Source: an optimization exercise on an open RTL-to-GDS flow (aim: small area, a short achievable clock period and few clock cycles per item). Production flows keep margins and buffers that such runs may drop. Only simulation tests tie the RTL to the original design; equivalence was not proved. The series may have gaps, and a smaller design here may also do less where the tests do not look.

==> design/flow/design.v <==
module length (
	input wire [31:0] op,
	output wire [5:0] op_length
);
assign op_length = (op[31:16] == 16'd0)? 
						(
							(op[15:8] == 8'd0)?
								(
									(op[7:4] == 4'd0)?
									(
										(op[3:2] == 2'd0)?
											(
												(op[1] == 1'd0)?op[0]:6'd2
											)
											:
											(
												(op[3] == 1'd0)?6'd3:6'd4
											)
									)
									:
									(
										(op[7:6] == 2'd0)?
											(
												(op[5] == 1'd0)?6'd5:6'd6
											)
											:
											(
												(op[7] == 1'd0)?6'd7:6'd8
											)
									)
								)
								:
								(
									(op[15:12] == 4'd0)?
									(
										(op[11:10] == 2'd0)?
											(
												(op[9] == 1'd0)?6'd9:6'd10
											)
											:
											(
												(op[11] == 1'd0)?6'd11:6'd12
											)
									)
									:
									(
										(op[15:14] == 2'd0)?
											(
												(op[13] == 1'd0)?6'd13:6'd14
											)
											:
											(
												(op[15] == 1'd0)?6'd15:6'd16
											)
									)
								) 
						)
						: 
						(
								(op[31:24] == 8'd0)?
								(
									(op[23:20] == 4'd0)?
									(
										(op[19:18] == 2'd0)?
											(
												(op[17] == 1'd0)?6'd17:6'd18
											)
											:
											(
												(op[19] == 1'd0)?6'd19:6'd20
											)
									)
									:
									(
										(op[23:22] == 2'd0)?
											(
												(op[21] == 1'd0)?6'd21:6'd22
											)
											:
											(
												(op[23] == 1'd0)?6'd23:6'd24
											)
									)
								)
								:
								(
									(op[31:28] == 4'd0)?
									(
										(op[27:26] == 2'd0)?
											(
												(op[25] == 1'd0)?6'd25:6'd26
											)
											:
											(
												(op[27] == 1'd0)?6'd27:6'd28
											)
									)
									:
									(
										(op[31:30] == 2'd0)?
											(
												(op[29] == 1'd0)?6'd29:6'd30
											)
											:
											(
												(op[31] == 1'd0)?6'd31:6'd32
											)
									)
								) 
						) ;
endmodule
module top(
		input wire [31:0] opa,
		input wire [31:0] opb,
		input wire start,
		input wire rst,
		input wire clk,
		output reg done,
		output reg [31:0] result
);
reg [2:0] current_state;
reg [2:0] next_state;
reg [31:0] regopa;
reg [31:0] regopb;
reg [5:0] length_diff_reg;
wire [5:0] length_opa;
wire [5:0] length_opb;
wire [5:0] length_diff;
wire [31:0] length_in_opa;
wire [31:0] length_in_opb;
parameter IDLE = 3'd0;
parameter INPUT = 3'd1;
parameter ADJUDICATE = 3'd2;
parameter CAMP_SWITCH = 3'd3;
parameter ALIGN = 3'd4;
parameter ABSOLUTE = 3'd5;
parameter OUTPUT = 3'd6;
parameter ZEROS = 32'd0;
parameter ZEROS_C = 7'b0; 
always @(posedge clk or negedge rst) begin : proc_current_state
	if(~rst) begin
		current_state <= IDLE;
	end else begin
		current_state <= next_state ;
	end
end
always @ * begin : proc_next_state
	case (current_state)
		IDLE:begin 
			if(start == 1) 
				next_state <= INPUT;
			else 
				next_state <= IDLE;			
		end
		INPUT:next_state <= ADJUDICATE;
		ADJUDICATE:begin 
			if(regopa == regopb || regopa == 0 || regopb == 0) begin
				next_state <= OUTPUT;
			end
			else begin 
				next_state <= CAMP_SWITCH;
			end
		end
		CAMP_SWITCH:next_state <= ALIGN;
		ALIGN:next_state <= ABSOLUTE;
		ABSOLUTE:next_state <= ADJUDICATE;
		OUTPUT:begin 
			if(start == 1) 
				next_state <= INPUT;
			else 
				next_state <= IDLE;
		end
		default : next_state <= IDLE;
	endcase
end
always @(posedge clk or negedge rst) begin : proc_regopa
	if(~rst) begin
		regopa <= ZEROS;
	end else begin
		case (next_state)
			IDLE:regopa <= ZEROS;
			INPUT:regopa <= opa;
			ADJUDICATE:regopa <= regopa;
			CAMP_SWITCH:begin 
				if(regopa < regopb) begin
					regopa <= regopb;
				end
				else begin 
					regopa <= regopa;
				end
			end
			ALIGN:regopa <= regopa;
			ABSOLUTE:begin 
				if (regopa >= regopb ) begin 
					regopa <= regopa - regopb;
				end
				else begin 
					regopa <= regopb - regopa;
				end
			end		
			default :regopa <= regopa;
		endcase		
	end
end
always @(posedge clk or negedge rst) begin : proc_regopb
	if(~rst) begin
		regopb <= ZEROS;
	end else begin
		case (next_state)
			IDLE:regopb <= ZEROS;
			INPUT:regopb <= opb;
			ADJUDICATE:regopb <= regopb;
			CAMP_SWITCH:begin 
				if(regopa < regopb) begin
					regopb <= regopa <<< length_diff;
				end
				else begin 
					regopb <= regopb <<< length_diff;
				end
			end
			ALIGN:regopb <= regopb ;
			ABSOLUTE:regopb <= regopb >>> length_diff_reg;
			default:regopb <= regopb;
		endcase		
	end
end
assign length_in_opa = regopa;
assign length_in_opb = regopb;
length cal_opa_length(.op(length_in_opa), .op_length(length_opa));
length cal_opp_length(.op(length_in_opb), .op_length(length_opb));
assign length_diff = (length_opa >= length_opb)? (length_opa - length_opb):(length_opb - length_opa);
always @(posedge clk or negedge rst) begin : proc_length_diff_reg
	if(~rst) begin
		length_diff_reg <= 0;
	end else begin
		case (next_state)
			CAMP_SWITCH:begin 
				length_diff_reg <= length_diff;
			end
			default : length_diff_reg <= length_diff_reg;
		endcase
	end
end
always @(posedge clk or negedge rst) begin : proc_result
	if(~rst) begin
		result <= ZEROS;
	end else begin
		case (next_state)
			OUTPUT:begin 
				if(regopa == regopb) begin 
					result <= regopa ;
				end
				else if (regopa == 0 ) begin
					result <=  regopb ;
				end
				else begin 
					result <= regopa ;
				end
			end
			default : begin 
				result <= result;
			end
		endcase
	end
end
always @(posedge clk or negedge rst) begin : proc_done
	if(~rst) begin
		done <= 1'b0;
	end else begin
		case (next_state)
			OUTPUT: begin 
				done <= 1'b1;
			end
			default : done <= 1'b0;
		endcase
	end
end
endmodule  
==> design/flow/run.sh <==
#!/bin/bash
# synth_recipe.tcl (not shown) runs the flow's synth.tcl, then flattens the netlist and writes it again
# the make line also repeats each setting of config.mk as NAME=value (left out here)
make -C /OpenROAD-flow-scripts/flow DESIGN_CONFIG=/design/flow/config.mk WORK_HOME=/design/flow/orfs CLKGATE_MAP_FILE= SYNTH_SCRIPT=/design/flow/synth_recipe.tcl finish
==> design/flow/config.mk <==
export PLATFORM = sky130hd
export DESIGN_NAME = top
export DESIGN_NICKNAME = top
export VERILOG_FILES = /design/flow/design.v
export SDC_FILE = /design/flow/constraint.sdc
export NUM_CORES = 4
export LEC_CHECK = 0
export CAP_MARGIN = 20
export CORE_MARGIN = 2
export CORE_UTILIZATION = 40
export SLEW_MARGIN = 20
==> design/flow/constraint.sdc <==
create_clock -name core_clock -period 7.0 [get_ports {clk}]
set_input_delay 1.4000 -clock core_clock [delete_from_list [all_inputs] [get_ports {clk}]]
set_output_delay 1.4000 -clock core_clock [all_outputs]
set_load 0.01 [all_outputs]
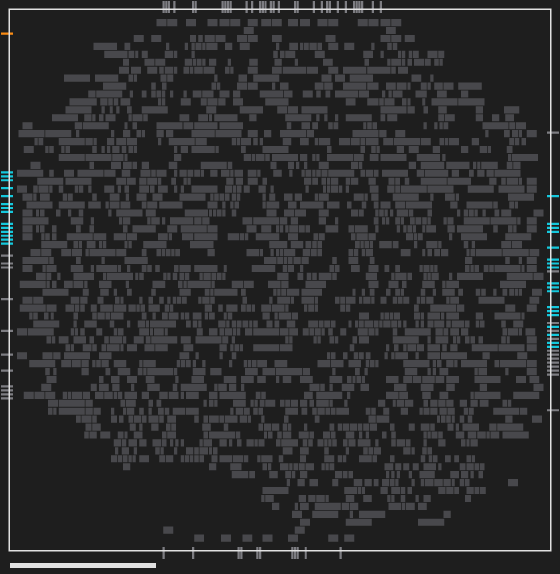
**Above:** run 1 (I/O pins on the die edge).
Scale bar: 50 µm. Pins as bars across the die edge, other pins in gray.
[result] cyan | pins: 32 | direction: output | edge: 18 right, 14 left
[clk] orange | pins: 1 | direction: input | edge: left
all pins by edge: 32 top, 31 right, 26 left, 11 bottom
die height: 185 µm
Buffers on Ports: 99
width of the die: 185 µm

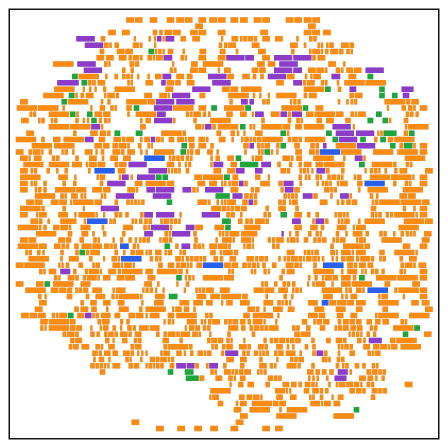
**Above:** run 1 (drive-strength map).
[x3 and x4] green | cells: 60 | most used: buf_4
[x2] purple | cells: 95 | most used: mux4_2
[x1 and smaller] orange | cells: 1546 | most used: a21oi_1
[x6 and larger] blue | cells: 11 | most used: clkbuf_16
Non-clock buffers: 146
synthesis-to-finish area growth: 11.8%

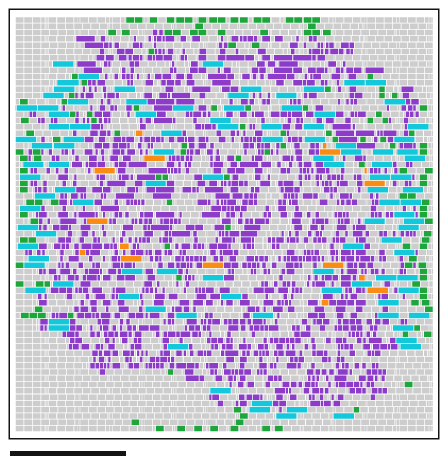
**Above:** run 1 (placed cells, one color a class).
Scale bar: 50 µm. Fill, decap, tap and diode cells in gray.
[remaining logic cells] purple | cells: 1444
[remaining buffers and delay cells] green | cells: 146
[registers] cyan | cells: 106
[clock drivers and dummy loads] orange | cells: 16
Layout Utilization: 45.3%
final instance area: 0.0147 mm²
num rows: 66
Core ar.: 0.0325 mm²
Seq/total area: 18.1%

==> run notes, run 1 <==
- Status: finished clean
- Largest net degree at the start of global routing: 69
- Slew Viols, Final: 0
- Most frequent cell after synthesis: a21oi_1
- GRT met1 Usage: around 45%
- DP Wirelength: about 42000 µm
- CP peak stage delay: a little under 900 ps
- Predominant post-synthesis flop cell: dfrtp_1
- Setup crit start: regopb[12]$_DFFE_PN0P_
- Crit path to: regopb[13]$_DFFE_PN0P_
- Fin Setup TNS: 0 ps
- DR WL met2: between 20000 and 25000 µm
- Antenna cells: 0
- EDFF count, synth: 0
- Initial antenna violation count: 0
- Hold Startpoint: result[14]$_DFFE_PN0P_
- Asr flop ratio synth: 100%
- Adder-Cell Fraction of Synth Area: under 10%
- # hold bufs at CTS: 0
- Worst R2R End: regopb[13]$_DFFE_PN0P_
- Clk sink count: roughly 110
- Most common cell on crit path: nand2_1
- Tcrit/Tclk final: between 90% and 100%
- Final GP Congestion: between 1 and 1.5
- CP Class: reg2reg
- First-pass GRT wire length: 84100 µm
- Highest-count cells in the layout ignoring fill and taps: a21oi_1, nand2_1, nor2_1, o21ai_0, dfrtp_1
- Register area share after synthesis: a little over 20%
- Maximum buffer depth of the clock tree: 2
- CP Depth: 19
- Leading area contributor after synthesis: dfrtp_1
- Number of global-route vias before repair: 13.3k
- Layout cells sized above 1: under 10%
- Post-synth top area share: between 20% and 30%
- Final hold vios: 0
- Total grt overflow: 0
- Crit-path leading delay family: simple AND/OR/NAND/NOR gates
- Total number of vias: 14.3k
- Setup crit start kind: flop
- Worst min-delay path endpoint: result[14]$_DFFE_PN0P_
- Largest family of logic cells by synthesized area: compound AO/OA/AOI/OAI gates
- # Post-CTS Setup Buffers: 0
- Commonest non-fill, non-tap cell in the layout: a21oi_1
- Fill count: about 3.2k
- Proportion of synthesized area in mux cells: 14.5%
- Simple-gate area share of the yosys netlist: between 10% and 20%
- Initial Util: between 40% and 50%
- Worst Path Required: around 7200 ps
- Unique masters post-synth: a little under 90
- DRT Pass-1 Iters: 8
- Final setup viols: 0
- H-tree depth: 3
- CTS tree: built
- Crit path max fanout: 28
- Starting DRT DRC Count: about 2.2k
- Drt drc: 0
- Post-DRT Antenna Nets: 0
Testbench counts for the RTL of run 1, summed over its fixed seeds: cycles 199,960, items 2,400.
[run 1: area by class of cell]
type	count	area, µm²	area share [%]
multi-input cells	1341	9470	64.5
flip-flops and latches	106	2650	18.1
repair buffers	146	1340	9.13
well taps	442	553	3.77
inverters	103	387	2.63
clock buffers	10	229	1.56
clock inverters	6	48.8	0.332
[run 1: metrics by stage]
step	utilization [%]	cells	setup slack [ps]	hold slack, ps	area (µm²)
after floorplan	-	1704	2190	523	13100
after global placement	44.4	2138	743	508	14400
after detailed placement	44.4	2138	745	519	14400
after CTS	45.3	2154	700	536	14700
after global routing	45.3	2154	228	549	14700
final	45.3	2154	514	531	14700
**Run 1: sequential cells grouped by signal name**

Scale bar: 50 µm.
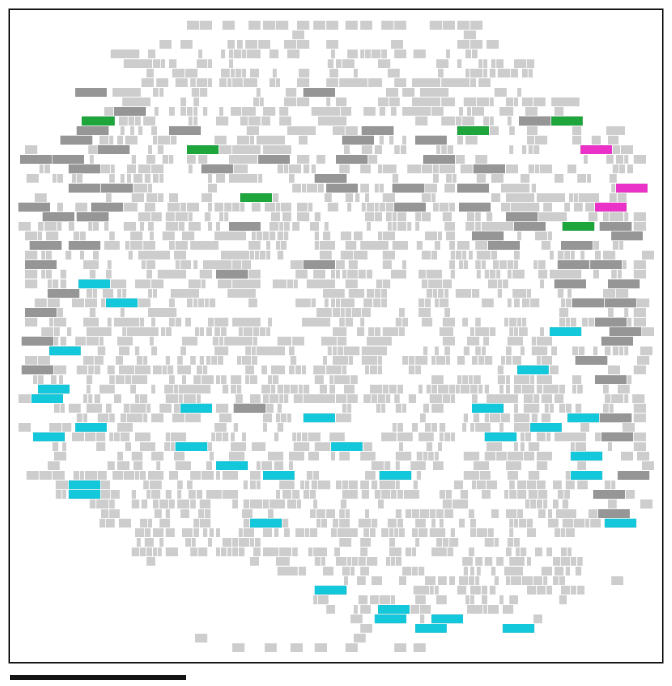

==> inputs of run 2 (changes only) <==
==> design/flow/design.v (replaced) <==
module absdiff (
	input  wire [30:0] x,
	input  wire [30:0] y,
	output wire [30:0] d,
	output wire        xlty
);
wire [31:0] d1 = {1'b0, x} - {1'b0, y};
assign xlty = d1[31];
assign d = xlty ? (y - x) : d1[30:0];
endmodule
module top(
		input wire [31:0] opa,
		input wire [31:0] opb,
		input wire start,
		input wire rst,
		input wire clk,
		output reg done,
		output reg [31:0] result
);
localparam SMAX = 4;
reg        busy;
reg        first;
reg        sb;      
reg  [4:0] k;
reg [31:0] a;
reg [31:0] b;
wire za  = (a == 32'd0);
wire eq  = (a == b);
wire kz  = (k == 5'd0);
wire eqt = eq & (first | b[0]);
wire fin = za | eqt;
always @* begin
	done   = busy & (first ? (za | eq) : ((fin | sb) & kz));
	result = b;
end
wire accept = start & (~busy | done);
wire shiftb = ~first & (fin | sb);
wire [30:0] ah = a[31:1];
wire [30:0] bh = b[31:1];
wire        altb;
wire [30:0] dh;
absdiff u_absdiff(.x(ah), .y(bh), .d(dh), .xlty(altb));
wire sub = a[0] & b[0];
wire [30:0] xh = sub ? dh : (~b[0] ? b[31:1] : a[31:1]);
wire [31:0] y  = sub ? (a ^ b) : (~b[0] ? b : a);
reg  [30:0] xs;
always @* begin
	if (y[1])      xs = xh;
	else if (y[2]) xs = {1'b0, xh[30:1]};
	else if (y[3]) xs = {2'b0, xh[30:2]};
	else           xs = {3'b0, xh[30:3]};
end
reg  [4:0] kinit;
wire [31:0] ab = a | b;
integer i;
always @* begin
	kinit = 5'd0;
	for (i = 31; i >= 0; i = i - 1)
		if (ab[i]) kinit = i[4:0];
	if (b == 32'd0) kinit = 5'd0;
end
always @(posedge clk or negedge rst) begin
	if (~rst) begin
		busy <= 1'b0;
	end else begin
		busy <= start | (busy & ~done);
	end
end
always @(posedge clk) begin
	first <= accept;
	sb    <= shiftb & ~accept;
	if (accept) begin
		a <= opa;
		b <= opb;
	end else begin
		a <= {1'b0, xs};
		if (shiftb)
			b <= {b[30:0], 1'b0};
		else if (~b[0] | (sub & altb))
			b <= a;
	end
	if (first)
		k <= kinit;
	else if (shiftb)
		k <= k - 5'd1;
end
endmodule
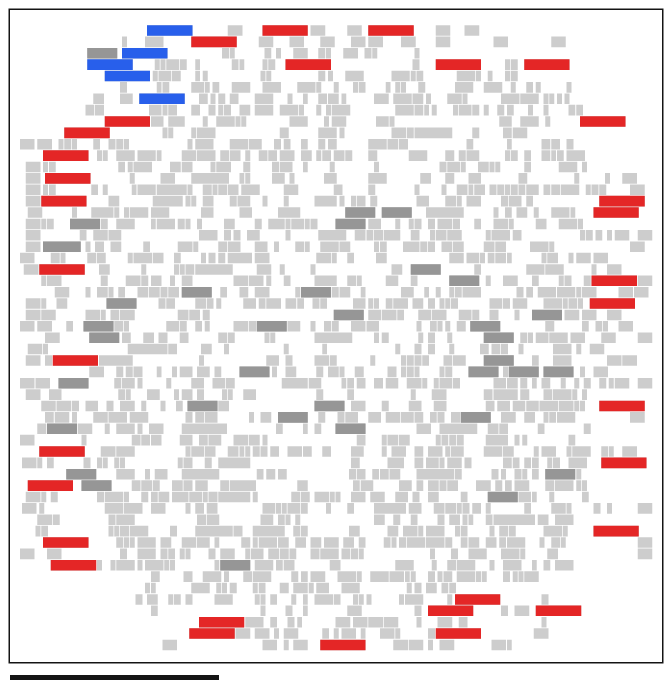
**Above:** run 2 (sequential cells grouped by signal name).
Scale bar: 50 µm.
[b] red | flops: 32 | where: all over the die
[k] blue | flops: 5 | where: upper left
not colored: 35

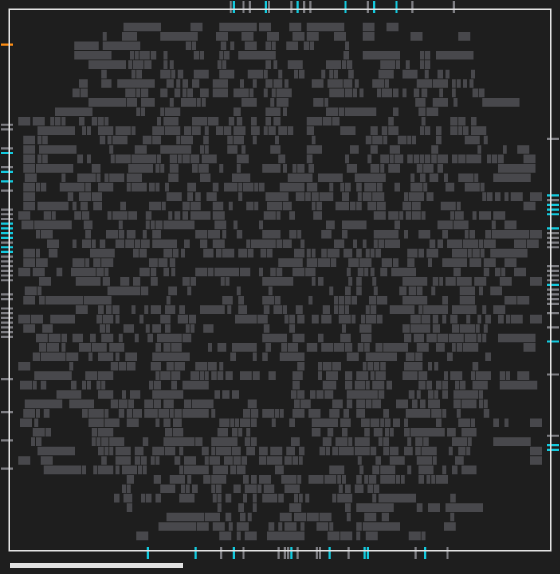
**Above:** run 2 (I/O pins on the die edge).
Scale bar: 50 µm. Pins as bars across the die edge, other pins in gray.
[clk] orange | pins: 1 | direction: input | edge: left
[result] cyan | pins: 32 | direction: output | edge: 9 left, 9 right, 8 bottom, 6 top
all pins by edge: 38 left, 27 right, 19 bottom, 16 top
die height: 156 µm
width of the die: 156 µm

==> run 2 against run 1 <==
  * Still clean on timing, DRC and antenna
  * Sequential share of layout area down 0.99 points
  * Synthesized area down 30%
  * Routed wire length decreased by 34%
  * Worst hold slack worse by 11 ps
  * Synthesized cell count down 28%
  * First-iteration DRC count is 48% lower
  * Clock skew down 2.1 ps
  * Setup slack improved by 1300 ps
  * Global-route usage fell by 2.1 points
  * Critical path type is now reg2out
  * Largest cell class unchanged
==> run notes, run 2 <==
- Status: finished clean
- Clk sink count: 72 (-32%)
- Slew Viols, Final: 0 (unchanged)
- Cell count of the worst reg-to-reg path: 15
- Clk_skew: roughly 8.2 ps
- EDFF count, synth: 37 (+37)
- R2r startpoint: b[8]$_DFFE_PP_
- Seq/total area: 17.1% (-0.99 points)
- All-layer global routing usage: 30.5%
- Setup crit end kind: output pin
- Layout cells sized above 1: 6.15% (-3.5 points)
- Clock latency on the worst-skew pair: 360 ps
- WHS Path Cells: 2
- CP Depth: 9 (-10)
- CTS root buf: clkbuf_16
- Sequential cell area: 0.00182 mm² (-32%)
- Crit path max fanout: 10 (-64%)
- Top Registers: a x32, b x32, k x5
- Flip-flop and latch count after synthesis: slightly above 70
- CLK BUF: 9 (-1)
- RSZ-0062 raised after global routing: false
- Final setup viols: 0 (unchanged)
- Leading area contributor after synthesis: ha_1
- Post-synth top area share: 12.9% (-7.3 points)
- Asr flop ratio synth: 1.39% (-99 points)
- Non-clk invs: 110 (+6.8%)
- Hold Startpoint: busy$_DFF_PN0_
- Core ar.: 0.0226 mm² (-30%)
- Relative max-transition margin: a little over a quarter
- Minimum clock period: between 5000 and 6000 ps
- CTS tree: built
- Starting DRT DRC Count: 1138 (-48%)
- ClkCell Share: 2.71% (+0.81 points)
- Setup crit start: b[8]$_DFFE_PP_
- Hold Crit Class: reg2reg
- Setup crit start kind: flop
- Worst Path Required: 5600 ps (-1630 ps)
- Nets: roughly 1.4k
- Mapped Cells: 1225
- Placed Area: 0.0103 mm² (-28%)
- Synth warn: 1
- Buffers on Ports: 99 (unchanged)
- Vias per cell: about 6.2
- Flip-flop and latch count: 72 (-32%)
- Number of global-route vias before repair: 8999 (-33%)
- Worst slew pin tran: roughly 1100 ps
- Multi-input gate area: 0.00668 mm² (-29%)
- # Post-CTS Setup Buffers: 0 (unchanged)
- Initial antenna violation count: 2 (+2)
- Crit path buffers/inverters: 2
- Initial Util: 40.7% (+0.27 points)
- Wirelength per Cell: about 24 µm
- DP Wirelength: 28700 µm (-31%)
- Slowest stage cell, crit path: or4_1
- Post-CTS sizing: 0
- Top class by area: multi-input combinational cells
- Non-clock buffers: 111 (-24%)
- Post-DRT Antenna Nets: 0 (unchanged)
- Most frequent cells after synthesis: a21oi_1, nor2_1, nand2_1
- Fill count: 2310 (-28%)
- Largest net degree at the start of global routing: 66 (-4.3%)
- Syn Nets: ~1.4k
- First-pass GRT wire length: 56000 µm (-33%)
- Clock transition at path regs: about 70 ps
- H-tree depth: 3 (unchanged)
- Maximum buffer depth of the clock tree: 2 (unchanged)
- #MultiIn Comb: 975 (-27%)
- Fraction of area in multi-input gates: 62.8% (-1.7 points)
- Total number of vias: 9775 (-32%)
- Register area share after synthesis: 19.7% (-0.50 points)
- CP Class: reg2out
- Final wirelength: between 30000 and 40000 µm
- Total grt overflow: 0 (unchanged)
- Antenna cells: 0 (unchanged)
- # hold bufs at CTS: 0 (unchanged)
- Max-Cap Viols: 0
- Final instance area: 0.0106 mm² (-28%)
- Syn_area_per_cell: approximately 7.5 µm²
- Most frequent cell after synthesis: a21oi_1
- Synthesis-to-finish area growth: 15.3%
- Predominant post-synthesis flop cell: edfxtp_1
- Final hold vios: 0 (unchanged)
- Final GP Congestion: 0.969 (-4.0%)
- Non-clk buf share: 10.2% (+1.0 points)
- Unique masters post-synth: 99 (+13%)
- Tcrit/Tclk final: 73.8% (-19 points)
- Drt drc: 0 (unchanged)
- Worst R2R End: a[2]$_DFF_P_
- Highest-count cells in the layout ignoring fill and taps: a21oi_1, nor2_1, nand2_1, inv_1, clkdlybuf4s50_1
- Crit-path leading delay family: simple AND/OR/NAND/NOR gates
- Commonest non-fill, non-tap cell in the layout: a21oi_1
- CP peak stage delay: 620 ps (-260 ps)
- Tapcells: 285 (-36%)
- WP data arrival: between 3000 and 4000 ps
- Crit path to: done
- Num rows: 55 (-17%)
- CTS Buf Count: 9
- DRT Pass-1 Iters: 5 (-3)
- Worst min-delay path endpoint: busy$_DFF_PN0_
Testbench counts for the RTL of run 2, summed over its fixed seeds: cycles 52,913, items 2,400.
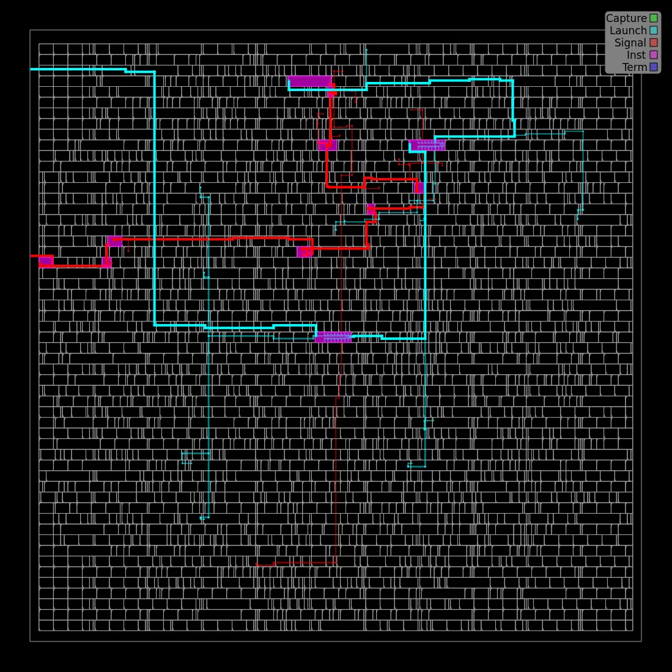
**Above:** run 2 (path with the least slack).
Final Worst Setup Slack: 1830 ps
Fin Setup TNS: 0 ps
Layout Utilization: 47.0%

[run 2: worst min-delay path: cells and delay by family (launching register included)]
| family | cells | cell delay (ps) |
|---|---|---|
| DFF | 1 | 340 |
| and+or+nand+nor | 2 | 150 |
[run 2: cells by family after synthesis]
family                   Yosys count  synth area share, %
adder cells (fa/ha/maj)           97                 13.3
buffers and inverters            178                 8.21
XOR/XNOR                          25                 2.37
multiplexers                      44                 4.99
AO/OA/AOI/OAI                    423                 31.2
flip-flops                        72                 19.7
AND/OR/NAND/NOR                  386                 20.2
[run 2: layer usage]
layer,vias up,share of wire (%),track usage [%]
li1,4586,-,-
met1,4649,45,42.8
met2,465,44,46.6
met3,71,8.0,5.22
met4,4,3.5,11.6
met5,-,0.073,0
[run 2: metrics by stage]
stage                     hold WS [ps]  instances  worst slack, ps
final                              520       1569             1830
after global routing               577       1569             1690
after CTS                          519       1569             1910
after detailed placement           502       1553             2060
after global placement             505       1553             2240
after floorplan                    469       1225             2480
**Run 2: placed cells, one color a class**

Scale bar: 50 µm. Fill, decap, tap and diode cells in gray.
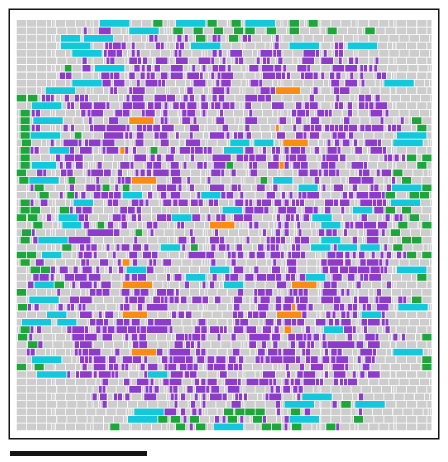

==> inputs of run 3 (changes only) <==
==> design/flow/design.v (replaced) <==
module absdiff (
	input  wire [30:0] x,
	input  wire [30:0] y,
	output wire [30:0] d,
	output wire        xgty,
	output wire        xeqy
);
localparam N = 31;
localparam L = 5;
wire [N-1:0] p0 = ~(x ^ y);
wire [N-1:0] g0 = x & ~y;
reg [N-1:0] G;
reg [N-1:0] P;
reg [N-1:0] c;
integer l, i;
always @* begin
	G = g0;
	P = p0;
	for (l = 0; l < L; l = l + 1)
		for (i = 0; i < N; i = i + 1)
			if ((i >> l) & 1) begin
				G[i] = G[i] | (P[i] & G[((i >> l) << l) - 1]);
				P[i] = P[i] & P[((i >> l) << l) - 1];
			end
	c[0] = G[N-1];
	for (i = 1; i < N; i = i + 1)
		c[i] = G[i-1] | (P[i-1] & G[N-1]);
end
wire gall = G[N-1];
assign d    = p0 ^ c ^ {N{~gall}};
assign xgty = gall;
assign xeqy = P[N-1];
endmodule
module top(
		input wire [31:0] opa,
		input wire [31:0] opb,
		input wire start,
		input wire rst,
		input wire clk,
		output reg done,
		output reg [31:0] result
);
reg        busy;
reg        sb;      
reg  [4:0] k;
reg [31:0] a;
reg [31:0] b;
wire        xgty;
wire        xeqy;
wire [30:0] dh;
wire [30:0] xh = a[31:1] & {31{b[0]}};
wire [30:0] yh = b[31:1] & {31{(a[0] | ~b[0]) & ~sb}};
absdiff u_absdiff(.x(xh), .y(yh), .d(dh), .xgty(xgty), .xeqy(xeqy));
wire za  = (a == 32'd0);
wire eqt = xeqy & a[0] & b[0];
wire fin = za | eqt;
wire kz  = (k == 5'd0);
always @* begin
	done   = busy & fin & kz;
	result = b;
end
wire accept = start & (~busy | done);
wire [2:0] tz = xh[2:0] ^ yh[2:0];
reg  [30:0] ds;
always @* begin
	if (tz[0])      ds = dh;
	else if (tz[1]) ds = {1'b0, dh[30:1]};
	else if (tz[2]) ds = {2'b0, dh[30:2]};
	else            ds = {3'b0, dh[30:3]};
end
reg  [4:0] kin;
wire [31:0] oab = opa | opb;
integer i;
always @* begin
	kin = 5'd0;
	for (i = 31; i >= 0; i = i - 1)
		if (oab[i]) kin = i[4:0];
	if (opa == 32'd0 || opb == 32'd0) kin = 5'd0;
end
always @(posedge clk or negedge rst) begin
	if (~rst) begin
		busy <= 1'b0;
	end else begin
		busy <= start | (busy & ~done);
	end
end
always @(posedge clk) begin
	sb <= fin & ~accept;
	if (accept) begin
		a <= opa;
		b <= opb;
		k <= kin;
	end else begin
		a <= {1'b0, ds};
		if (fin) begin
			b <= {b[30:0], 1'b0};
			k <= k - 5'd1;
		end else if (~xgty)
			b <= a;
	end
end
endmodule
--- a/design/flow/config.mk
+++ b/design/flow/config.mk
@@ -8,4 +8,5 @@
 export CAP_MARGIN = 20
 export CORE_MARGIN = 2
 export CORE_UTILIZATION = 40
+export SETUP_SLACK_MARGIN = 3.5
 export SLEW_MARGIN = 20
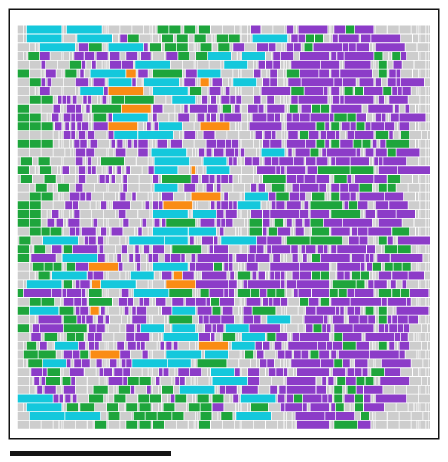
**Above:** run 3 (placed cells, one color a class).
Scale bar: 50 µm. Fill, decap, tap and diode cells in gray.
[remaining logic cells] purple | cells: 717
[remaining buffers and delay cells] green | cells: 243
[registers] cyan | cells: 71
[clock drivers and dummy loads] orange | cells: 16
Seq/total area: 16.2%
num rows: 46
Core ar.: 0.0160 mm²
final instance area: 0.0111 mm²
Layout Utilization: 69.5%

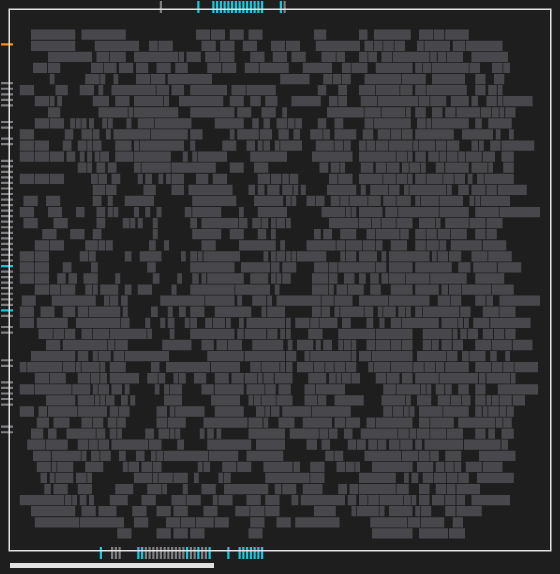
**Above:** run 3 (I/O pins on the die edge).
Scale bar: 50 µm. Pins as bars across the die edge, other pins in gray.
[result] cyan | pins: 32 | direction: output | edge: 16 top, 14 bottom, 2 left
[clk] orange | pins: 1 | direction: input | edge: left
all pins by edge: 50 left, 32 bottom, 18 top
die height: 133 µm
width of the die: 133 µm

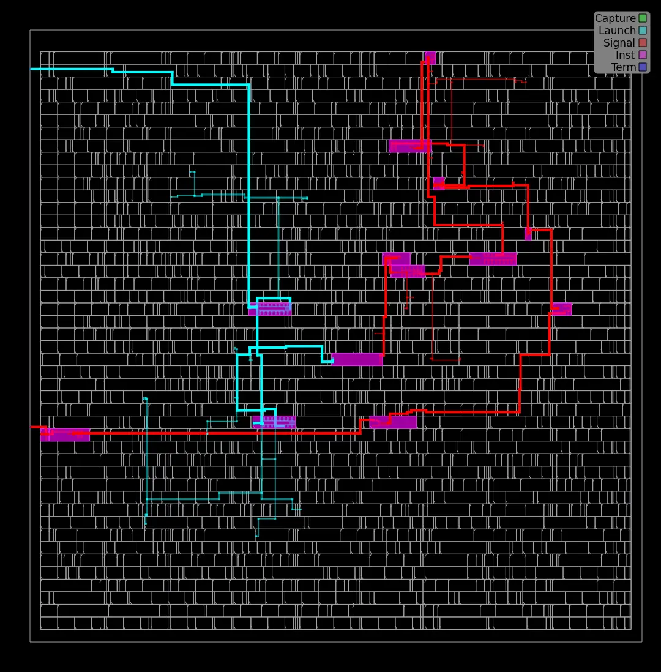
**Above:** run 3 (path with the least slack).
Final Worst Setup Slack: 2780 ps
minimum clock period: 4220 ps
Non-Filler Instances: 1263

==> run 3 against run 2 <==
  * Largest cell class unchanged
  * First-iteration DRC count is 13% lower
  * Clock skew shrank 2.3 ps
  * Routed wire length fell by 14%
  * Maximum frequency up 23%
  * Non-clock buffer count rose by 132
  * Die area down 28%
==> run notes, run 3 <==
- Fin Setup TNS: 0 ps (unchanged)
- Antenna cells: 0 (unchanged)
- Total grt overflow: 0 (unchanged)
- WHS Path Cells: 2 (unchanged)
- Setup crit start kind: flop
- Synth warn: 2 (+1)
- Worst slack, placed: 1810 ps (-250 ps)
- Crit path to: done
- Worst R2R End: a[21]$_DFF_P_
- Number of global-route vias before repair: 7332 (-19%)
- H-tree depth: 3 (unchanged)
- Drt drc: 0 (unchanged)
- Highest-count cells in the layout ignoring fill and taps: clkdlybuf4s50_1, nand2_1, buf_4, nor2_1
- Buffers on Ports: 99 (unchanged)
- Global routing usage on met3: 6.97% (+1.8 points)
- CTS tree: built
- CP peak stage delay: 460 ps (-160 ps)
- Vias per cell: 6.29 (+0.91%)
- Starting DRT DRC Count: 993 (-13%)
- Clock transition at path regs: 60 ps (about the same)
- # hold bufs at CTS: 0 (unchanged)
- Predominant post-synthesis flop cell: edfxtp_1
- Clk sink count: 71 (-1.4%)
- Status: finished clean
- CTS Buf Count: 9 (unchanged)
- Layout cells sized above 1: 36.7% (+31 points)
- Slew Viols, Final: 0 (unchanged)
- Top Registers: a x32, b x32, k x5
- CTS root buf: clkbuf_16
- Setup crit start: b[0]$_DFFE_PP_
- DR top layer: met4
- GRT met1 Usage: 44.2% (+1.4 points)
- Nets: 1142 (-21%)
- Final hold vios: 0 (unchanged)
- Post-DRT Antenna Nets: 0 (unchanged)
Testbench counts for the RTL of run 3, summed over its fixed seeds: cycles 52,913, items 2,400.
## run 3: cell types whose count changed after synthesis, moves of 11 or more
cell,previous run,this run
and2_1,7,35
nand4_1,21,9
nor2_1,121,80
o31ai_1,18,7
clkbuf_1,37,26
o21ai_0,78,62
a221oi_1,14,3
a21oi_1,131,47
inv_1,103,13
o21bai_1,17,6
ha_1,95,33
o211a_1,16,0
xor2_1,2,13
## run 3: logic make-up after synthesis
| kind of cell | after synthesis | share of synthesized area [%] |
|---|---|---|
| multiplexers | 43 | 6.61 |
| adder cells (fa/ha/maj) | 33 | 6.25 |
| AO/OA/AOI/OAI | 238 | 24.6 |
| buffers and inverters | 55 | 4.13 |
| flip-flops | 71 | 27.2 |
| AND/OR/NAND/NOR | 336 | 24.2 |
| XOR/XNOR | 48 | 7.04 |
## run 3: cell type report
cell class / count / area [µm²] / share of cell area (%)
clock buffer: 9 / 225 / 2.02
clock inverter: 7 / 72.6 / 0.652
inverter: 13 / 48.8 / 0.439
multi-input combinational: 704 / 6130 / 55.1
sequential: 71 / 1800 / 16.2
tap: 216 / 270 / 2.43
timing repair buffer: 243 / 2570 / 23.2
**Run 3: sequential cells grouped by signal name**

Scale bar: 50 µm.
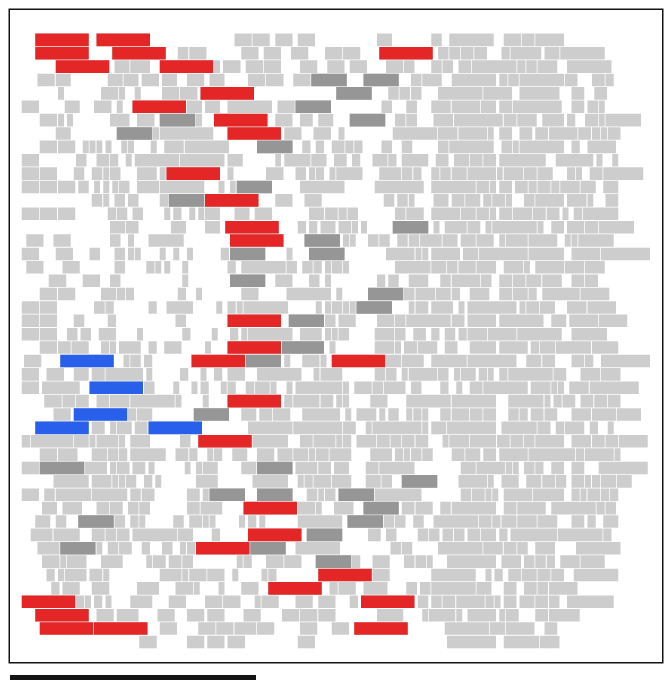

==> inputs of run 4 (changes only) <==
--- a/design/flow/config.mk
+++ b/design/flow/config.mk
@@ -8,5 +8,5 @@
 export CAP_MARGIN = 20
 export CORE_MARGIN = 2
 export CORE_UTILIZATION = 40
-export SETUP_SLACK_MARGIN = 3.5
+export SETUP_SLACK_MARGIN = 3
 export SLEW_MARGIN = 20
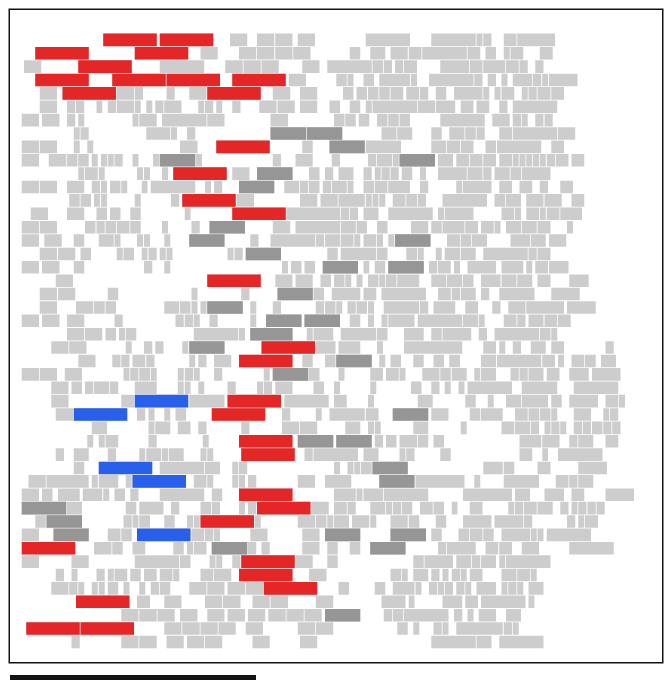
**Above:** run 4 (sequential cells grouped by signal name).
Scale bar: 50 µm.
[k] blue | flops: 5
[b] red | flops: 32
not colored: 34
Seq/total area: 19.4%
sequential cell area: 0.00180 mm²
Layout Utilization: 58.0%

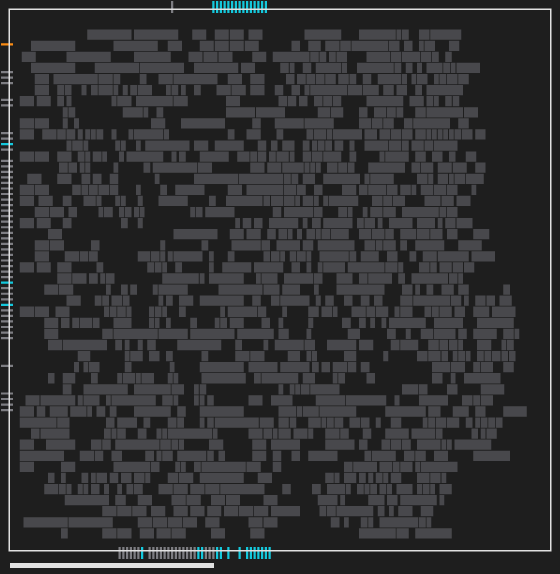
**Above:** run 4 (I/O pins on the die edge).
Scale bar: 50 µm. Pins as bars across the die edge, other pins in gray.
[result] cyan | pins: 32 | direction: output | edge: 15 top, 14 bottom, 3 left
[clk] orange | pins: 1 | direction: input | edge: left

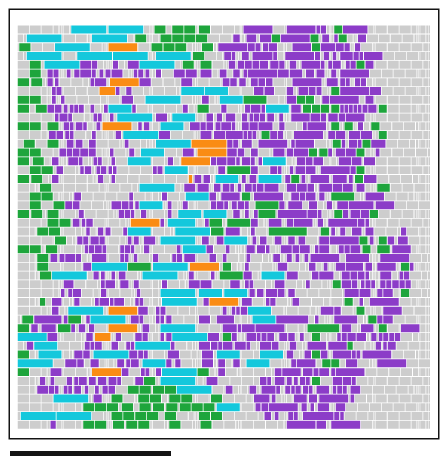
**Above:** run 4 (placed cells, one color a class).
Scale bar: 50 µm. Fill, decap, tap and diode cells in gray.
[remaining logic cells] purple | cells: 714
[remaining buffers and delay cells] green | cells: 164
[clock drivers and dummy loads] orange | cells: 15
[registers] cyan | cells: 71

==> run 4 against run 3 <==
  * Critical path depth did not move
  * Sequential share of layout area up 3.2 points
  * Clock skew hardly changed
  * First-iteration DRC count fell by 0.81%
  * Largest cell class unchanged
  * Global-route usage fell by 1.8 points
  * Synthesized cell count unchanged
  * Synthesized area unchanged
  * Critical path type unchanged
  * Critical endpoint unchanged
==> run notes, run 4 <==
- Status: finished clean
- Relative max-transition margin: 48.0%
- First-pass GRT wire length: roughly 41000 µm
- Syn Nets: a little over 900
- Minimum clock period: 4150 ps (-72.2 ps)
- Width of the die: 133 µm (unchanged)
- Crit path to: done
- # hold bufs at CTS: 0 (unchanged)
- Starting DRT DRC Count: 985 (-0.81%)
- Compound-Gate Fraction of Synth Area: 24.6% (unchanged)
- Slew Viols, Final: 0 (unchanged)
- Mapped Cells: 824
- DR top layer: met4
- Initial Util: between 40% and 50%
- Largest net degree at the start of global routing: between 50 and 60
- Die height: 133 µm (unchanged)
- Placed cell count: about 1.1k
- Proportion of synthesized area in mux cells: 6.61% (unchanged)
- Hold Startpoint: busy$_DFF_PN0_
- Asr flop ratio synth: 1.41%
- Number of global-route vias before repair: 6830 (-6.8%)
- GRT met1 Usage: 44.2% (about the same)
- Layout cells sized above 1: 19.8% (-17 points)
- Drt drc: 0 (unchanged)
- Clock latency on the worst-skew pair: 340 ps
- DP Wirelength: 19800 µm
- Setup crit start: b[0]$_DFFE_PP_
- CTS Buf Count: 9 (unchanged)
- Worst min-delay path endpoint: busy$_DFF_PN0_
- Fmax: about 0.24 GHz
- Nets: 1060 (-7.2%)
- # Post-CTS Setup Buffers: 23
- Met3 WL post-DR: between 2000 and 3000 µm
- Flip-flop and latch count after synthesis: 71
- Commonest non-fill, non-tap cell in the layout: nand2_1
- Synth warn: 2 (unchanged)
- Most frequent cell after synthesis: nand2_1
- CTS tree: built
- CP Class: reg2out
- Simple-gate area share of the yosys netlist: 24.2% (unchanged)
- Final setup viols: 0
- All-layer global routing usage: ~30%
- Antenna cells: 0 (unchanged)
- Crit path max fanout: 5
- Most frequent cells after synthesis: nand2_1, nor2_1, o21ai_0
- Clk sink count: 71 (unchanged)
- Num rows: 46 (unchanged)
- Fin Setup TNS: 0 ps (unchanged)
- Clock transition at path regs: 60 ps (about the same)
- Vias per cell: 6.27 (-0.22%)
- Final GP Congestion: 0.960
- Tcrit/Tclk final: around three fifths
- WHS: between 600 and 700 ps
- Core ar.: 0.0160 mm² (unchanged)
- Wirelength per Cell: 23.5 µm
- RSZ-0062 raised after global routing: true
- Register area share after synthesis: between 20% and 30%
- Total grt overflow: 0 (unchanged)
- CTS root buf: clkbuf_16
- Top cells by area, synth: edfxtp_1, dfxtp_1, nand2_1
- Post-CTS sizing: 65
- R2r startpoint: b[0]$_DFFE_PP_
- Post-synthesis cell area: between 0.006 and 0.007 mm²
- GR Util met2: between 40% and 50%
- DR WL met2: roughly 12000 µm
- IO Count: 100
- Post-synth top area share: ~17%
- Leading area contributor after synthesis: edfxtp_1
- Hold Crit Class: reg2reg
- CP peak stage delay: 450 ps (about the same)
- Largest family of logic cells by synthesized area: compound AO/OA/AOI/OAI gates
- Slowest stage cell, crit path: edfxtp_1
- WHS Path Cells: 2 (unchanged)
- Total number of vias: ~7.4k
- Maximum buffer depth of the clock tree: 2
- Worst R2R End: a[4]$_DFF_P_
- Max-Cap Viols: 0
- Global routing usage on met3: 4.33% (-2.6 points)
- Predominant post-synthesis flop cell: edfxtp_1
- Setup crit start kind: flop
- Non-Filler Instances: 1180 (-6.6%)
- Final hold vios: 0 (unchanged)
- Top Registers: a x32, b x32, k x5
- Cell count of the worst reg-to-reg path: 16
- Highest-count cells in the layout ignoring fill and taps: nand2_1, clkdlybuf4s50_1, nor2_1, o21ai_0, buf_4
- H-tree depth: 3 (unchanged)
- DRT Pass-1 Iters: 6
- Buffers on Ports: 99 (unchanged)
- Final wirelength: 27700 µm
- WP data arrival: 2750 ps
- Xor and xnor fraction of the mapped netlist area: 7.04% (unchanged)
- Adder-Cell Fraction of Synth Area: 6.25% (unchanged)
- Unique masters post-synth: 82
- Initial antenna violation count: 0
- Syn_area_per_cell: about 8 µm²
- CP Cell Sequence: a21oi_4, buf_12, buf_4, nand2_2, ha_4, nand4_1, nor2_1, and3_4, a41oi_4, nor4b_4, buf_2
- Post-DRT Antenna Nets: 0 (unchanged)
run 4: cell type report:
class                   instances  area (µm²)
inverters                      13        48.8
well taps                     216         270
clock inverters                 1        30.0
repair buffers                164        1630
flip-flops and latches         71        1800
fillers                      1481        6710
clock buffers                  14         307
multi-input cells             701        5200
run 4: stage by stage:
step	worst slack, ps	util [%]	area (µm²)
2_1_floorplan	3000	-	6700
3_3_place_gp	1630	48.7	7800
3_5_place_dp	1470	48.7	7800
4_1_cts	2850	55.3	8850
5_1_grt	2760	58.0	9290
6_report	2850	58.0	9290
run 4: worst max-delay path, delay by kind of cell, from the launching register on:
| kind | cells | cell delay (ps) |
|---|---|---|
| AO/OA/AOI/OAI | 2 | 370 |
| adder cells (fa/ha/maj) | 1 | 310 |
| buffers and inverters | 3 | 450 |
| flip-flops | 1 | 450 |
| AND/OR/NAND/NOR | 5 | 830 |
**Run 4: drive-strength map**

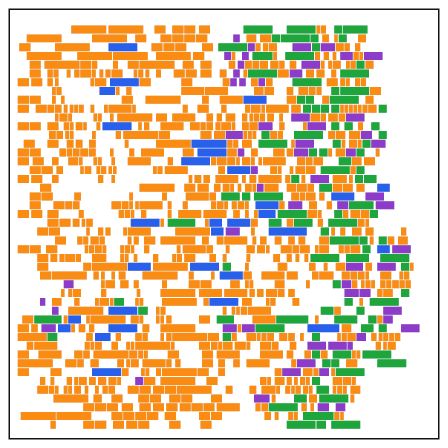

==> inputs of run 5 (changes only) <==
--- a/design/flow/config.mk
+++ b/design/flow/config.mk
@@ -8,5 +8,4 @@
 export CAP_MARGIN = 20
 export CORE_MARGIN = 2
 export CORE_UTILIZATION = 40
-export SETUP_SLACK_MARGIN = 3
 export SLEW_MARGIN = 20
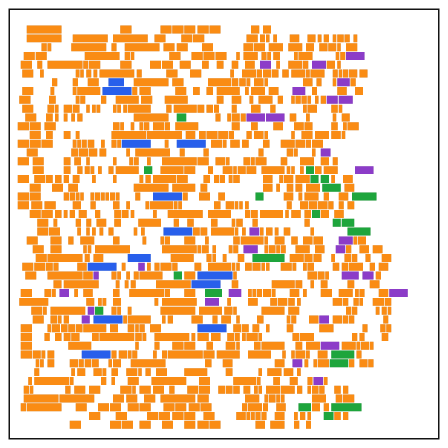
**Above:** run 5 (drive-strength map).
[x1 and smaller] orange | cells: 843 | most used: nand2_1
[x6 and larger] blue | cells: 13 | most used: clkbuf_16
[x2] purple | cells: 29 | most used: a21oi_2
[x3 and x4] green | cells: 21 | most used: buf_4
synthesis-to-finish area growth: 22.2%
Final Worst Setup Slack: 962 ps

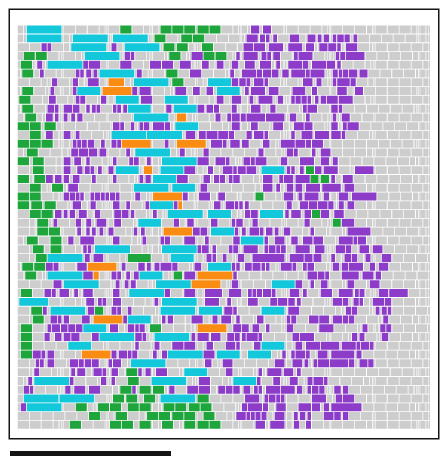
**Above:** run 5 (placed cells, one color a class).
Scale bar: 50 µm. Fill, decap, tap and diode cells in gray.
[registers] cyan | cells: 71
[remaining buffers and delay cells] green | cells: 108
[clock drivers and dummy loads] orange | cells: 16
[remaining logic cells] purple | cells: 711

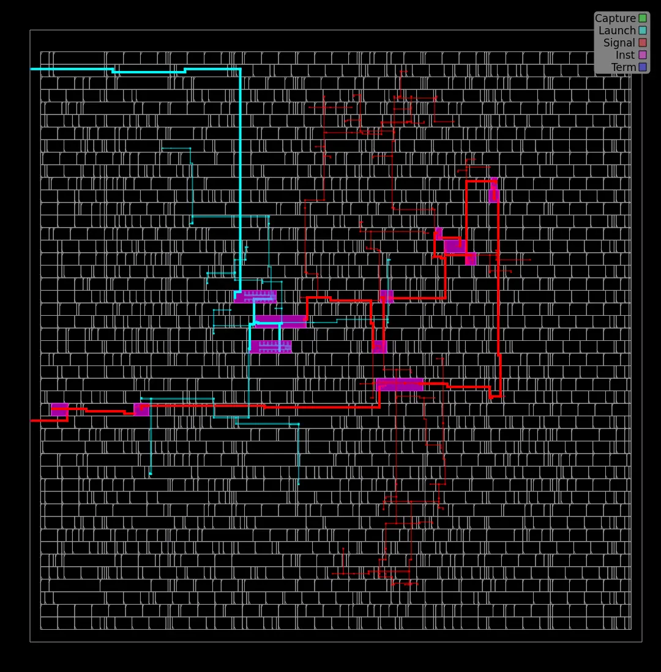
**Above:** run 5 (path with the least slack).
Layout Utilization: 50.5%
minimum clock period: 6040 ps

==> run 5 against run 4 <==
  * Still clean on timing, DRC and antenna
  * Maximum frequency shrank 31%
  * Setup slack lost 1900 ps
  * Largest cell class unchanged
  * Highest routed layer unchanged
==> run notes, run 5 <==
- Asr flop ratio synth: 1.41% (unchanged)
- Slew Viols, Final: 0 (unchanged)
- Non-clk invs: 13 (unchanged)
- CP peak stage delay: 800 ps (+350 ps)
- WP data arrival: 4640 ps (+1890 ps)
- Post-synthesis cell area: 0.00661 mm² (unchanged)
- Starting DRT DRC Count: 657 (-33%)
- Clk sink count: 71 (unchanged)
- Crit-path leading delay family: simple AND/OR/NAND/NOR gates
- Leading area contributor after synthesis: edfxtp_1
- Fraction of area in multi-input gates: 56.6% (+0.64 points)
- #MultiIn Comb: 698 (-0.43%)
- Number of global-route vias before repair: 6372 (-6.7%)
- Top Registers: a x32, b x32, k x5
- Setup crit start kind: flop
- Predominant post-synthesis flop cell: edfxtp_1
- Final setup viols: 0 (unchanged)
- Proportion of synthesized area in mux cells: 6.61% (unchanged)
- Status: finished clean
- # hold bufs at CTS: 0 (unchanged)
- DP Wirelength: 18700 µm (-5.4%)
- Die height: 133 µm (unchanged)
- All-layer global routing usage: 26.9% (-2.9 points)
- Final GP Congestion: 0.897 (-6.5%)
- Non-clock buffers: 108 (-34%)
- Largest net degree at the start of global routing: 58 (unchanged)
- Width of the die: 133 µm (unchanged)
- Total number of vias: 6737 (-9.0%)
- Compound-Gate Fraction of Synth Area: 24.6% (unchanged)
- Multi-input gate area: 0.00457 mm² (-12%)
- CLK BUF: 12 (-2)
- Initial Util: 41.3% (unchanged)
- Syn Nets: 924 (unchanged)
- Tapcells: 216 (unchanged)
- Worst slack, placed: 1360 ps (-110 ps)
- Fill count: 1614 (+9.0%)
- Flip-flop and latch count: 71 (unchanged)
- CP Cell Sequence: a21oi_2, buf_4, nand2_1, ha_1, nand4_1, nor2_1, and3_1, a41oi_4, nor4b_1, clkdlybuf4s50_1
- Post-CTS sizing: 0 (-100%)
- Met3 WL post-DR: 1870 µm (-31%)
- CTS tree: built
- H-tree depth: 3 (unchanged)
- Fin Setup TNS: 0 ps (unchanged)
- Sequential cell area: 0.00180 mm² (-0.21%)
- Flip-flop and latch count after synthesis: 71 (unchanged)
- Largest family of logic cells by synthesized area: compound AO/OA/AOI/OAI gates
- Simple-gate area share of the yosys netlist: 24.2% (unchanged)
- Fmax: 0.166 GHz (-31%)
- Hold Crit Class: reg2reg
- Nets: 1001 (-5.6%)
- Layout cells sized above 1: 6.95% (-13 points)
- Vias per cell: 6.00 (-4.3%)
- Final hold vios: 0 (unchanged)
- Tcrit/Tclk final: 86.3% (+27 points)
- Crit path max fanout: 35 (+30)
- Unique masters post-synth: 82 (unchanged)
- Register area share after synthesis: 27.2% (unchanged)
- # Post-CTS Setup Buffers: 0 (-100%)
- Antenna cells: 0 (unchanged)
- Clock latency on the worst-skew pair: 330 ps (about the same)
- Maximum buffer depth of the clock tree: 2 (unchanged)
- Syn_area_per_cell: 8.02 µm² (unchanged)
- Final wirelength: 23900 µm (-14%)
- GR Util met2: 38.4% (-6.3 points)
- Adder-Cell Fraction of Synth Area: 6.25% (unchanged)
- Global routing usage on met3: 3.83% (-0.50 points)
- CTS Buf Count: 9 (unchanged)
- CP Class: reg2out
- ClkCell Share: 3.95% (+0.33 points)
- Non-clk buf share: 13.3% (-4.3 points)
- DRT Pass-1 Iters: 6 (unchanged)
- Post-synth top area share: 16.8% (unchanged)
- CTS root buf: clkbuf_16
[run 5: cell types whose count changed in the layout (fill, tap and decap cells not counted), moves of 6 or more]
cell     delta
buf_12      -6
xnor2_1     +7
xnor2_2     -7
buf_4      -40
nand2_2    -12
ha_1       +28
nand2_1    +13
ha_4       -28
buf_6       -6
[run 5: path summary, 6_finish.rpt]
check                                      end  slack (ps)  depth (start not counted)            from
worst max register to register   a[12]$_DFF_P_        1340                         14  b[0]$_DFFE_PP_
worst min-delay path            busy$_DFF_PN0_         620                          2  busy$_DFF_PN0_
max in group asynchronous       busy$_DFF_PN0_        5700                          1             rst
worst max-delay path                      done         960                         10  b[0]$_DFFE_PP_
worst min register to register  busy$_DFF_PN0_         620                          2  busy$_DFF_PN0_
min in group asynchronous       busy$_DFF_PN0_        1210                          1             rst
[run 5: through the flow]
stage / std cells / area [µm²] / utilization (%)
after floorplan: 824 / 6610 / -
after global placement: 1106 / 7760 / 48.5
after detailed placement: 1106 / 7760 / 48.5
after CTS: 1122 / 8080 / 50.5
after global routing: 1122 / 8080 / 50.5
final: 1122 / 8080 / 50.5
**Run 5: sequential cells grouped by signal name**

Scale bar: 50 µm.
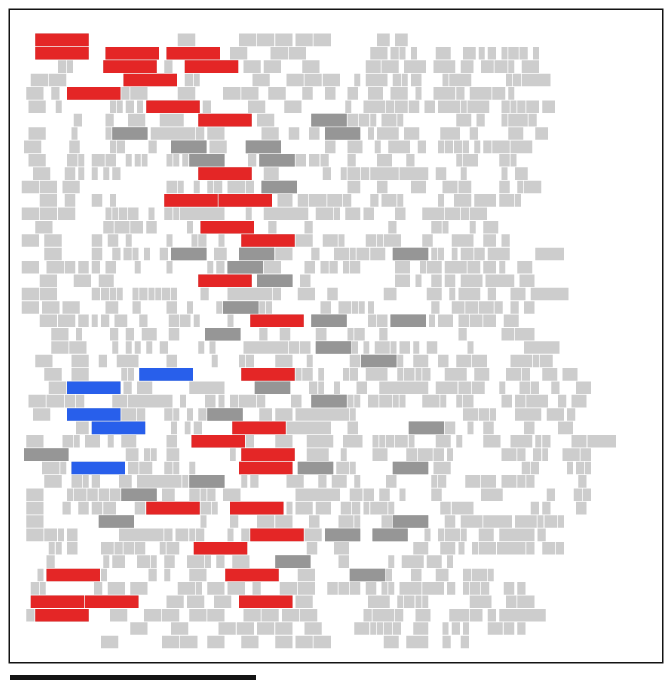

==> inputs of run 6 (changes only) <==
--- a/design/flow/config.mk
+++ b/design/flow/config.mk
@@ -8,4 +8,5 @@
 export CAP_MARGIN = 20
 export CORE_MARGIN = 2
 export CORE_UTILIZATION = 40
+export SETUP_SLACK_MARGIN = 2
 export SLEW_MARGIN = 20
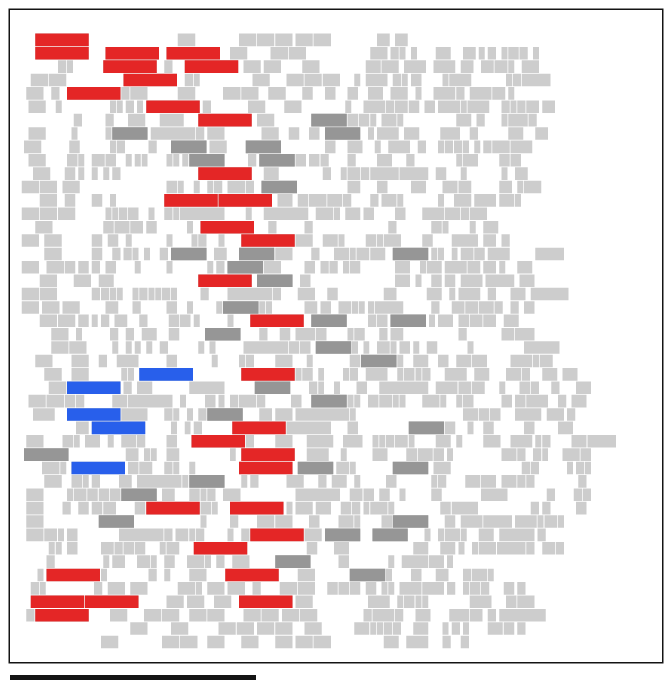
**Above:** run 6 (sequential cells grouped by signal name).
Scale bar: 50 µm.
[k] blue | flops: 5
[b] red | flops: 32
Seq/total area: 22.1%

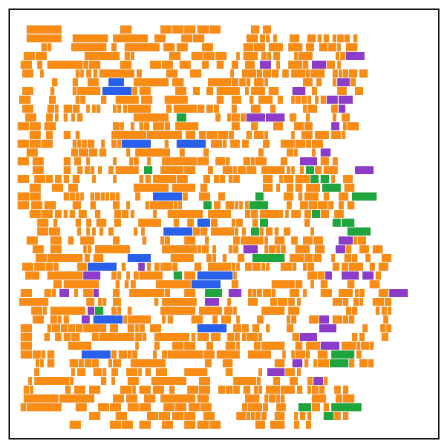
**Above:** run 6 (drive-strength map).
[x1 and smaller] orange | cells: 835 | most used: nand2_1
[x3 and x4] green | cells: 25 | most used: buf_4
[x6 and larger] blue | cells: 14 | most used: clkbuf_16
[x2] purple | cells: 36

==> run 6 against run 5 <==
  * Non-clock buffer count grew 4
  * Critical path type is now reg2reg
  * Maximum frequency is 31% higher
  * Register-to-register slack improved by 1100 ps
  * Worst hold slack gained 7.0 ps
  * Flip-flop and latch count is the same
  * Still clean on timing, DRC and antenna
  * Final cell count rose by 0.36%
  * Final area rose by 0.82%
  * Setup slack better by 1400 ps
  * Synthesized cell count is the same
==> run notes, run 6 <==
- DP Wirelength: 18700 µm (unchanged)
- Clk sink count: 71 (unchanged)
- GR Util met2: 38.9% (+0.43 points)
- Fill count: 1607 (-0.43%)
- Worst slack, placed: 1360 ps (unchanged)
- CTS Buf Count: 9 (unchanged)
- Top Registers: a x32, b x32, k x5
- #MultiIn Comb: 698 (unchanged)
- Width of the die: 133 µm (unchanged)
- Drt drc: 0
- Fmax: 0.217 GHz (+31%)
- # hold bufs at CTS: 0 (unchanged)
- Synth warn: 2
- Tapcells: 216 (unchanged)
- Post-synthesis cell area: 0.00661 mm² (unchanged)
- Max-Cap Viols: 0
- Tcrit/Tclk final: 65.8% (-20 points)
- Largest net degree at the start of global routing: 58 (unchanged)
- Final setup viols: 0 (unchanged)
- Setup crit start kind: flop
- Maximum buffer depth of the clock tree: 2 (unchanged)
- Slowest stage cell, crit path: a221oi_4
- Cell count of the worst reg-to-reg path: 16 (+2)
- Vias per cell: 5.99 (-0.24%)
- CTS root buf: clkbuf_16
- Antenna cells: 0 (unchanged)
- Final Worst Setup Slack: 2390 ps (+1430 ps)
- CP peak stage delay: 480 ps (-320 ps)
- Post-synth top area share: 16.8% (unchanged)
- Die height: 133 µm (unchanged)
- Slew Viols, Final: 0 (unchanged)
- Highest-count cells in the layout ignoring fill and taps: nand2_1, clkdlybuf4s50_1, nor2_1, o21ai_0, a21oi_1
- H-tree depth: 3 (unchanged)
- Number of global-route vias before repair: 6430 (+0.91%)
- Crit-path leading delay family: compound AO/OA/AOI/OAI gates
- Non-clk buf share: 13.6% (+0.34 points)
- Crit path max fanout: 16 (-54%)
- DRT Pass-1 Iters: 6 (unchanged)
- Setup crit end kind: flop
- CP Class: reg2reg
- Syn_area_per_cell: 8.02 µm² (unchanged)
- CLK BUF: 12 (unchanged)
- Minimum clock period: 4610 ps (-1430 ps)
- Asr flop ratio synth: 1.41% (unchanged)
- Multi-input gate area: 0.00460 mm² (+0.66%)
- Post-DRT Antenna Nets: 0
- CP Depth: 16 (+6)
- Buffers on Ports: 99
- Non-clock buffers: 112 (+3.7%)
- Predominant post-synthesis flop cell: edfxtp_1
- # Post-CTS Setup Buffers: 4 (+4)
- WHS Path Cells: 2 (unchanged)
- Non-clk invs: 13 (unchanged)
- Met3 WL post-DR: 1920 µm (+3.0%)
- Synthesis-to-finish area growth: 23.2%
- Status: finished clean
- Post-CTS sizing: 3 (+3)
- Global routing usage on met3: 3.83% (unchanged)
- ClkCell Share: 3.92% (-0.032 points)
- Register area share after synthesis: 27.2% (unchanged)
- Total number of vias: 6745 (+0.12%)
- Final wirelength: 24100 µm (+0.73%)
- Fin Setup TNS: 0 ps (unchanged)
- Fraction of area in multi-input gates: 56.5% (-0.092 points)
- Layout Utilization: 50.9% (+0.41 points)
- M1 wire length: roughly 11000 µm
- Starting DRT DRC Count: 631 (-4.0%)
- Nets: 1005 (+0.40%)
- WP data arrival: 4790 ps (+150 ps)
- Initial Util: 41.3% (unchanged)
- Unique masters post-synth: 82 (unchanged)
- Hold Crit Class: reg2reg
- Flip-flop and latch count after synthesis: 71 (unchanged)
- All-layer global routing usage: 27.2% (+0.26 points)
- CTS tree: built
- Layout cells sized above 1: 8.24% (+1.3 points)
- Syn Nets: 924 (unchanged)
- CP Cell Sequence: inv_1, a21oi_4, buf_4, nand2_1, ha_1, a21oi_1, nand2_1, a221oi_4, o21ai_4, nor2_4, buf_4, mux2i_1, xnor2_1, o22ai_1, a221oi_1, a21oi_1
- Initial antenna violation count: 0
- Leading area contributor after synthesis: edfxtp_1
- Flip-flop and latch count: 71 (unchanged)
- Sequential cell area: 0.00180 mm² (unchanged)
- Clock latency on the worst-skew pair: 330 ps (about the same)
- Total grt overflow: 0
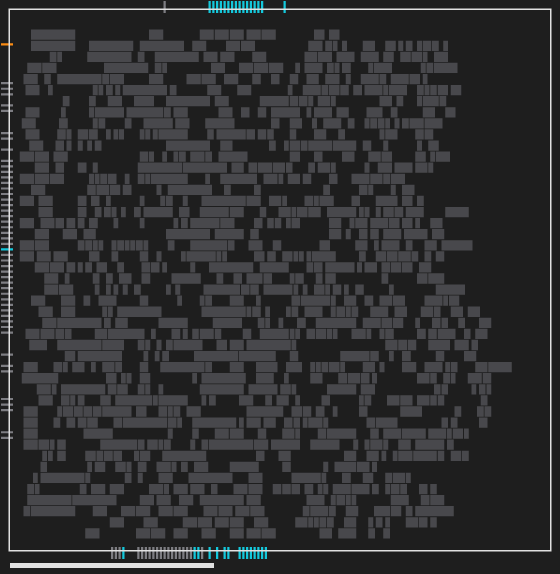
**Above:** run 6 (I/O pins on the die edge).
Scale bar: 50 µm. Pins as bars across the die edge, other pins in gray.
[clk] orange | pins: 1 | direction: input | edge: left
[result] cyan | pins: 32 | direction: output | edge: 16 top, 15 bottom, 1 left
all pins by edge: 49 left, 34 bottom, 17 top

[run 6: kinds of logic (layout without fill, tap and decap cells)]
logic type	Yosys count	count (layout)	share of synthesized area (%)
buf+inv	55	141	4.13
flops	71	71	27.2
simple gates	336	336	24.2
fa+ha+maj	33	33	6.25
mux	43	43	6.61
compound gates	238	238	24.6
xor+xnor	48	48	7.04
[run 6: final timing paths]
| path | startpoint | to | slack, ps |
|---|---|---|---|
| max | a[0]$_DFF_P_ | a[8]$_DFF_P_ | 2390 |
| min | busy$_DFF_PN0_ | busy$_DFF_PN0_ | 630 |
| max reg2reg | a[0]$_DFF_P_ | a[8]$_DFF_P_ | 2390 |
| min reg2reg | busy$_DFF_PN0_ | busy$_DFF_PN0_ | 630 |
| max in group asynchronous | rst | busy$_DFF_PN0_ | 5700 |
| min in group asynchronous | rst | busy$_DFF_PN0_ | 1210 |
[run 6: metrics by stage]
step | cell area (µm²) | hold slack (ps) | instances
global route | 8140 | 697 | 1126
floorplan | 6610 | 504 | 824
detailed placement | 7760 | 611 | 1106
finish | 8140 | 625 | 1126
CTS | 8130 | 630 | 1126
global placement | 7760 | 604 | 1106
**Run 6: placed cells, one color a class**

Scale bar: 50 µm. Fill, decap, tap and diode cells in gray.
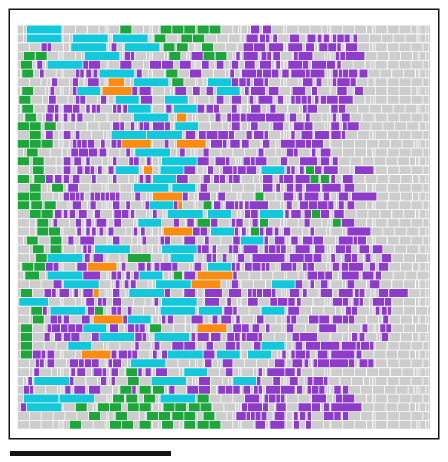

==> inputs of run 7 (changes only) <==
==> design/flow/flow/run.sh (new file) <==
#!/bin/bash
# Standard layout, with plain buf_1 cells as the port buffers.
set -euo pipefail
export BUFFER_PORTS_ARGS="-buffer_cell sky130_fd_sc_hd__buf_1"
bash standard.sh > standard.log 2>&1
==> design/flow/standard.sh (new file) <==
#!/bin/bash
# synth_recipe.tcl (not shown) runs the flow's synth.tcl, then flattens the netlist and writes it again
# the make line also repeats each setting of config.mk as NAME=value (left out here)
make -C /OpenROAD-flow-scripts/flow DESIGN_CONFIG=/design/flow/config.mk WORK_HOME=/design/flow/orfs CLKGATE_MAP_FILE= SYNTH_SCRIPT=/design/flow/synth_recipe.tcl "${@:-finish}"
removed: design/flow/run.sh
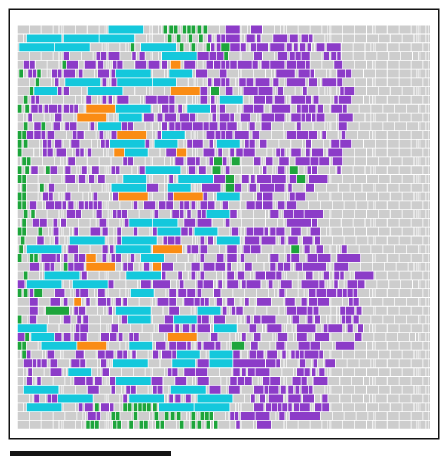
**Above:** run 7 (placed cells, one color a class).
Scale bar: 50 µm. Fill, decap, tap and diode cells in gray.
[remaining logic cells] purple | cells: 711
[remaining buffers and delay cells] green | cells: 112
[registers] cyan | cells: 71
[clock drivers and dummy loads] orange | cells: 16
Seq/total area: 24.0%
Layout Utilization: 46.8%
final instance area: 0.00748 mm²

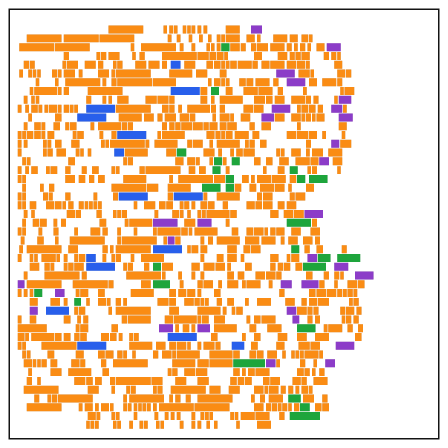
**Above:** run 7 (drive-strength map).
[x3 and x4] green | cells: 26 | most used: buf_4
[x6 and larger] blue | cells: 15 | most used: clkbuf_16
[x2] purple | cells: 30 | most used: a21oi_2
[x1 and smaller] orange | cells: 839 | most used: nand2_1

==> run 7 against run 6 <==
  * Critical endpoint is now done
  * Largest cell class unchanged
  * Count of clock-buffer cells in the layout shrank 2
  * Maximum frequency fell by 4.4%
  * Highest routed layer unchanged
  * Register-to-register slack about the same
  * First-iteration DRC count is 41% higher
  * Setup slack worse by 210 ps
==> run notes, run 7 <==
- Final wirelength: 23700 µm (-1.4%)
- WHS Path Cells: 2 (unchanged)
- Die height: 133 µm (unchanged)
- Vias per cell: 6.16 (+2.8%)
- Clk_skew: approximately 11 ps
- Hold Crit Class: reg2reg
- DP Wirelength: 18300 µm (-2.4%)
- H-tree depth: 3 (unchanged)
- Slowest stage cell, crit path: dfxtp_2
- Core ar.: 0.0160 mm²
- Fin Setup TNS: 0 ps (unchanged)
- Worst R2R End: b[13]$_DFFE_PP_
- Setup crit start: a[0]$_DFF_P_
- Fill count: 1670 (+3.9%)
- Top Registers: a x32, b x32, k x5
- Asr flop ratio synth: 1.41% (unchanged)
- Register area share after synthesis: 27.2% (unchanged)
- Nets: 1005 (unchanged)
- Post-synth top area share: 16.8% (unchanged)
- CLK BUF: 10 (-2)
- Antenna cells: 0 (unchanged)
- Cell count of the worst reg-to-reg path: 12 (-4)
- CTS Buf Count: 9 (unchanged)
- Global routing usage on met3: 4.67% (+0.84 points)
- Syn_area_per_cell: 8.02 µm² (unchanged)
- Fmax: 0.208 GHz (-4.4%)
- Synth warn: 2 (unchanged)
- Worst reg2reg setup slack: 2380 ps (about the same)
- IO Count: 100
- Flip-flop and latch count after synthesis: 71 (unchanged)
- Flip-flop and latch count: 71 (unchanged)
- Total number of vias: 6936 (+2.8%)
- Non-clk buf share: 6.49% (-7.1 points)
- Post-DRT Antenna Nets: 0 (unchanged)
- Placed cell count: 1105 (-0.090%)
- Highest-count cells in the layout ignoring fill and taps: nand2_1, buf_1, nor2_1, o21ai_0, a21oi_1
- Max-Cap Viols: 0 (unchanged)
- Initial antenna violation count: 0 (unchanged)
- CTS root buf: clkbuf_16
- Met3 WL post-DR: 2070 µm (+7.6%)
- Tapcells: 216 (unchanged)
- Slew Viols, Final: 0 (unchanged)
- Starting DRT DRC Count: 891 (+41%)
- Buffers on Ports: 99 (unchanged)
- Crit path max fanout: 36 (+20)
- CP peak stage delay: 410 ps (-70 ps)
- GR Util met2: 38.3% (-0.55 points)
- Total grt overflow: 0 (unchanged)
- ClkCell Share: 4.00% (+0.078 points)
- R2r startpoint: a[0]$_DFF_P_
- Crit path to: done
- Multi-input gate area: 0.00458 mm² (-0.41%)
- Clk sink count: 71 (unchanged)
- Non-clock buffers: 112 (unchanged)
- CP Cell Sequence: inv_1, a21oi_4, buf_4, nand2_1, ha_1, and4_1, nand3_1, nor2_2, a41oi_4, buf_6, nor4b_1, buf_1
- Clock latency on the worst-skew pair: 340 ps (about the same)
- Layout cells sized above 1: 7.80% (-0.44 points)
- Setup crit start kind: flop
- CTS tree: built
- #MultiIn Comb: 698 (unchanged)
- Final setup viols: 0 (unchanged)
- Largest net degree at the start of global routing: 58 (unchanged)
- Non-clk invs: 13 (unchanged)
- Initial Util: 41.3% (unchanged)
- Post-synthesis cell area: 0.00661 mm² (unchanged)
- WP data arrival: 3420 ps (-1370 ps)
- Status: finished clean
- M1 wire length: 10900 µm (-4.4%)
- Most frequent cells after synthesis: nand2_1, nor2_1, o21ai_0
- Tcrit/Tclk final: 68.8% (+3.0 points)
- Unique masters post-synth: 82 (unchanged)
- Sequential cell area: 0.00180 mm² (about the same)
- Syn Nets: 924 (unchanged)
- Setup crit end kind: output pin
- Drt drc: 0 (unchanged)
- # hold bufs at CTS: 0 (unchanged)
- Number of global-route vias before repair: 6414 (-0.25%)
- Predominant post-synthesis flop cell: edfxtp_1
- All-layer global routing usage: 26.4% (-0.79 points)
- CP Depth: 12 (-4)
- Maximum buffer depth of the clock tree: 2 (unchanged)
- Leading area contributor after synthesis: edfxtp_1
- Crit-path leading delay family: simple AND/OR/NAND/NOR gates
- Hold Startpoint: busy$_DFF_PN0_
- Synthesis-to-finish area growth: 13.2%
- Fraction of area in multi-input gates: 61.2% (+4.7 points)
- Num rows: 46
- Worst min-delay path endpoint: busy$_DFF_PN0_
- CP Class: reg2out
- Width of the die: 133 µm (unchanged)
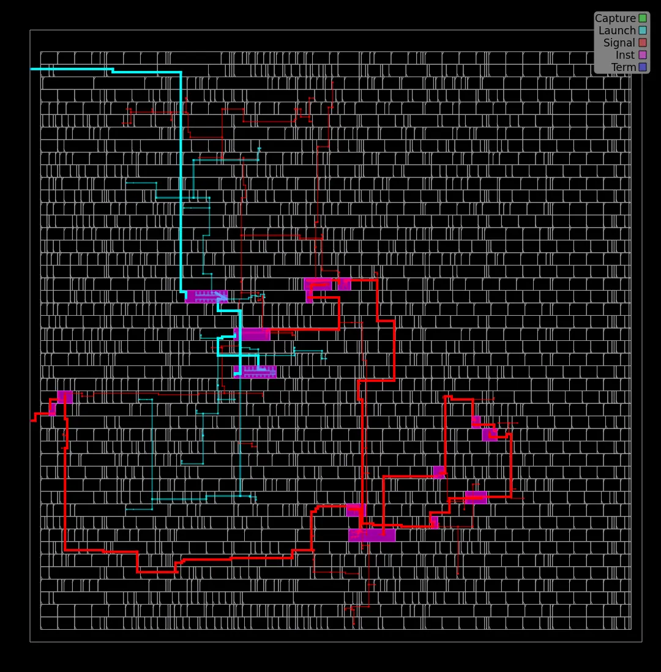
**Above:** run 7 (path with the least slack).
Final Worst Setup Slack: 2180 ps
Non-Filler Instances: 1126
minimum clock period: 4820 ps

-- run 7: cell counts after synthesis --
No cell type changed its count.
-- run 7: metrics by stage --
| step | hold WS (ps) | instance area [µm²] | worst slack (ps) | util (%) |
|---|---|---|---|---|
| after floorplan | 504 | 6610 | 2440 | - |
| after global placement | 569 | 7130 | 1680 | 44.6 |
| after detailed placement | 595 | 7130 | 1590 | 44.6 |
| after CTS | 610 | 7480 | 2040 | 46.8 |
| after global routing | 643 | 7480 | 2020 | 46.8 |
| final | 603 | 7480 | 2180 | 46.8 |
-- run 7: logic make-up (layout without fill, tap and decap cells) --
logic type / Yosys count / after routing / share of synthesized area, %
buffers and inverters: 55 / 141 / 4.13
multiplexers: 43 / 43 / 6.61
adder cells (fa/ha/maj): 33 / 33 / 6.25
XOR/XNOR: 48 / 48 / 7.04
AND/OR/NAND/NOR: 336 / 336 / 24.2
AO/OA/AOI/OAI: 238 / 238 / 24.6
flip-flops: 71 / 71 / 27.2
-- run 7: repair_timing --
item / CTS / global route
setup buffers: 5 / 0
pin swaps: 1 / 0
endpoints found under the setup margin: 93 / 37
gates resized for setup: 3 / 2
**Run 7: I/O pins on the die edge**

Scale bar: 50 µm. Pins as bars across the die edge, other pins in gray.
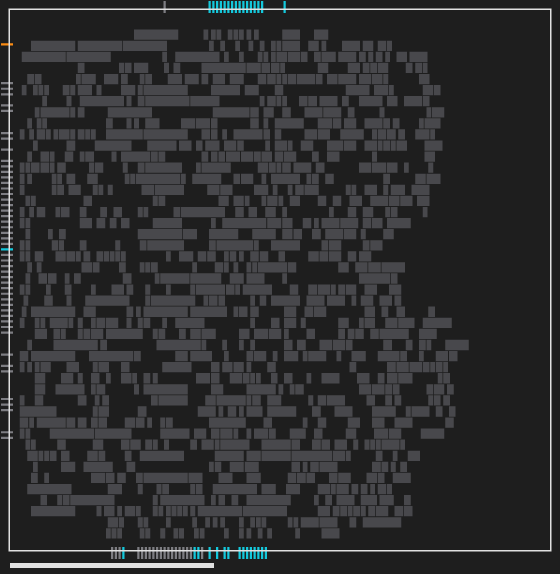

==> inputs of run 8 (changes only) <==
--- a/design/flow/config.mk
+++ b/design/flow/config.mk
@@ -7,6 +7,6 @@
 export LEC_CHECK = 0
 export CAP_MARGIN = 20
 export CORE_MARGIN = 2
-export CORE_UTILIZATION = 40
+export CORE_UTILIZATION = 60
 export SETUP_SLACK_MARGIN = 2
 export SLEW_MARGIN = 20
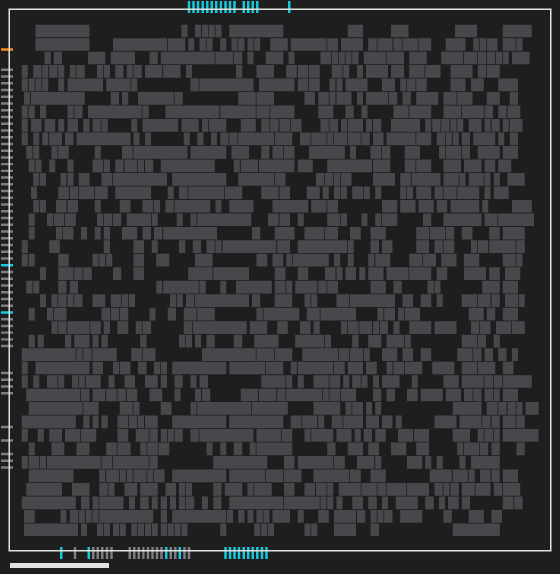
**Above:** run 8 (I/O pins on the die edge).
Scale bar: 20 µm. Pins as bars across the die edge, other pins in gray.
[clk] orange | pins: 1 | direction: input | edge: left
[result] cyan | pins: 32 | direction: output | edge: 16 top, 14 bottom, 2 left
all pins by edge: 52 left, 32 bottom, 16 top

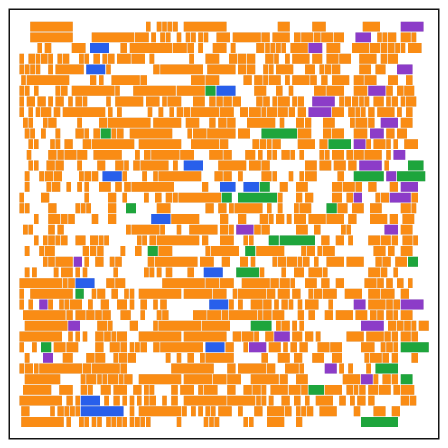
**Above:** run 8 (drive-strength map).
[x2] purple | cells: 29 | most used: a21oi_2
[x6 and larger] blue | cells: 14 | most used: clkbuf_8
[x1 and smaller] orange | cells: 840 | most used: nand2_1
[x3 and x4] green | cells: 26 | most used: buf_4
Non-clock buffers: 110
Final Worst Setup Slack: 2100 ps
synthesis-to-finish area growth: 10.4%
final instance area: 0.00730 mm²

==> run 8 against run 7 <==
  * Routed wire length decreased by 2.7%
  * Highest routed layer unchanged
  * Critical endpoint unchanged
  * Setup slack got worse by 85 ps
  * Still clean
  * First-iteration DRC count up 7.0%
==> run notes, run 8 <==
- DR top layer: met4
- All-layer global routing usage: 39.1% (+13 points)
- Flip-flop and latch count after synthesis: 71 (unchanged)
- WP data arrival: 3500 ps (+80 ps)
- Multi-input gate area: 0.00461 mm² (+0.63%)
- CTS Buf Count: 9 (unchanged)
- Fmax: 0.204 GHz (-1.7%)
- CTS tree: built
- CTS root buf: clkbuf_8
- Hold Crit Class: reg2reg
- Synth warn: 2 (unchanged)
- WHS: 608 ps (+4.51 ps)
- Starting DRT DRC Count: 953 (+7.0%)
- Met3 WL post-DR: 2830 µm (+37%)
- H-tree depth: 3 (unchanged)
- Fraction of area in multi-input gates: 63.2% (+1.9 points)
- Non-Filler Instances: 1049 (-6.8%)
- Antenna cells: 0 (unchanged)
- Slowest stage cell, crit path: dfxtp_1
- CP Class: reg2out
- Status: finished clean
- Maximum buffer depth of the clock tree: 2 (unchanged)
- GR Util met2: 54.4% (+16 points)
- Final wirelength: 23100 µm (-2.7%)
- Flip-flop and latch count: 71 (unchanged)
- M1 wire length: 10100 µm (-7.9%)
- Placed cell count: 1028 (-7.0%)
- CP Cell Sequence: inv_1, a21oi_4, buf_4, nand2_1, ha_1, and4_1, nand3_1, nor2_1, a41oi_4, buf_6, nor4b_1, buf_1
- Fill count: 973 (-42%)
- Crit path max fanout: 36 (unchanged)
- Total grt overflow: 0 (unchanged)
- Width of the die: 109 µm (-18%)
- IO Count: 100 (unchanged)
- #MultiIn Comb: 699 (+0.14%)
- Sequential cell area: 0.00180 mm² (about the same)
- Post-synth top area share: 16.8% (unchanged)
- Buffers on Ports: 99 (unchanged)
- Most frequent cells after synthesis: nand2_1, nor2_1, o21ai_0
- Drt drc: 0 (unchanged)
- DP Wirelength: 17500 µm (-4.2%)
- Total number of vias: 7032 (+1.4%)
- Syn_area_per_cell: 8.02 µm² (unchanged)
- CLK BUF: 11 (+1)
- Post-CTS sizing: 4 (+1)
- Post-DRT Antenna Nets: 0 (unchanged)
- Clock latency on the worst-skew pair: 370 ps (+30 ps)
- Initial antenna violation count: 0 (unchanged)
- Tcrit/Tclk final: 70.0% (+1.2 points)
- Non-clk buf share: 6.32% (-0.16 points)
- Mapped Cells: between 800 and 900
- CP peak stage delay: 440 ps (+30 ps)
- Placed Area: 0.00702 mm² (-1.6%)
- Crit-path leading delay family: simple AND/OR/NAND/NOR gates
- Layout cells sized above 1: 7.59% (-0.21 points)
- Worst slack, placed: 1160 ps (-425 ps)
- Predominant post-synthesis flop cell: edfxtp_1
- Clk sink count: 71 (unchanged)
- Nets: 1004 (-0.10%)
- Setup crit start kind: flop
- Setup crit end kind: output pin
- ClkCell Share: 2.83% (-1.2 points)
- # Post-CTS Setup Buffers: 4 (-1)
- Initial Util: 61.2% (+20 points)
- Asr flop ratio synth: 1.41% (unchanged)
- Max-Cap Viols: 0 (unchanged)
- Post-synthesis cell area: 0.00661 mm² (unchanged)
- Final setup viols: 0 (unchanged)
- Die height: 109 µm (-18%)
- Largest net degree at the start of global routing: 58 (unchanged)
- Leading area contributor after synthesis: edfxtp_1
- Syn Nets: 924 (unchanged)
- Slew Viols, Final: 0 (unchanged)
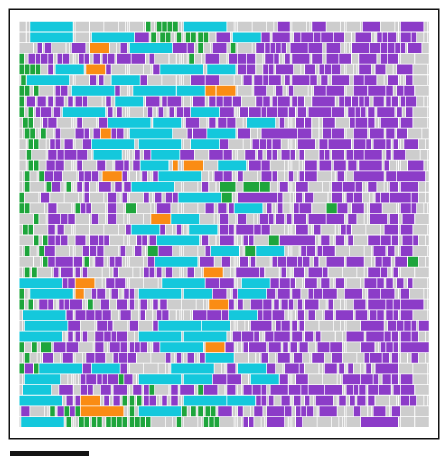
**Above:** run 8 (placed cells, one color a class).
Scale bar: 20 µm. Fill, decap, tap and diode cells in gray.
[remaining buffers and delay cells] green | cells: 110
[remaining logic cells] purple | cells: 712
[clock drivers and dummy loads] orange | cells: 16
[registers] cyan | cells: 71
Seq/total area: 24.6%
Layout Utilization: 67.6%
Core ar.: 0.0108 mm²
num rows: 38

-- run 8: cell count changes in the layout (fill, tap and decap cells not counted), sizes merged --
cell / previous run / this run
inv: 17 / 14
buf: 112 / 110
clkbuf: 10 / 11
clkinvlp: 1 / 2
nor2: 81 / 82
bufinv: 0 / 1
-- run 8: worst paths after layout --
path / slack [ps] / endpoint / cells past startpoint / start
setup / recovery: 2100 / done / 12 / a[0]$_DFF_P_
hold / removal: 610 / busy$_DFF_PN0_ / 2 / busy$_DFF_PN0_
setup reg to reg: 2310 / b[5]$_DFFE_PP_ / 14 / a[0]$_DFF_P_
hold reg to reg: 610 / busy$_DFF_PN0_ / 2 / busy$_DFF_PN0_
max in group asynchronous: 6120 / busy$_DFF_PN0_ / 1 / rst
min in group asynchronous: 790 / busy$_DFF_PN0_ / 1 / rst
-- run 8: kinds of logic (layout without fill, tap and decap cells) --
family / Yosys count / count (layout) / synth area share (%)
AOI/OAI and AO/OA: 238 / 238 / 24.6
xor gates and xnor gates: 48 / 48 / 7.04
and+or+nand+nor: 336 / 337 / 24.2
DFF: 71 / 71 / 27.2
muxes: 43 / 43 / 6.61
adders and majority gates: 33 / 33 / 6.25
buffers and inverters: 55 / 139 / 4.13
**Run 8: sequential cells grouped by signal name**

Scale bar: 20 µm.
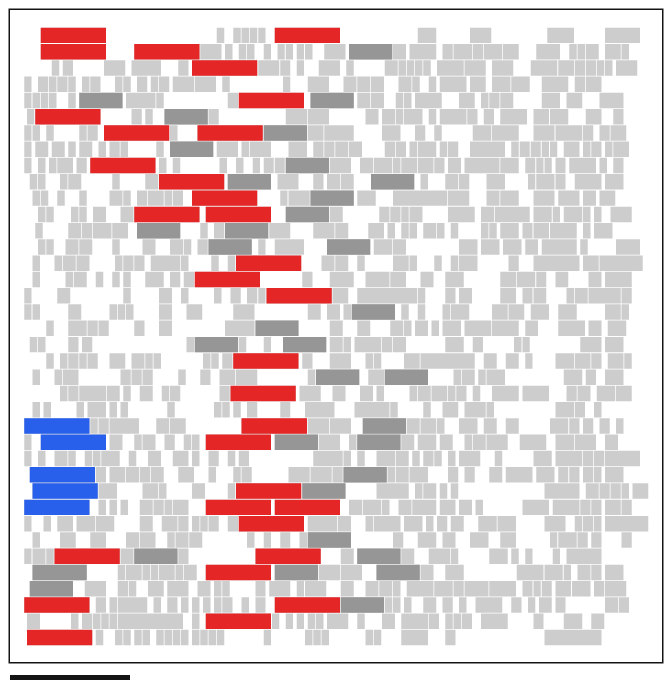

==> inputs of run 9 (changes only) <==
--- a/design/flow/config.mk
+++ b/design/flow/config.mk
@@ -7,6 +7,6 @@
 export LEC_CHECK = 0
 export CAP_MARGIN = 20
 export CORE_MARGIN = 2
-export CORE_UTILIZATION = 60
-export SETUP_SLACK_MARGIN = 2
+export CORE_UTILIZATION = 40
+export SETUP_SLACK_MARGIN = 3.5
 export SLEW_MARGIN = 20
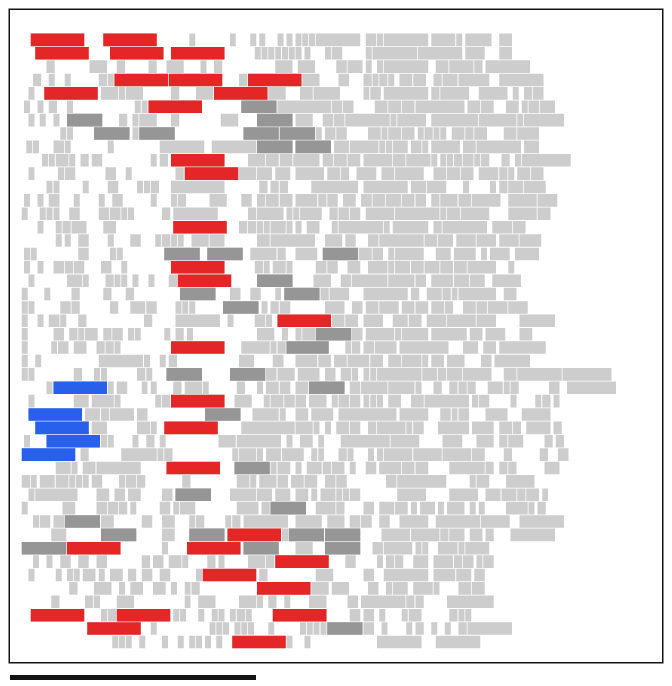
**Above:** run 9 (sequential cells grouped by signal name).
Scale bar: 50 µm.
[k] blue | flops: 5
[b] red | flops: 32
not colored: 34
Layout Utilization: 58.0%
Seq/total area: 19.4%

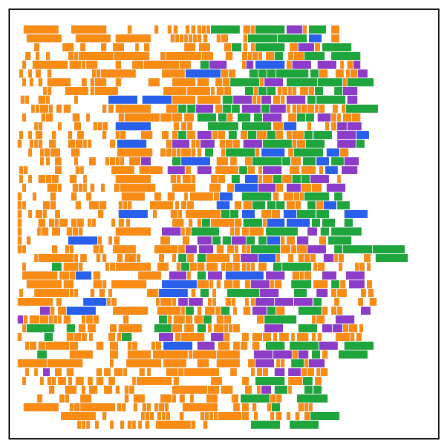
**Above:** run 9 (drive-strength map).
[x3 and x4] green | cells: 141 | most used: buf_4
[x2] purple | cells: 82 | most used: xnor2_2
[x6 and larger] blue | cells: 35 | most used: buf_6
[x1 and smaller] orange | cells: 732 | most used: nand2_1

==> run 9 against run 8 <==
  * Worst hold slack worse by 19 ps
  * Flip-flop and latch count stayed put
  * Maximum frequency is 16% higher
  * Final cell count is 15% higher
  * Die area is 48% higher
  * Global-route usage is 10 points lower
  * Non-clock buffer count is 79 higher
==> run notes, run 9 <==
- Die height: 133 µm (+22%)
- Crit path max fanout: 7 (-81%)
- Slowest stage cell, crit path: edfxtp_1
- ClkCell Share: 3.75% (+0.92 points)
- Synthesis-to-finish area growth: 40.3%
- Placed cell count: 1103 (+7.3%)
- Tcrit/Tclk final: 60.1% (-9.9 points)
- CTS tree: built
- DP Wirelength: 18300 µm (+4.4%)
- Total grt overflow: 0 (unchanged)
- Nets: 1085 (+8.1%)
- Final setup viols: 0 (unchanged)
- #MultiIn Comb: 701 (+0.29%)
- Non-clock buffers: 189 (+72%)
- Flip-flop and latch count: 71 (unchanged)
- Clock latency on the worst-skew pair: 330 ps (-40 ps)
- Setup crit end kind: output pin
- Syn_area_per_cell: 8.02 µm² (unchanged)
- Worst R2R End: a[4]$_DFF_P_
- Post-synthesis cell area: 0.00661 mm² (unchanged)
- Flip-flop and latch count after synthesis: 71 (unchanged)
- Synth warn: 2 (unchanged)
- Met3 WL post-DR: 2570 µm (-9.2%)
- Post-DRT Antenna Nets: 0 (unchanged)
- GR Util met2: 43.1% (-11 points)
- Fmax: 0.238 GHz (+16%)
- Initial Util: 41.3% (-20 points)
- Final Worst Setup Slack: 2790 ps (+691 ps)
- CP Depth: 11 (-1)
- Mapped Cells: 824 (unchanged)
- All-layer global routing usage: 28.7% (-10 points)
- Status: finished clean
- CTS Buf Count: 9 (unchanged)
- R2r startpoint: b[0]$_DFFE_PP_
- Maximum buffer depth of the clock tree: 2 (unchanged)
- Layout cells sized above 1: 26.1% (+18 points)
- H-tree depth: 3 (unchanged)
- Setup crit start: b[0]$_DFFE_PP_
- Non-clk buf share: 13.1% (+6.8 points)
- Buffers on Ports: 99 (unchanged)
- Fraction of area in multi-input gates: 60.3% (-2.9 points)
- Crit-path leading delay family: simple AND/OR/NAND/NOR gates
- WHS Path Cells: 2 (unchanged)
- IO Count: 100 (unchanged)
- Setup crit start kind: flop
- Post-synth top area share: 16.8% (unchanged)
- Width of the die: 133 µm (+22%)
- WP data arrival: 2810 ps (-690 ps)
- CP Class: reg2out
- Final wirelength: 27100 µm (+17%)
- Leading area contributor after synthesis: edfxtp_1
- Starting DRT DRC Count: 808 (-15%)
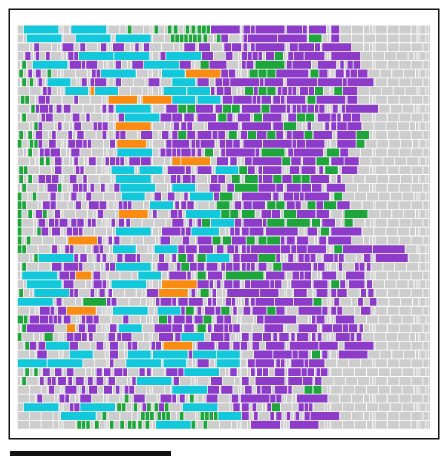
**Above:** run 9 (placed cells, one color a class).
Scale bar: 50 µm. Fill, decap, tap and diode cells in gray.
[clock drivers and dummy loads] orange | cells: 16
[remaining logic cells] purple | cells: 714
[remaining buffers and delay cells] green | cells: 189
[registers] cyan | cells: 71
num rows: 46
Core ar.: 0.0160 mm²
final instance area: 0.00928 mm²

run 9: cell counts after synthesis:
Identical to the previous run, type by type.
run 9: cell families after synthesis:
kind of cell    Yosys count  share of synthesized area, %
simple gates            336                          24.2
compound gates          238                          24.6
flops                    71                          27.2
buf+inv                  55                          4.13
xor+xnor                 48                          7.04
mux                      43                          6.61
fa+ha+maj                33                          6.25
run 9: repair_timing:
action | in CTS | in global routing
resized for setup | 92 | 54
setup buffers | 39 | 43
gates cloned | 4 | 1
pin swaps | 22 | 71
endpoints found under the setup margin | 109 | 107
endpoints found under the hold margin | 0 | 0
run 9: how the worst min path moves through the flow:
| stage | startpoint | slack [ps] | to |
|---|---|---|---|
| after global placement | busy$_DFF_PN0_ | 580 | busy$_DFF_PN0_ |
| after global routing | a[0]$_DFF_P_ | 620 | b[0]$_DFFE_PP_ |
| final | a[0]$_DFF_P_ | 590 | b[0]$_DFFE_PP_ |
| after floorplan | busy$_DFF_PN0_ | 520 | busy$_DFF_PN0_ |
| after detailed placement | busy$_DFF_PN0_ | 600 | busy$_DFF_PN0_ |
| after CTS | busy$_DFF_PN0_ | 620 | busy$_DFF_PN0_ |
**Run 9: I/O pins on the die edge**

Scale bar: 50 µm. Pins as bars across the die edge, other pins in gray.
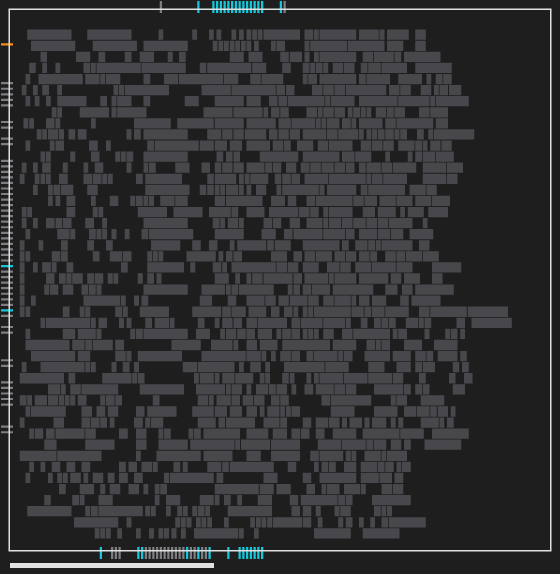

==> inputs of run 10 (changes only) <==
--- a/design/flow/config.mk
+++ b/design/flow/config.mk
@@ -8,5 +8,5 @@
 export CAP_MARGIN = 20
 export CORE_MARGIN = 2
 export CORE_UTILIZATION = 40
-export SETUP_SLACK_MARGIN = 3.5
+export SETUP_SLACK_MARGIN = 3
 export SLEW_MARGIN = 20
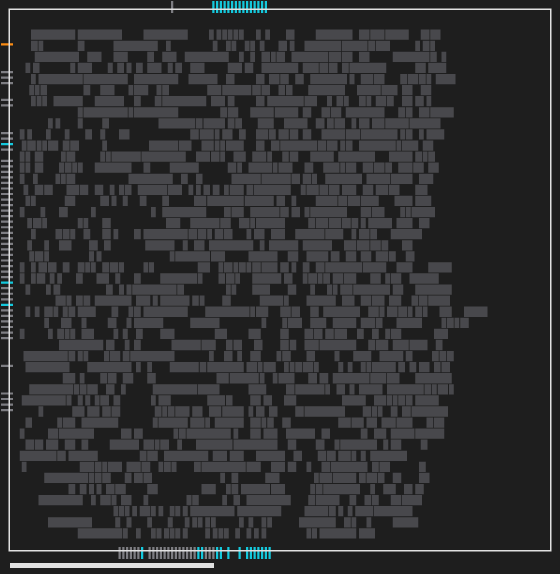
**Above:** run 10 (I/O pins on the die edge).
Scale bar: 50 µm. Pins as bars across the die edge, other pins in gray.
[result] cyan | pins: 32 | direction: output | edge: 15 top, 14 bottom, 3 left
[clk] orange | pins: 1 | direction: input | edge: left
all pins by edge: 48 left, 36 bottom, 16 top

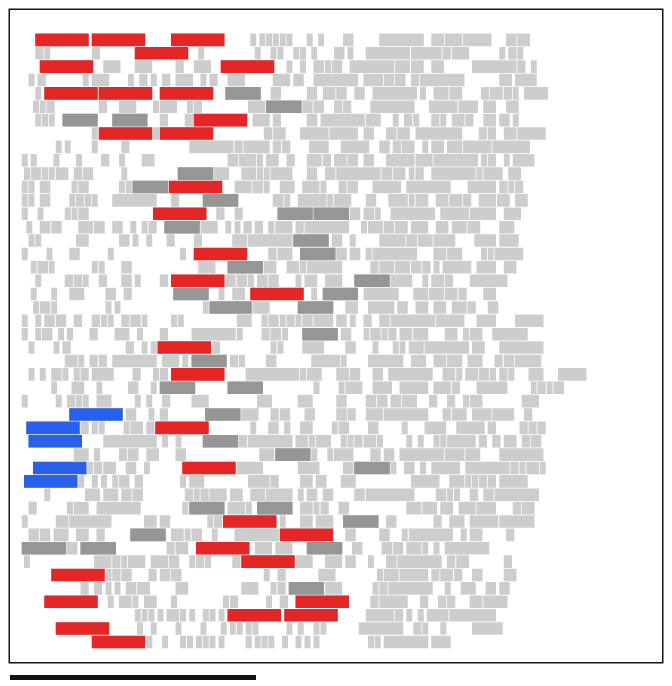
**Above:** run 10 (sequential cells grouped by signal name).
Scale bar: 50 µm.
[b] red | flops: 32
[k] blue | flops: 5
not colored: 34
Seq/total area: 21.1%

==> run 10 against run 9 <==
  * Core utilization shrank 4.5 points
  * Sequential share of layout area grew 1.6 points
  * Clock skew shrank 1.8 ps
  * Final cell count shrank 3.6%
  * Count of clock-buffer cells in the layout shrank 2
  * Worst hold slack gained 9.9 ps
  * Critical endpoint unchanged
  * Highest routed layer unchanged
==> run notes, run 10 <==
- Top Registers: a x32, b x32, k x5
- Mapped Cells: 824 (unchanged)
- Flip-flop and latch count after synthesis: 71 (unchanged)
- CP Depth: 11 (unchanged)
- IO Count: 100 (unchanged)
- WHS Path Cells: 2 (unchanged)
- Flip-flop and latch count: 71 (unchanged)
- CP Cell Sequence: a21oi_4, buf_12, buf_12, nand2_2, ha_4, nand4_4, nor2_4, and3_4, a41oi_4, nor4b_4, buf_2
- Total number of vias: slightly above 7k
- Synthesis-to-finish area growth: 29.3%
- Nets: 1042 (-4.0%)
- Status: finished clean
- GRT met1 Usage: between 40% and 50%
- Crit path max fanout: 8 (+1)
- Sequential cell area: roughly 0.0018 mm²
- Drt drc: 0
- Worst R2R End: a[4]$_DFF_P_
- Highest-count cells in the layout ignoring fill and taps: nand2_1, buf_1, nor2_1, o21ai_0, a21oi_1
- Final wirelength: 25400 µm (-6.4%)
- Crit path buffers/inverters: 3
- DP Wirelength: 18300 µm (about the same)
- Worst min-delay path endpoint: busy$_DFF_PN0_
- Post-CTS sizing: 34 (-63%)
- Crit-path leading delay family: simple AND/OR/NAND/NOR gates
- Register area share after synthesis: a little over a quarter
- Layout cells sized above 1: 19.2% (-6.8 points)
- Initial Util: 41.3% (unchanged)
- ClkCell Share: 3.64% (-0.11 points)
- Final setup viols: 0 (unchanged)
- GR Util met2: 42.3% (-0.83 points)
- Syn_area_per_cell: 8.02 µm² (unchanged)
- Starting DRT DRC Count: 802 (-0.74%)
- Non-clock buffers: 148 (-22%)
- #MultiIn Comb: 699 (-0.29%)
- Setup crit end kind: output pin
- Tcrit/Tclk final: 59.9% (-0.20 points)
- Num rows: 46 (unchanged)
- Non-clk invs: 13
- Final instance area: 0.00855 mm² (-7.8%)
- Maximum buffer depth of the clock tree: 2 (unchanged)
- Gr busiest metal: met2
- CP Class: reg2out
- H-tree depth: 3 (unchanged)
- Core ar.: 0.0160 mm² (unchanged)
- Antenna cells: 0
- Final GP Congestion: between 0.9 and 1
- R2r startpoint: b[0]$_DFFE_PP_
- Width of the die: 133 µm (unchanged)
- WP data arrival: 2800 ps (about the same)
- Layout Utilization: 53.4% (-4.5 points)
- Non-clk buf share: 9.86% (-3.3 points)
- Total grt overflow: 0 (unchanged)
- CTS Buf Count: 9 (unchanged)
- Slowest stage cell, crit path: edfxtp_1
- DRT Pass-1 Iters: 5
- Post-synthesis cell area: 0.00661 mm² (unchanged)
- Setup crit start kind: flop
- Fmax: 0.238 GHz (+0.33%)
- All-layer global routing usage: 27.7% (-0.99 points)
- Leading area contributor after synthesis: edfxtp_1
- Synth warn: 2 (unchanged)
- Fraction of area in multi-input gates: 61.7% (+1.4 points)
- Hold Startpoint: busy$_DFF_PN0_
- Die height: 133 µm (unchanged)
- Vias per cell: 6.09
- Clock latency on the worst-skew pair: 340 ps (about the same)
- Post-DRT Antenna Nets: 0 (unchanged)
- CTS tree: built
- Post-synth top area share: 16.8% (unchanged)
- # Post-CTS Setup Buffers: 9 (-77%)
- Buffers on Ports: 99 (unchanged)
- Placed cell count: 1106 (+0.27%)
- Most common cell on crit path: buf_12
- Final Worst Setup Slack: 2800 ps (+13.7 ps)
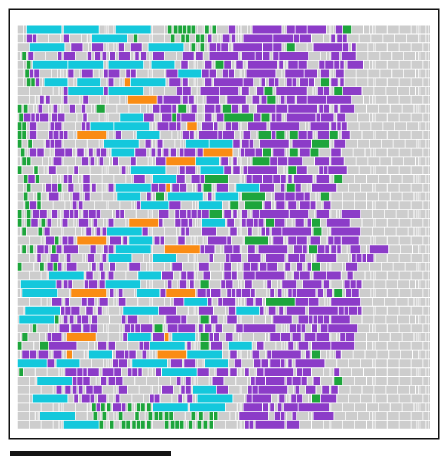
**Above:** run 10 (placed cells, one color a class).
Scale bar: 50 µm. Fill, decap, tap and diode cells in gray.
[remaining buffers and delay cells] green | cells: 148
[remaining logic cells] purple | cells: 712
[clock drivers and dummy loads] orange | cells: 16
[registers] cyan | cells: 71

-- run 10: cell counts after synthesis --
No cell type changed its count.
-- run 10: tightest hold or removal path, stage by stage (launching register included) --
cell and delay (ps):
dfrtp_1 350, o31ai_1 120, nand2b_1 90
-- run 10: kinds of logic (layout without fill, tap and decap cells) --
logic type,count (synthesis),after routing,share of synthesized area (%)
DFF,71,71,27.2
adders and majority gates,33,33,6.25
AOI/OAI and AO/OA,238,238,24.6
buffers and inverters,55,177,4.13
and+or+nand+nor,336,337,24.2
xor gates and xnor gates,48,48,7.04
muxes,43,43,6.61
-- run 10: layer usage --
layer / part of all wire [%] / vias up
met5: 0 / -
met4: 1.8 / 0
met3: 10 / 47
met2: 45 / 389
met1: 43 / 3339
li1: - / 3304
-- run 10: worst max-delay path by stage --
stage,from,endpoint,slack (ps)
2_1_floorplan,b[0]$_DFFE_PP_,done,3000
3_3_place_gp,b[0]$_DFFE_PP_,a[4]$_DFF_P_,1680
3_5_place_dp,b[0]$_DFFE_PP_,a[4]$_DFF_P_,1590
4_1_cts,b[0]$_DFFE_PP_,done,2840
5_1_grt,b[0]$_DFFE_PP_,done,2730
6_report,b[0]$_DFFE_PP_,done,2800
**Run 10: drive-strength map**

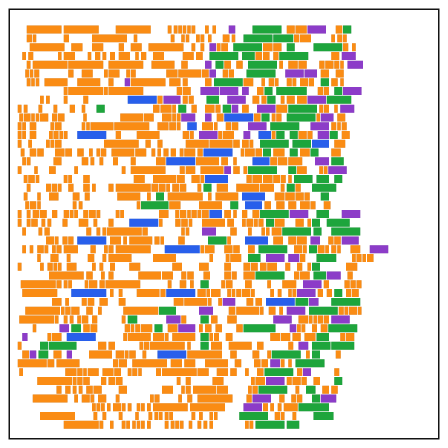

==> inputs of run 11 (changes only) <==
--- a/design/flow/config.mk
+++ b/design/flow/config.mk
@@ -8,5 +8,5 @@
 export CAP_MARGIN = 20
 export CORE_MARGIN = 2
 export CORE_UTILIZATION = 40
-export SETUP_SLACK_MARGIN = 3
+export SETUP_SLACK_MARGIN = 2.4
 export SLEW_MARGIN = 20
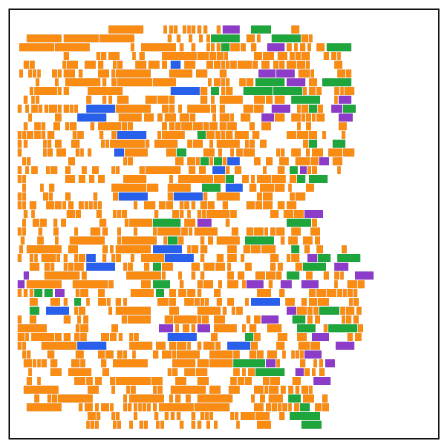
**Above:** run 11 (drive-strength map).
[x1 and smaller] orange | cells: 815 | most used: nand2_1
[x2] purple | cells: 34 | most used: ha_2
[x3 and x4] green | cells: 51 | most used: buf_4
[x6 and larger] blue | cells: 20 | most used: clkbuf_16

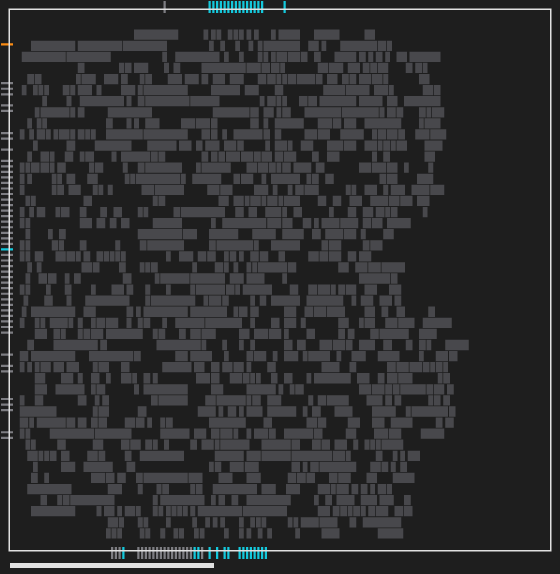
**Above:** run 11 (I/O pins on the die edge).
Scale bar: 50 µm. Pins as bars across the die edge, other pins in gray.
[result] cyan | pins: 32 | direction: output | edge: 16 top, 15 bottom, 1 left
[clk] orange | pins: 1 | direction: input | edge: left
all pins by edge: 49 left, 34 bottom, 17 top

==> run 11 against run 10 <==
  * Synthesized cell count stayed put
  * Critical endpoint unchanged
  * Still clean
  * First-iteration DRC count is 6.4% higher
  * Critical path type unchanged
  * Synthesized area stayed put
==> run notes, run 11 <==
- Status: finished clean
- Seq/total area: 23.0% (+1.9 points)
- Register area share after synthesis: 27.2% (unchanged)
- Syn_area_per_cell: 8.02 µm² (unchanged)
- Final setup viols: 0 (unchanged)
- CP Cell Sequence: a21oi_4, buf_4, buf_8, nand2_1, ha_2, and4_1, nand3_4, nor2_4, a41oi_4, buf_12, nor4b_1, buf_2
- Die height: 133 µm (unchanged)
- Synthesis-to-finish area growth: 18.5%
- Post-synth top area share: 16.8% (unchanged)
- IO Count: 100 (unchanged)
- Unique masters post-synth: ~80
- Top Registers: a x32, b x32, k x5
- Num rows: 46 (unchanged)
- Worst min-delay path endpoint: busy$_DFF_PN0_
- Worst R2R End: a[14]$_DFF_P_
- Adder-Cell Fraction of Synth Area: 6.25% (unchanged)
- Flip-flop and latch count: 71 (unchanged)
- Total grt overflow: 0 (unchanged)
- Final wirelength: 24800 µm (-2.2%)
- Clock latency on the worst-skew pair: 340 ps (about the same)
- Placed Area: ~0.007 mm²
- Xor and xnor fraction of the mapped netlist area: 7.04% (unchanged)
- Flip-flop and latch count after synthesis: 71 (unchanged)
- Antenna cells: 0 (unchanged)
- Crit path max fanout: 8 (unchanged)
- Slowest stage cell, crit path: edfxtp_1
- Drt drc: 0 (unchanged)
- Final GP Congestion: 0.941 (about the same)
- Fraction of area in multi-input gates: 61.3% (-0.40 points)
- WHS Path Cells: 2 (unchanged)
- Largest family of logic cells by synthesized area: compound AO/OA/AOI/OAI gates
- Maximum buffer depth of the clock tree: 2 (unchanged)
- CTS tree: built
- Buffers on Ports: 99 (unchanged)
- Leading area contributor after synthesis: edfxtp_1
- DRT Pass-1 Iters: 6 (+1)
- Total number of vias: 6988 (-1.3%)
- Tcrit/Tclk final: 63.6% (+3.6 points)
- Sequential cell area: 0.00180 mm² (unchanged)
- Synth warn: 2 (unchanged)
- Vias per cell: 6.15 (+1.1%)
- DP Wirelength: 18300 µm (about the same)
- CTS root buf: clkbuf_16
- Post-synthesis cell area: 0.00661 mm² (unchanged)
- ClkCell Share: 3.82% (+0.17 points)
- Width of the die: 133 µm (unchanged)
- Mapped Cells: 824 (unchanged)
- Nets: 1015 (-2.6%)
- CTS Buf Count: 9 (unchanged)
- Non-clk invs: 13 (unchanged)
- Core ar.: 0.0160 mm² (unchanged)
- Highest-count cells in the layout ignoring fill and taps: nand2_1, buf_1, nor2_1, o21ai_0, a21oi_1
- Final Worst Setup Slack: 2550 ps (-255 ps)
- Non-clk buf share: 7.83% (-2.0 points)
- Placed cell count: 1105 (-0.090%)
- WP data arrival: 3050 ps (+250 ps)
- Compound-Gate Fraction of Synth Area: 24.6% (unchanged)
- WHS: ~600 ps
- Fmax: 0.225 GHz (-5.7%)
- H-tree depth: 3 (unchanged)
- All-layer global routing usage: 26.7% (-1.0 points)
- Proportion of synthesized area in mux cells: 6.61% (unchanged)
- Post-DRT Antenna Nets: 0 (unchanged)
- #MultiIn Comb: 699 (unchanged)
- R2r startpoint: b[0]$_DFFE_PP_
- Hold Startpoint: busy$_DFF_PN0_
- Non-clock buffers: 121 (-18%)
- Setup crit start kind: flop
- Layout cells sized above 1: 11.4% (-7.8 points)
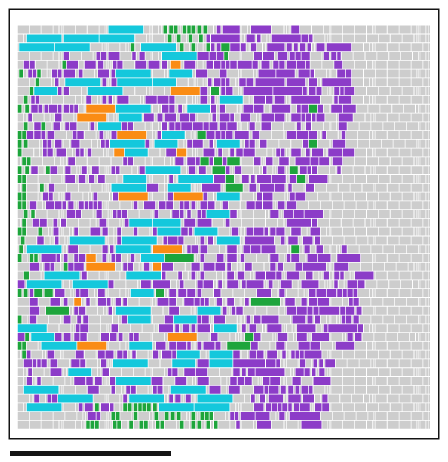
**Above:** run 11 (placed cells, one color a class).
Scale bar: 50 µm. Fill, decap, tap and diode cells in gray.
[registers] cyan | cells: 71
[clock drivers and dummy loads] orange | cells: 16
[remaining buffers and delay cells] green | cells: 121
[remaining logic cells] purple | cells: 712
final instance area: 0.00783 mm²
Layout Utilization: 49.0%

run 11: cell counts after synthesis:
No cell type changed its count.
run 11: metal layers:
layer | wire, µm | vias to the layer above | track usage (%)
met3 | 2150 | 48 | 4.48
met4 | 632 | 0 | 8.48
met2 | 10800 | 400 | 39.2
met1 | 11300 | 3301 | 39.5
li1 | - | 3239 | -
met5 | 0 | - | 0
run 11: what timing repair did:
action	in CTS	in global routing
resized for setup	21	25
setup buffers	7	5
pin swaps	4	3
hold buffers	0	0
cloned	0	3
setup endpoints to repair	107	52
run 11: worst max path at each step:
stage	cells after the start	startpoint	slack [ps]	end
2_1_floorplan	12	b[0]$_DFFE_PP_	2440	done
3_3_place_gp	13	b[0]$_DFFE_PP_	1680	b[7]$_DFFE_PP_
3_5_place_dp	13	b[0]$_DFFE_PP_	1590	b[6]$_DFFE_PP_
6_report	12	b[0]$_DFFE_PP_	2550	done
5_1_grt	11	b[0]$_DFFE_PP_	2420	done
4_1_cts	12	a[0]$_DFF_P_	2400	done
run 11: worst max-delay path: cells and delay by family, from the launching register on:
family	cells	cell delay, ps
adder cells (fa/ha/maj)	1	390
flip-flops	1	450
buffers and inverters	4	680
AND/OR/NAND/NOR	5	850
AO/OA/AOI/OAI	2	380
**Run 11: path with the least slack**

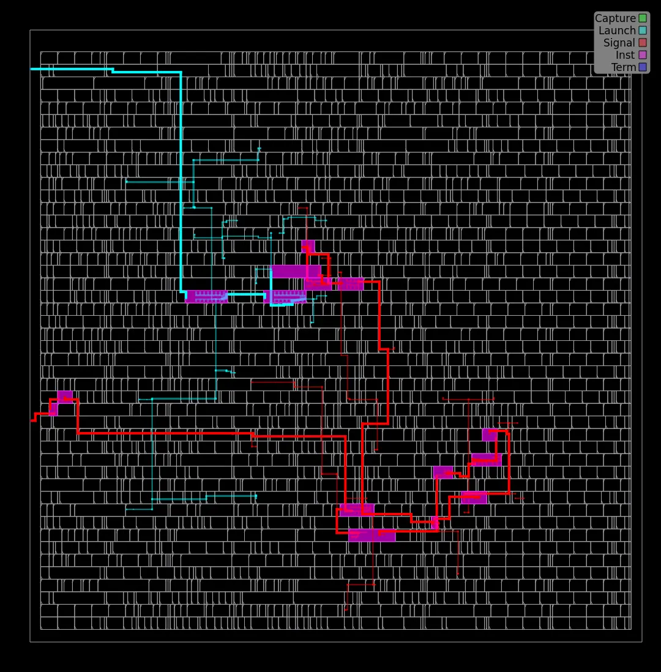

==> inputs of run 12 (changes only) <==
--- a/design/flow/config.mk
+++ b/design/flow/config.mk
@@ -8,5 +8,5 @@
 export CAP_MARGIN = 20
 export CORE_MARGIN = 2
 export CORE_UTILIZATION = 40
-export SETUP_SLACK_MARGIN = 2.4
+export SETUP_SLACK_MARGIN = 2.6
 export SLEW_MARGIN = 20
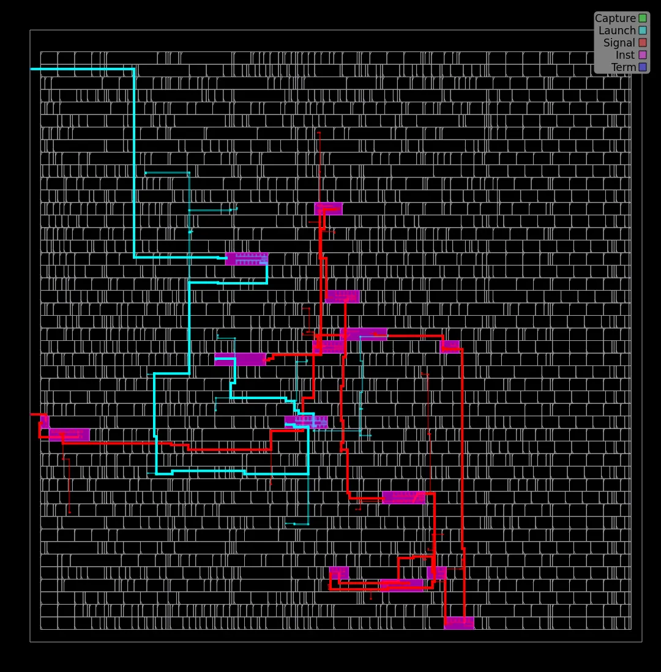
**Above:** run 12 (path with the least slack).
Non-Filler Instances: 1165
Final Worst Setup Slack: 2570 ps

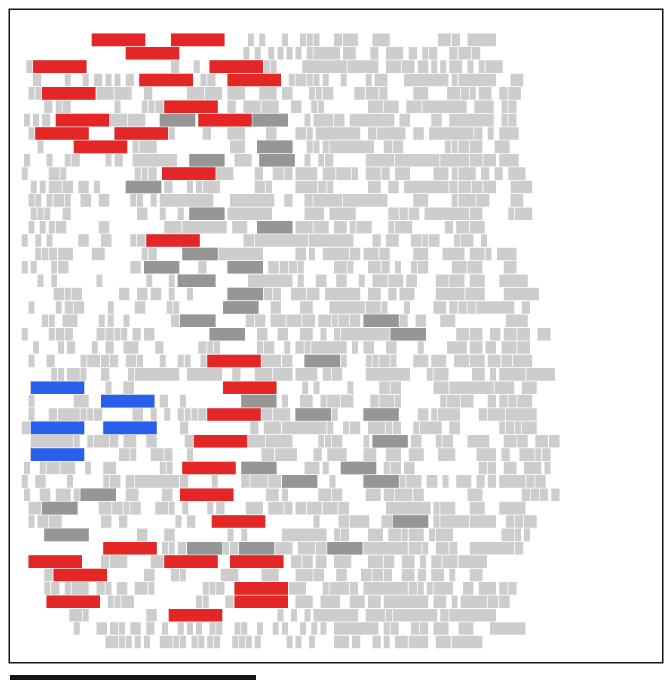
**Above:** run 12 (sequential cells grouped by signal name).
Scale bar: 50 µm.
[k] blue | flops: 5
[b] red | flops: 32
not colored: 34

==> run 12 against run 11 <==
  * Die area unchanged
  * Non-clock buffer count up 29
  * First-iteration DRC count down 24%
  * Flip-flop and latch count unchanged
  * Maximum frequency up 0.43%
  * Core utilization up 3.0 points
  * Via count up 0.96%
==> run notes, run 12 <==
- Num rows: 46 (unchanged)
- Slowest stage cell, crit path: edfxtp_1
- Layout Utilization: 52.0% (+3.0 points)
- Setup crit start: b[0]$_DFFE_PP_
- Final GP Congestion: 0.948 (+0.74%)
- Status: finished clean
- IO Count: 100 (unchanged)
- Post-CTS sizing: 14 (-33%)
- Top Registers: a x32, b x32, k x5
- Non-clk buf share: 10.6% (+2.8 points)
- H-tree depth: 3 (unchanged)
- Crit path max fanout: 8 (unchanged)
- Flip-flop and latch count: 71 (unchanged)
- Synth warn: 2 (unchanged)
- Antenna cells: 0 (unchanged)
- Worst R2R End: a[8]$_DFF_P_
- Crit path buffers/inverters: 4 (unchanged)
- Post-synthesis cell area: 0.00661 mm² (unchanged)
- Crit-path leading delay family: simple AND/OR/NAND/NOR gates
- # Post-CTS Setup Buffers: 5 (-2)
- Drt drc: 0 (unchanged)
- Leading area contributor after synthesis: edfxtp_1
- Tcrit/Tclk final: 63.3% (-0.27 points)
- Nets: 1044 (+2.9%)
- Mapped Cells: 824 (unchanged)
- CP Cell Sequence: a21oi_4, buf_12, clkbuf_16, nand2_4, ha_4, and3_4, nand3_4, nor2_4, a41oi_4, buf_12, nor4b_4, buf_2
- Post-DRT Antenna Nets: 0 (unchanged)
- Register area share after synthesis: 27.2% (unchanged)
- Fmax: 0.226 GHz (+0.43%)
- All-layer global routing usage: 27.0% (+0.32 points)
- Syn_area_per_cell: 8.02 µm² (unchanged)
- Post-synth top area share: 16.8% (unchanged)
- Layout cells sized above 1: 15.7% (+4.3 points)
- Fraction of area in multi-input gates: 60.2% (-1.1 points)
- Buffers on Ports: 99 (unchanged)
- Crit path to: done
- CTS tree: built
- Width of the die: 133 µm (unchanged)
- Clock latency on the worst-skew pair: 340 ps (about the same)
- WHS: 605 ps (-0.280 ps)
- Vias per cell: 6.06 (-1.6%)
- Final wirelength: 25500 µm (+2.9%)
- Total number of vias: 7055 (+0.96%)
- DP Wirelength: 18200 µm (-0.25%)
- R2r startpoint: b[0]$_DFFE_PP_
- Core ar.: 0.0160 mm² (unchanged)
- Final setup viols: 0 (unchanged)
- Total grt overflow: 0 (unchanged)
- Placed Area: 0.00713 mm² (about the same)
- DRT Pass-1 Iters: 5 (-1)
- ClkCell Share: 3.76% (-0.054 points)
- Maximum buffer depth of the clock tree: 2 (unchanged)
- #MultiIn Comb: 699 (unchanged)
- CP Depth: 12 (unchanged)
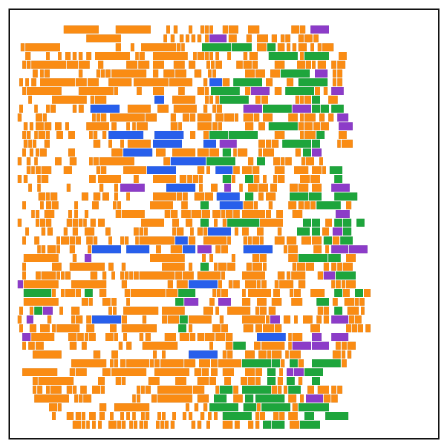
**Above:** run 12 (drive-strength map).
[x3 and x4] green | cells: 89 | most used: buf_4
[x1 and smaller] orange | cells: 800 | most used: nand2_1
[x2] purple | cells: 36 | most used: ha_2
[x6 and larger] blue | cells: 24 | most used: clkbuf_16
Non-clock buffers: 150
final instance area: 0.00831 mm²
synthesis-to-finish area growth: 25.8%

## run 12: worst min path at each step
stage                               from        endpoint  slack (ps)  cells after the start
after floorplan           busy$_DFF_PN0_  busy$_DFF_PN0_         500                      2
after global placement    busy$_DFF_PN0_  busy$_DFF_PN0_         580                      2
after detailed placement  busy$_DFF_PN0_  busy$_DFF_PN0_         590                      2
after CTS                 busy$_DFF_PN0_  busy$_DFF_PN0_         600                      2
after global routing        a[0]$_DFF_P_  b[0]$_DFFE_PP_         670                      2
final                     busy$_DFF_PN0_  busy$_DFF_PN0_         610                      2
## run 12: routing by layer
layer | vias to the layer above | global-route usage [%] | wire length [µm]
met1 | 3315 | 39.5 | 11200
met2 | 385 | 39.5 | 11300
met5 | - | 0 | 0
met3 | 62 | 5.48 | 2340
met4 | 0 | 9.02 | 751
li1 | 3293 | - | -
## run 12: kinds of logic (layout without fill, tap and decap cells)
group	after synthesis	after routing	synth area share, %
buf+inv	55	179	4.13
fa+ha+maj	33	33	6.25
simple gates	336	337	24.2
xor+xnor	48	48	7.04
mux	43	43	6.61
flops	71	71	27.2
compound gates	238	238	24.6

[static timing again, ports no longer ideal]
No port has a modelled driver above. Below, the same layouts with a new extraction and two added sets of constraints.
Step 1: set_driving_cell puts a clkbuf_16 on clk and a buf_2 on each other input, an assumption about the parent block.
Step 2 moves the port delays by t, midway between the first and last clock arrival at a register: inputs arrive t later, outputs are due t later. That takes back most of the time a late clock gives input paths.
a / b / c = no drivers / after step 1 / after step 2; a / b = the first two.
run	t (ns)	setup slack, ns	worst setup path at the end	slew at the worst register clock pin (ns)	worst data-port slew with drivers (ns)
run 1	0.428	0.514 / 0.514 / 0.514	register to register	0.08 / 0.08	0.06
run 2	0.407	1.831 / 1.781 / 1.922	register to register	0.07 / 0.07	0.04
run 3	0.374	2.781 / 2.740 / 2.980	register to register	0.06 / 0.06	0.04
run 4	0.376	2.853 / 2.814 / 2.993	input to register	0.06 / 0.06	0.04
run 5	0.365	0.962 / 0.923 / 1.288	register to output	0.06 / 0.06	0.06
run 6	0.365	2.395 / 2.395 / 2.395	register to register	0.06 / 0.06	0.05
run 7	0.373	2.185 / 2.148 / 2.383	register to register	0.07 / 0.07	0.04
run 8	0.395	2.100 / 2.068 / 2.307	register to register	0.09 / 0.09	0.04
run 9	0.368	2.790 / 2.750 / 2.796	register to register	0.06 / 0.06	0.04
run 10	0.377	2.804 / 2.765 / 2.989	register to register	0.06 / 0.06	0.04
run 11	0.367	2.549 / 2.512 / 2.580	register to register	0.07 / 0.07	0.04
run 12	0.368	2.568 / 2.533 / 2.719	register to register	0.06 / 0.06	0.04
After both steps setup and hold are still met in every run listed.
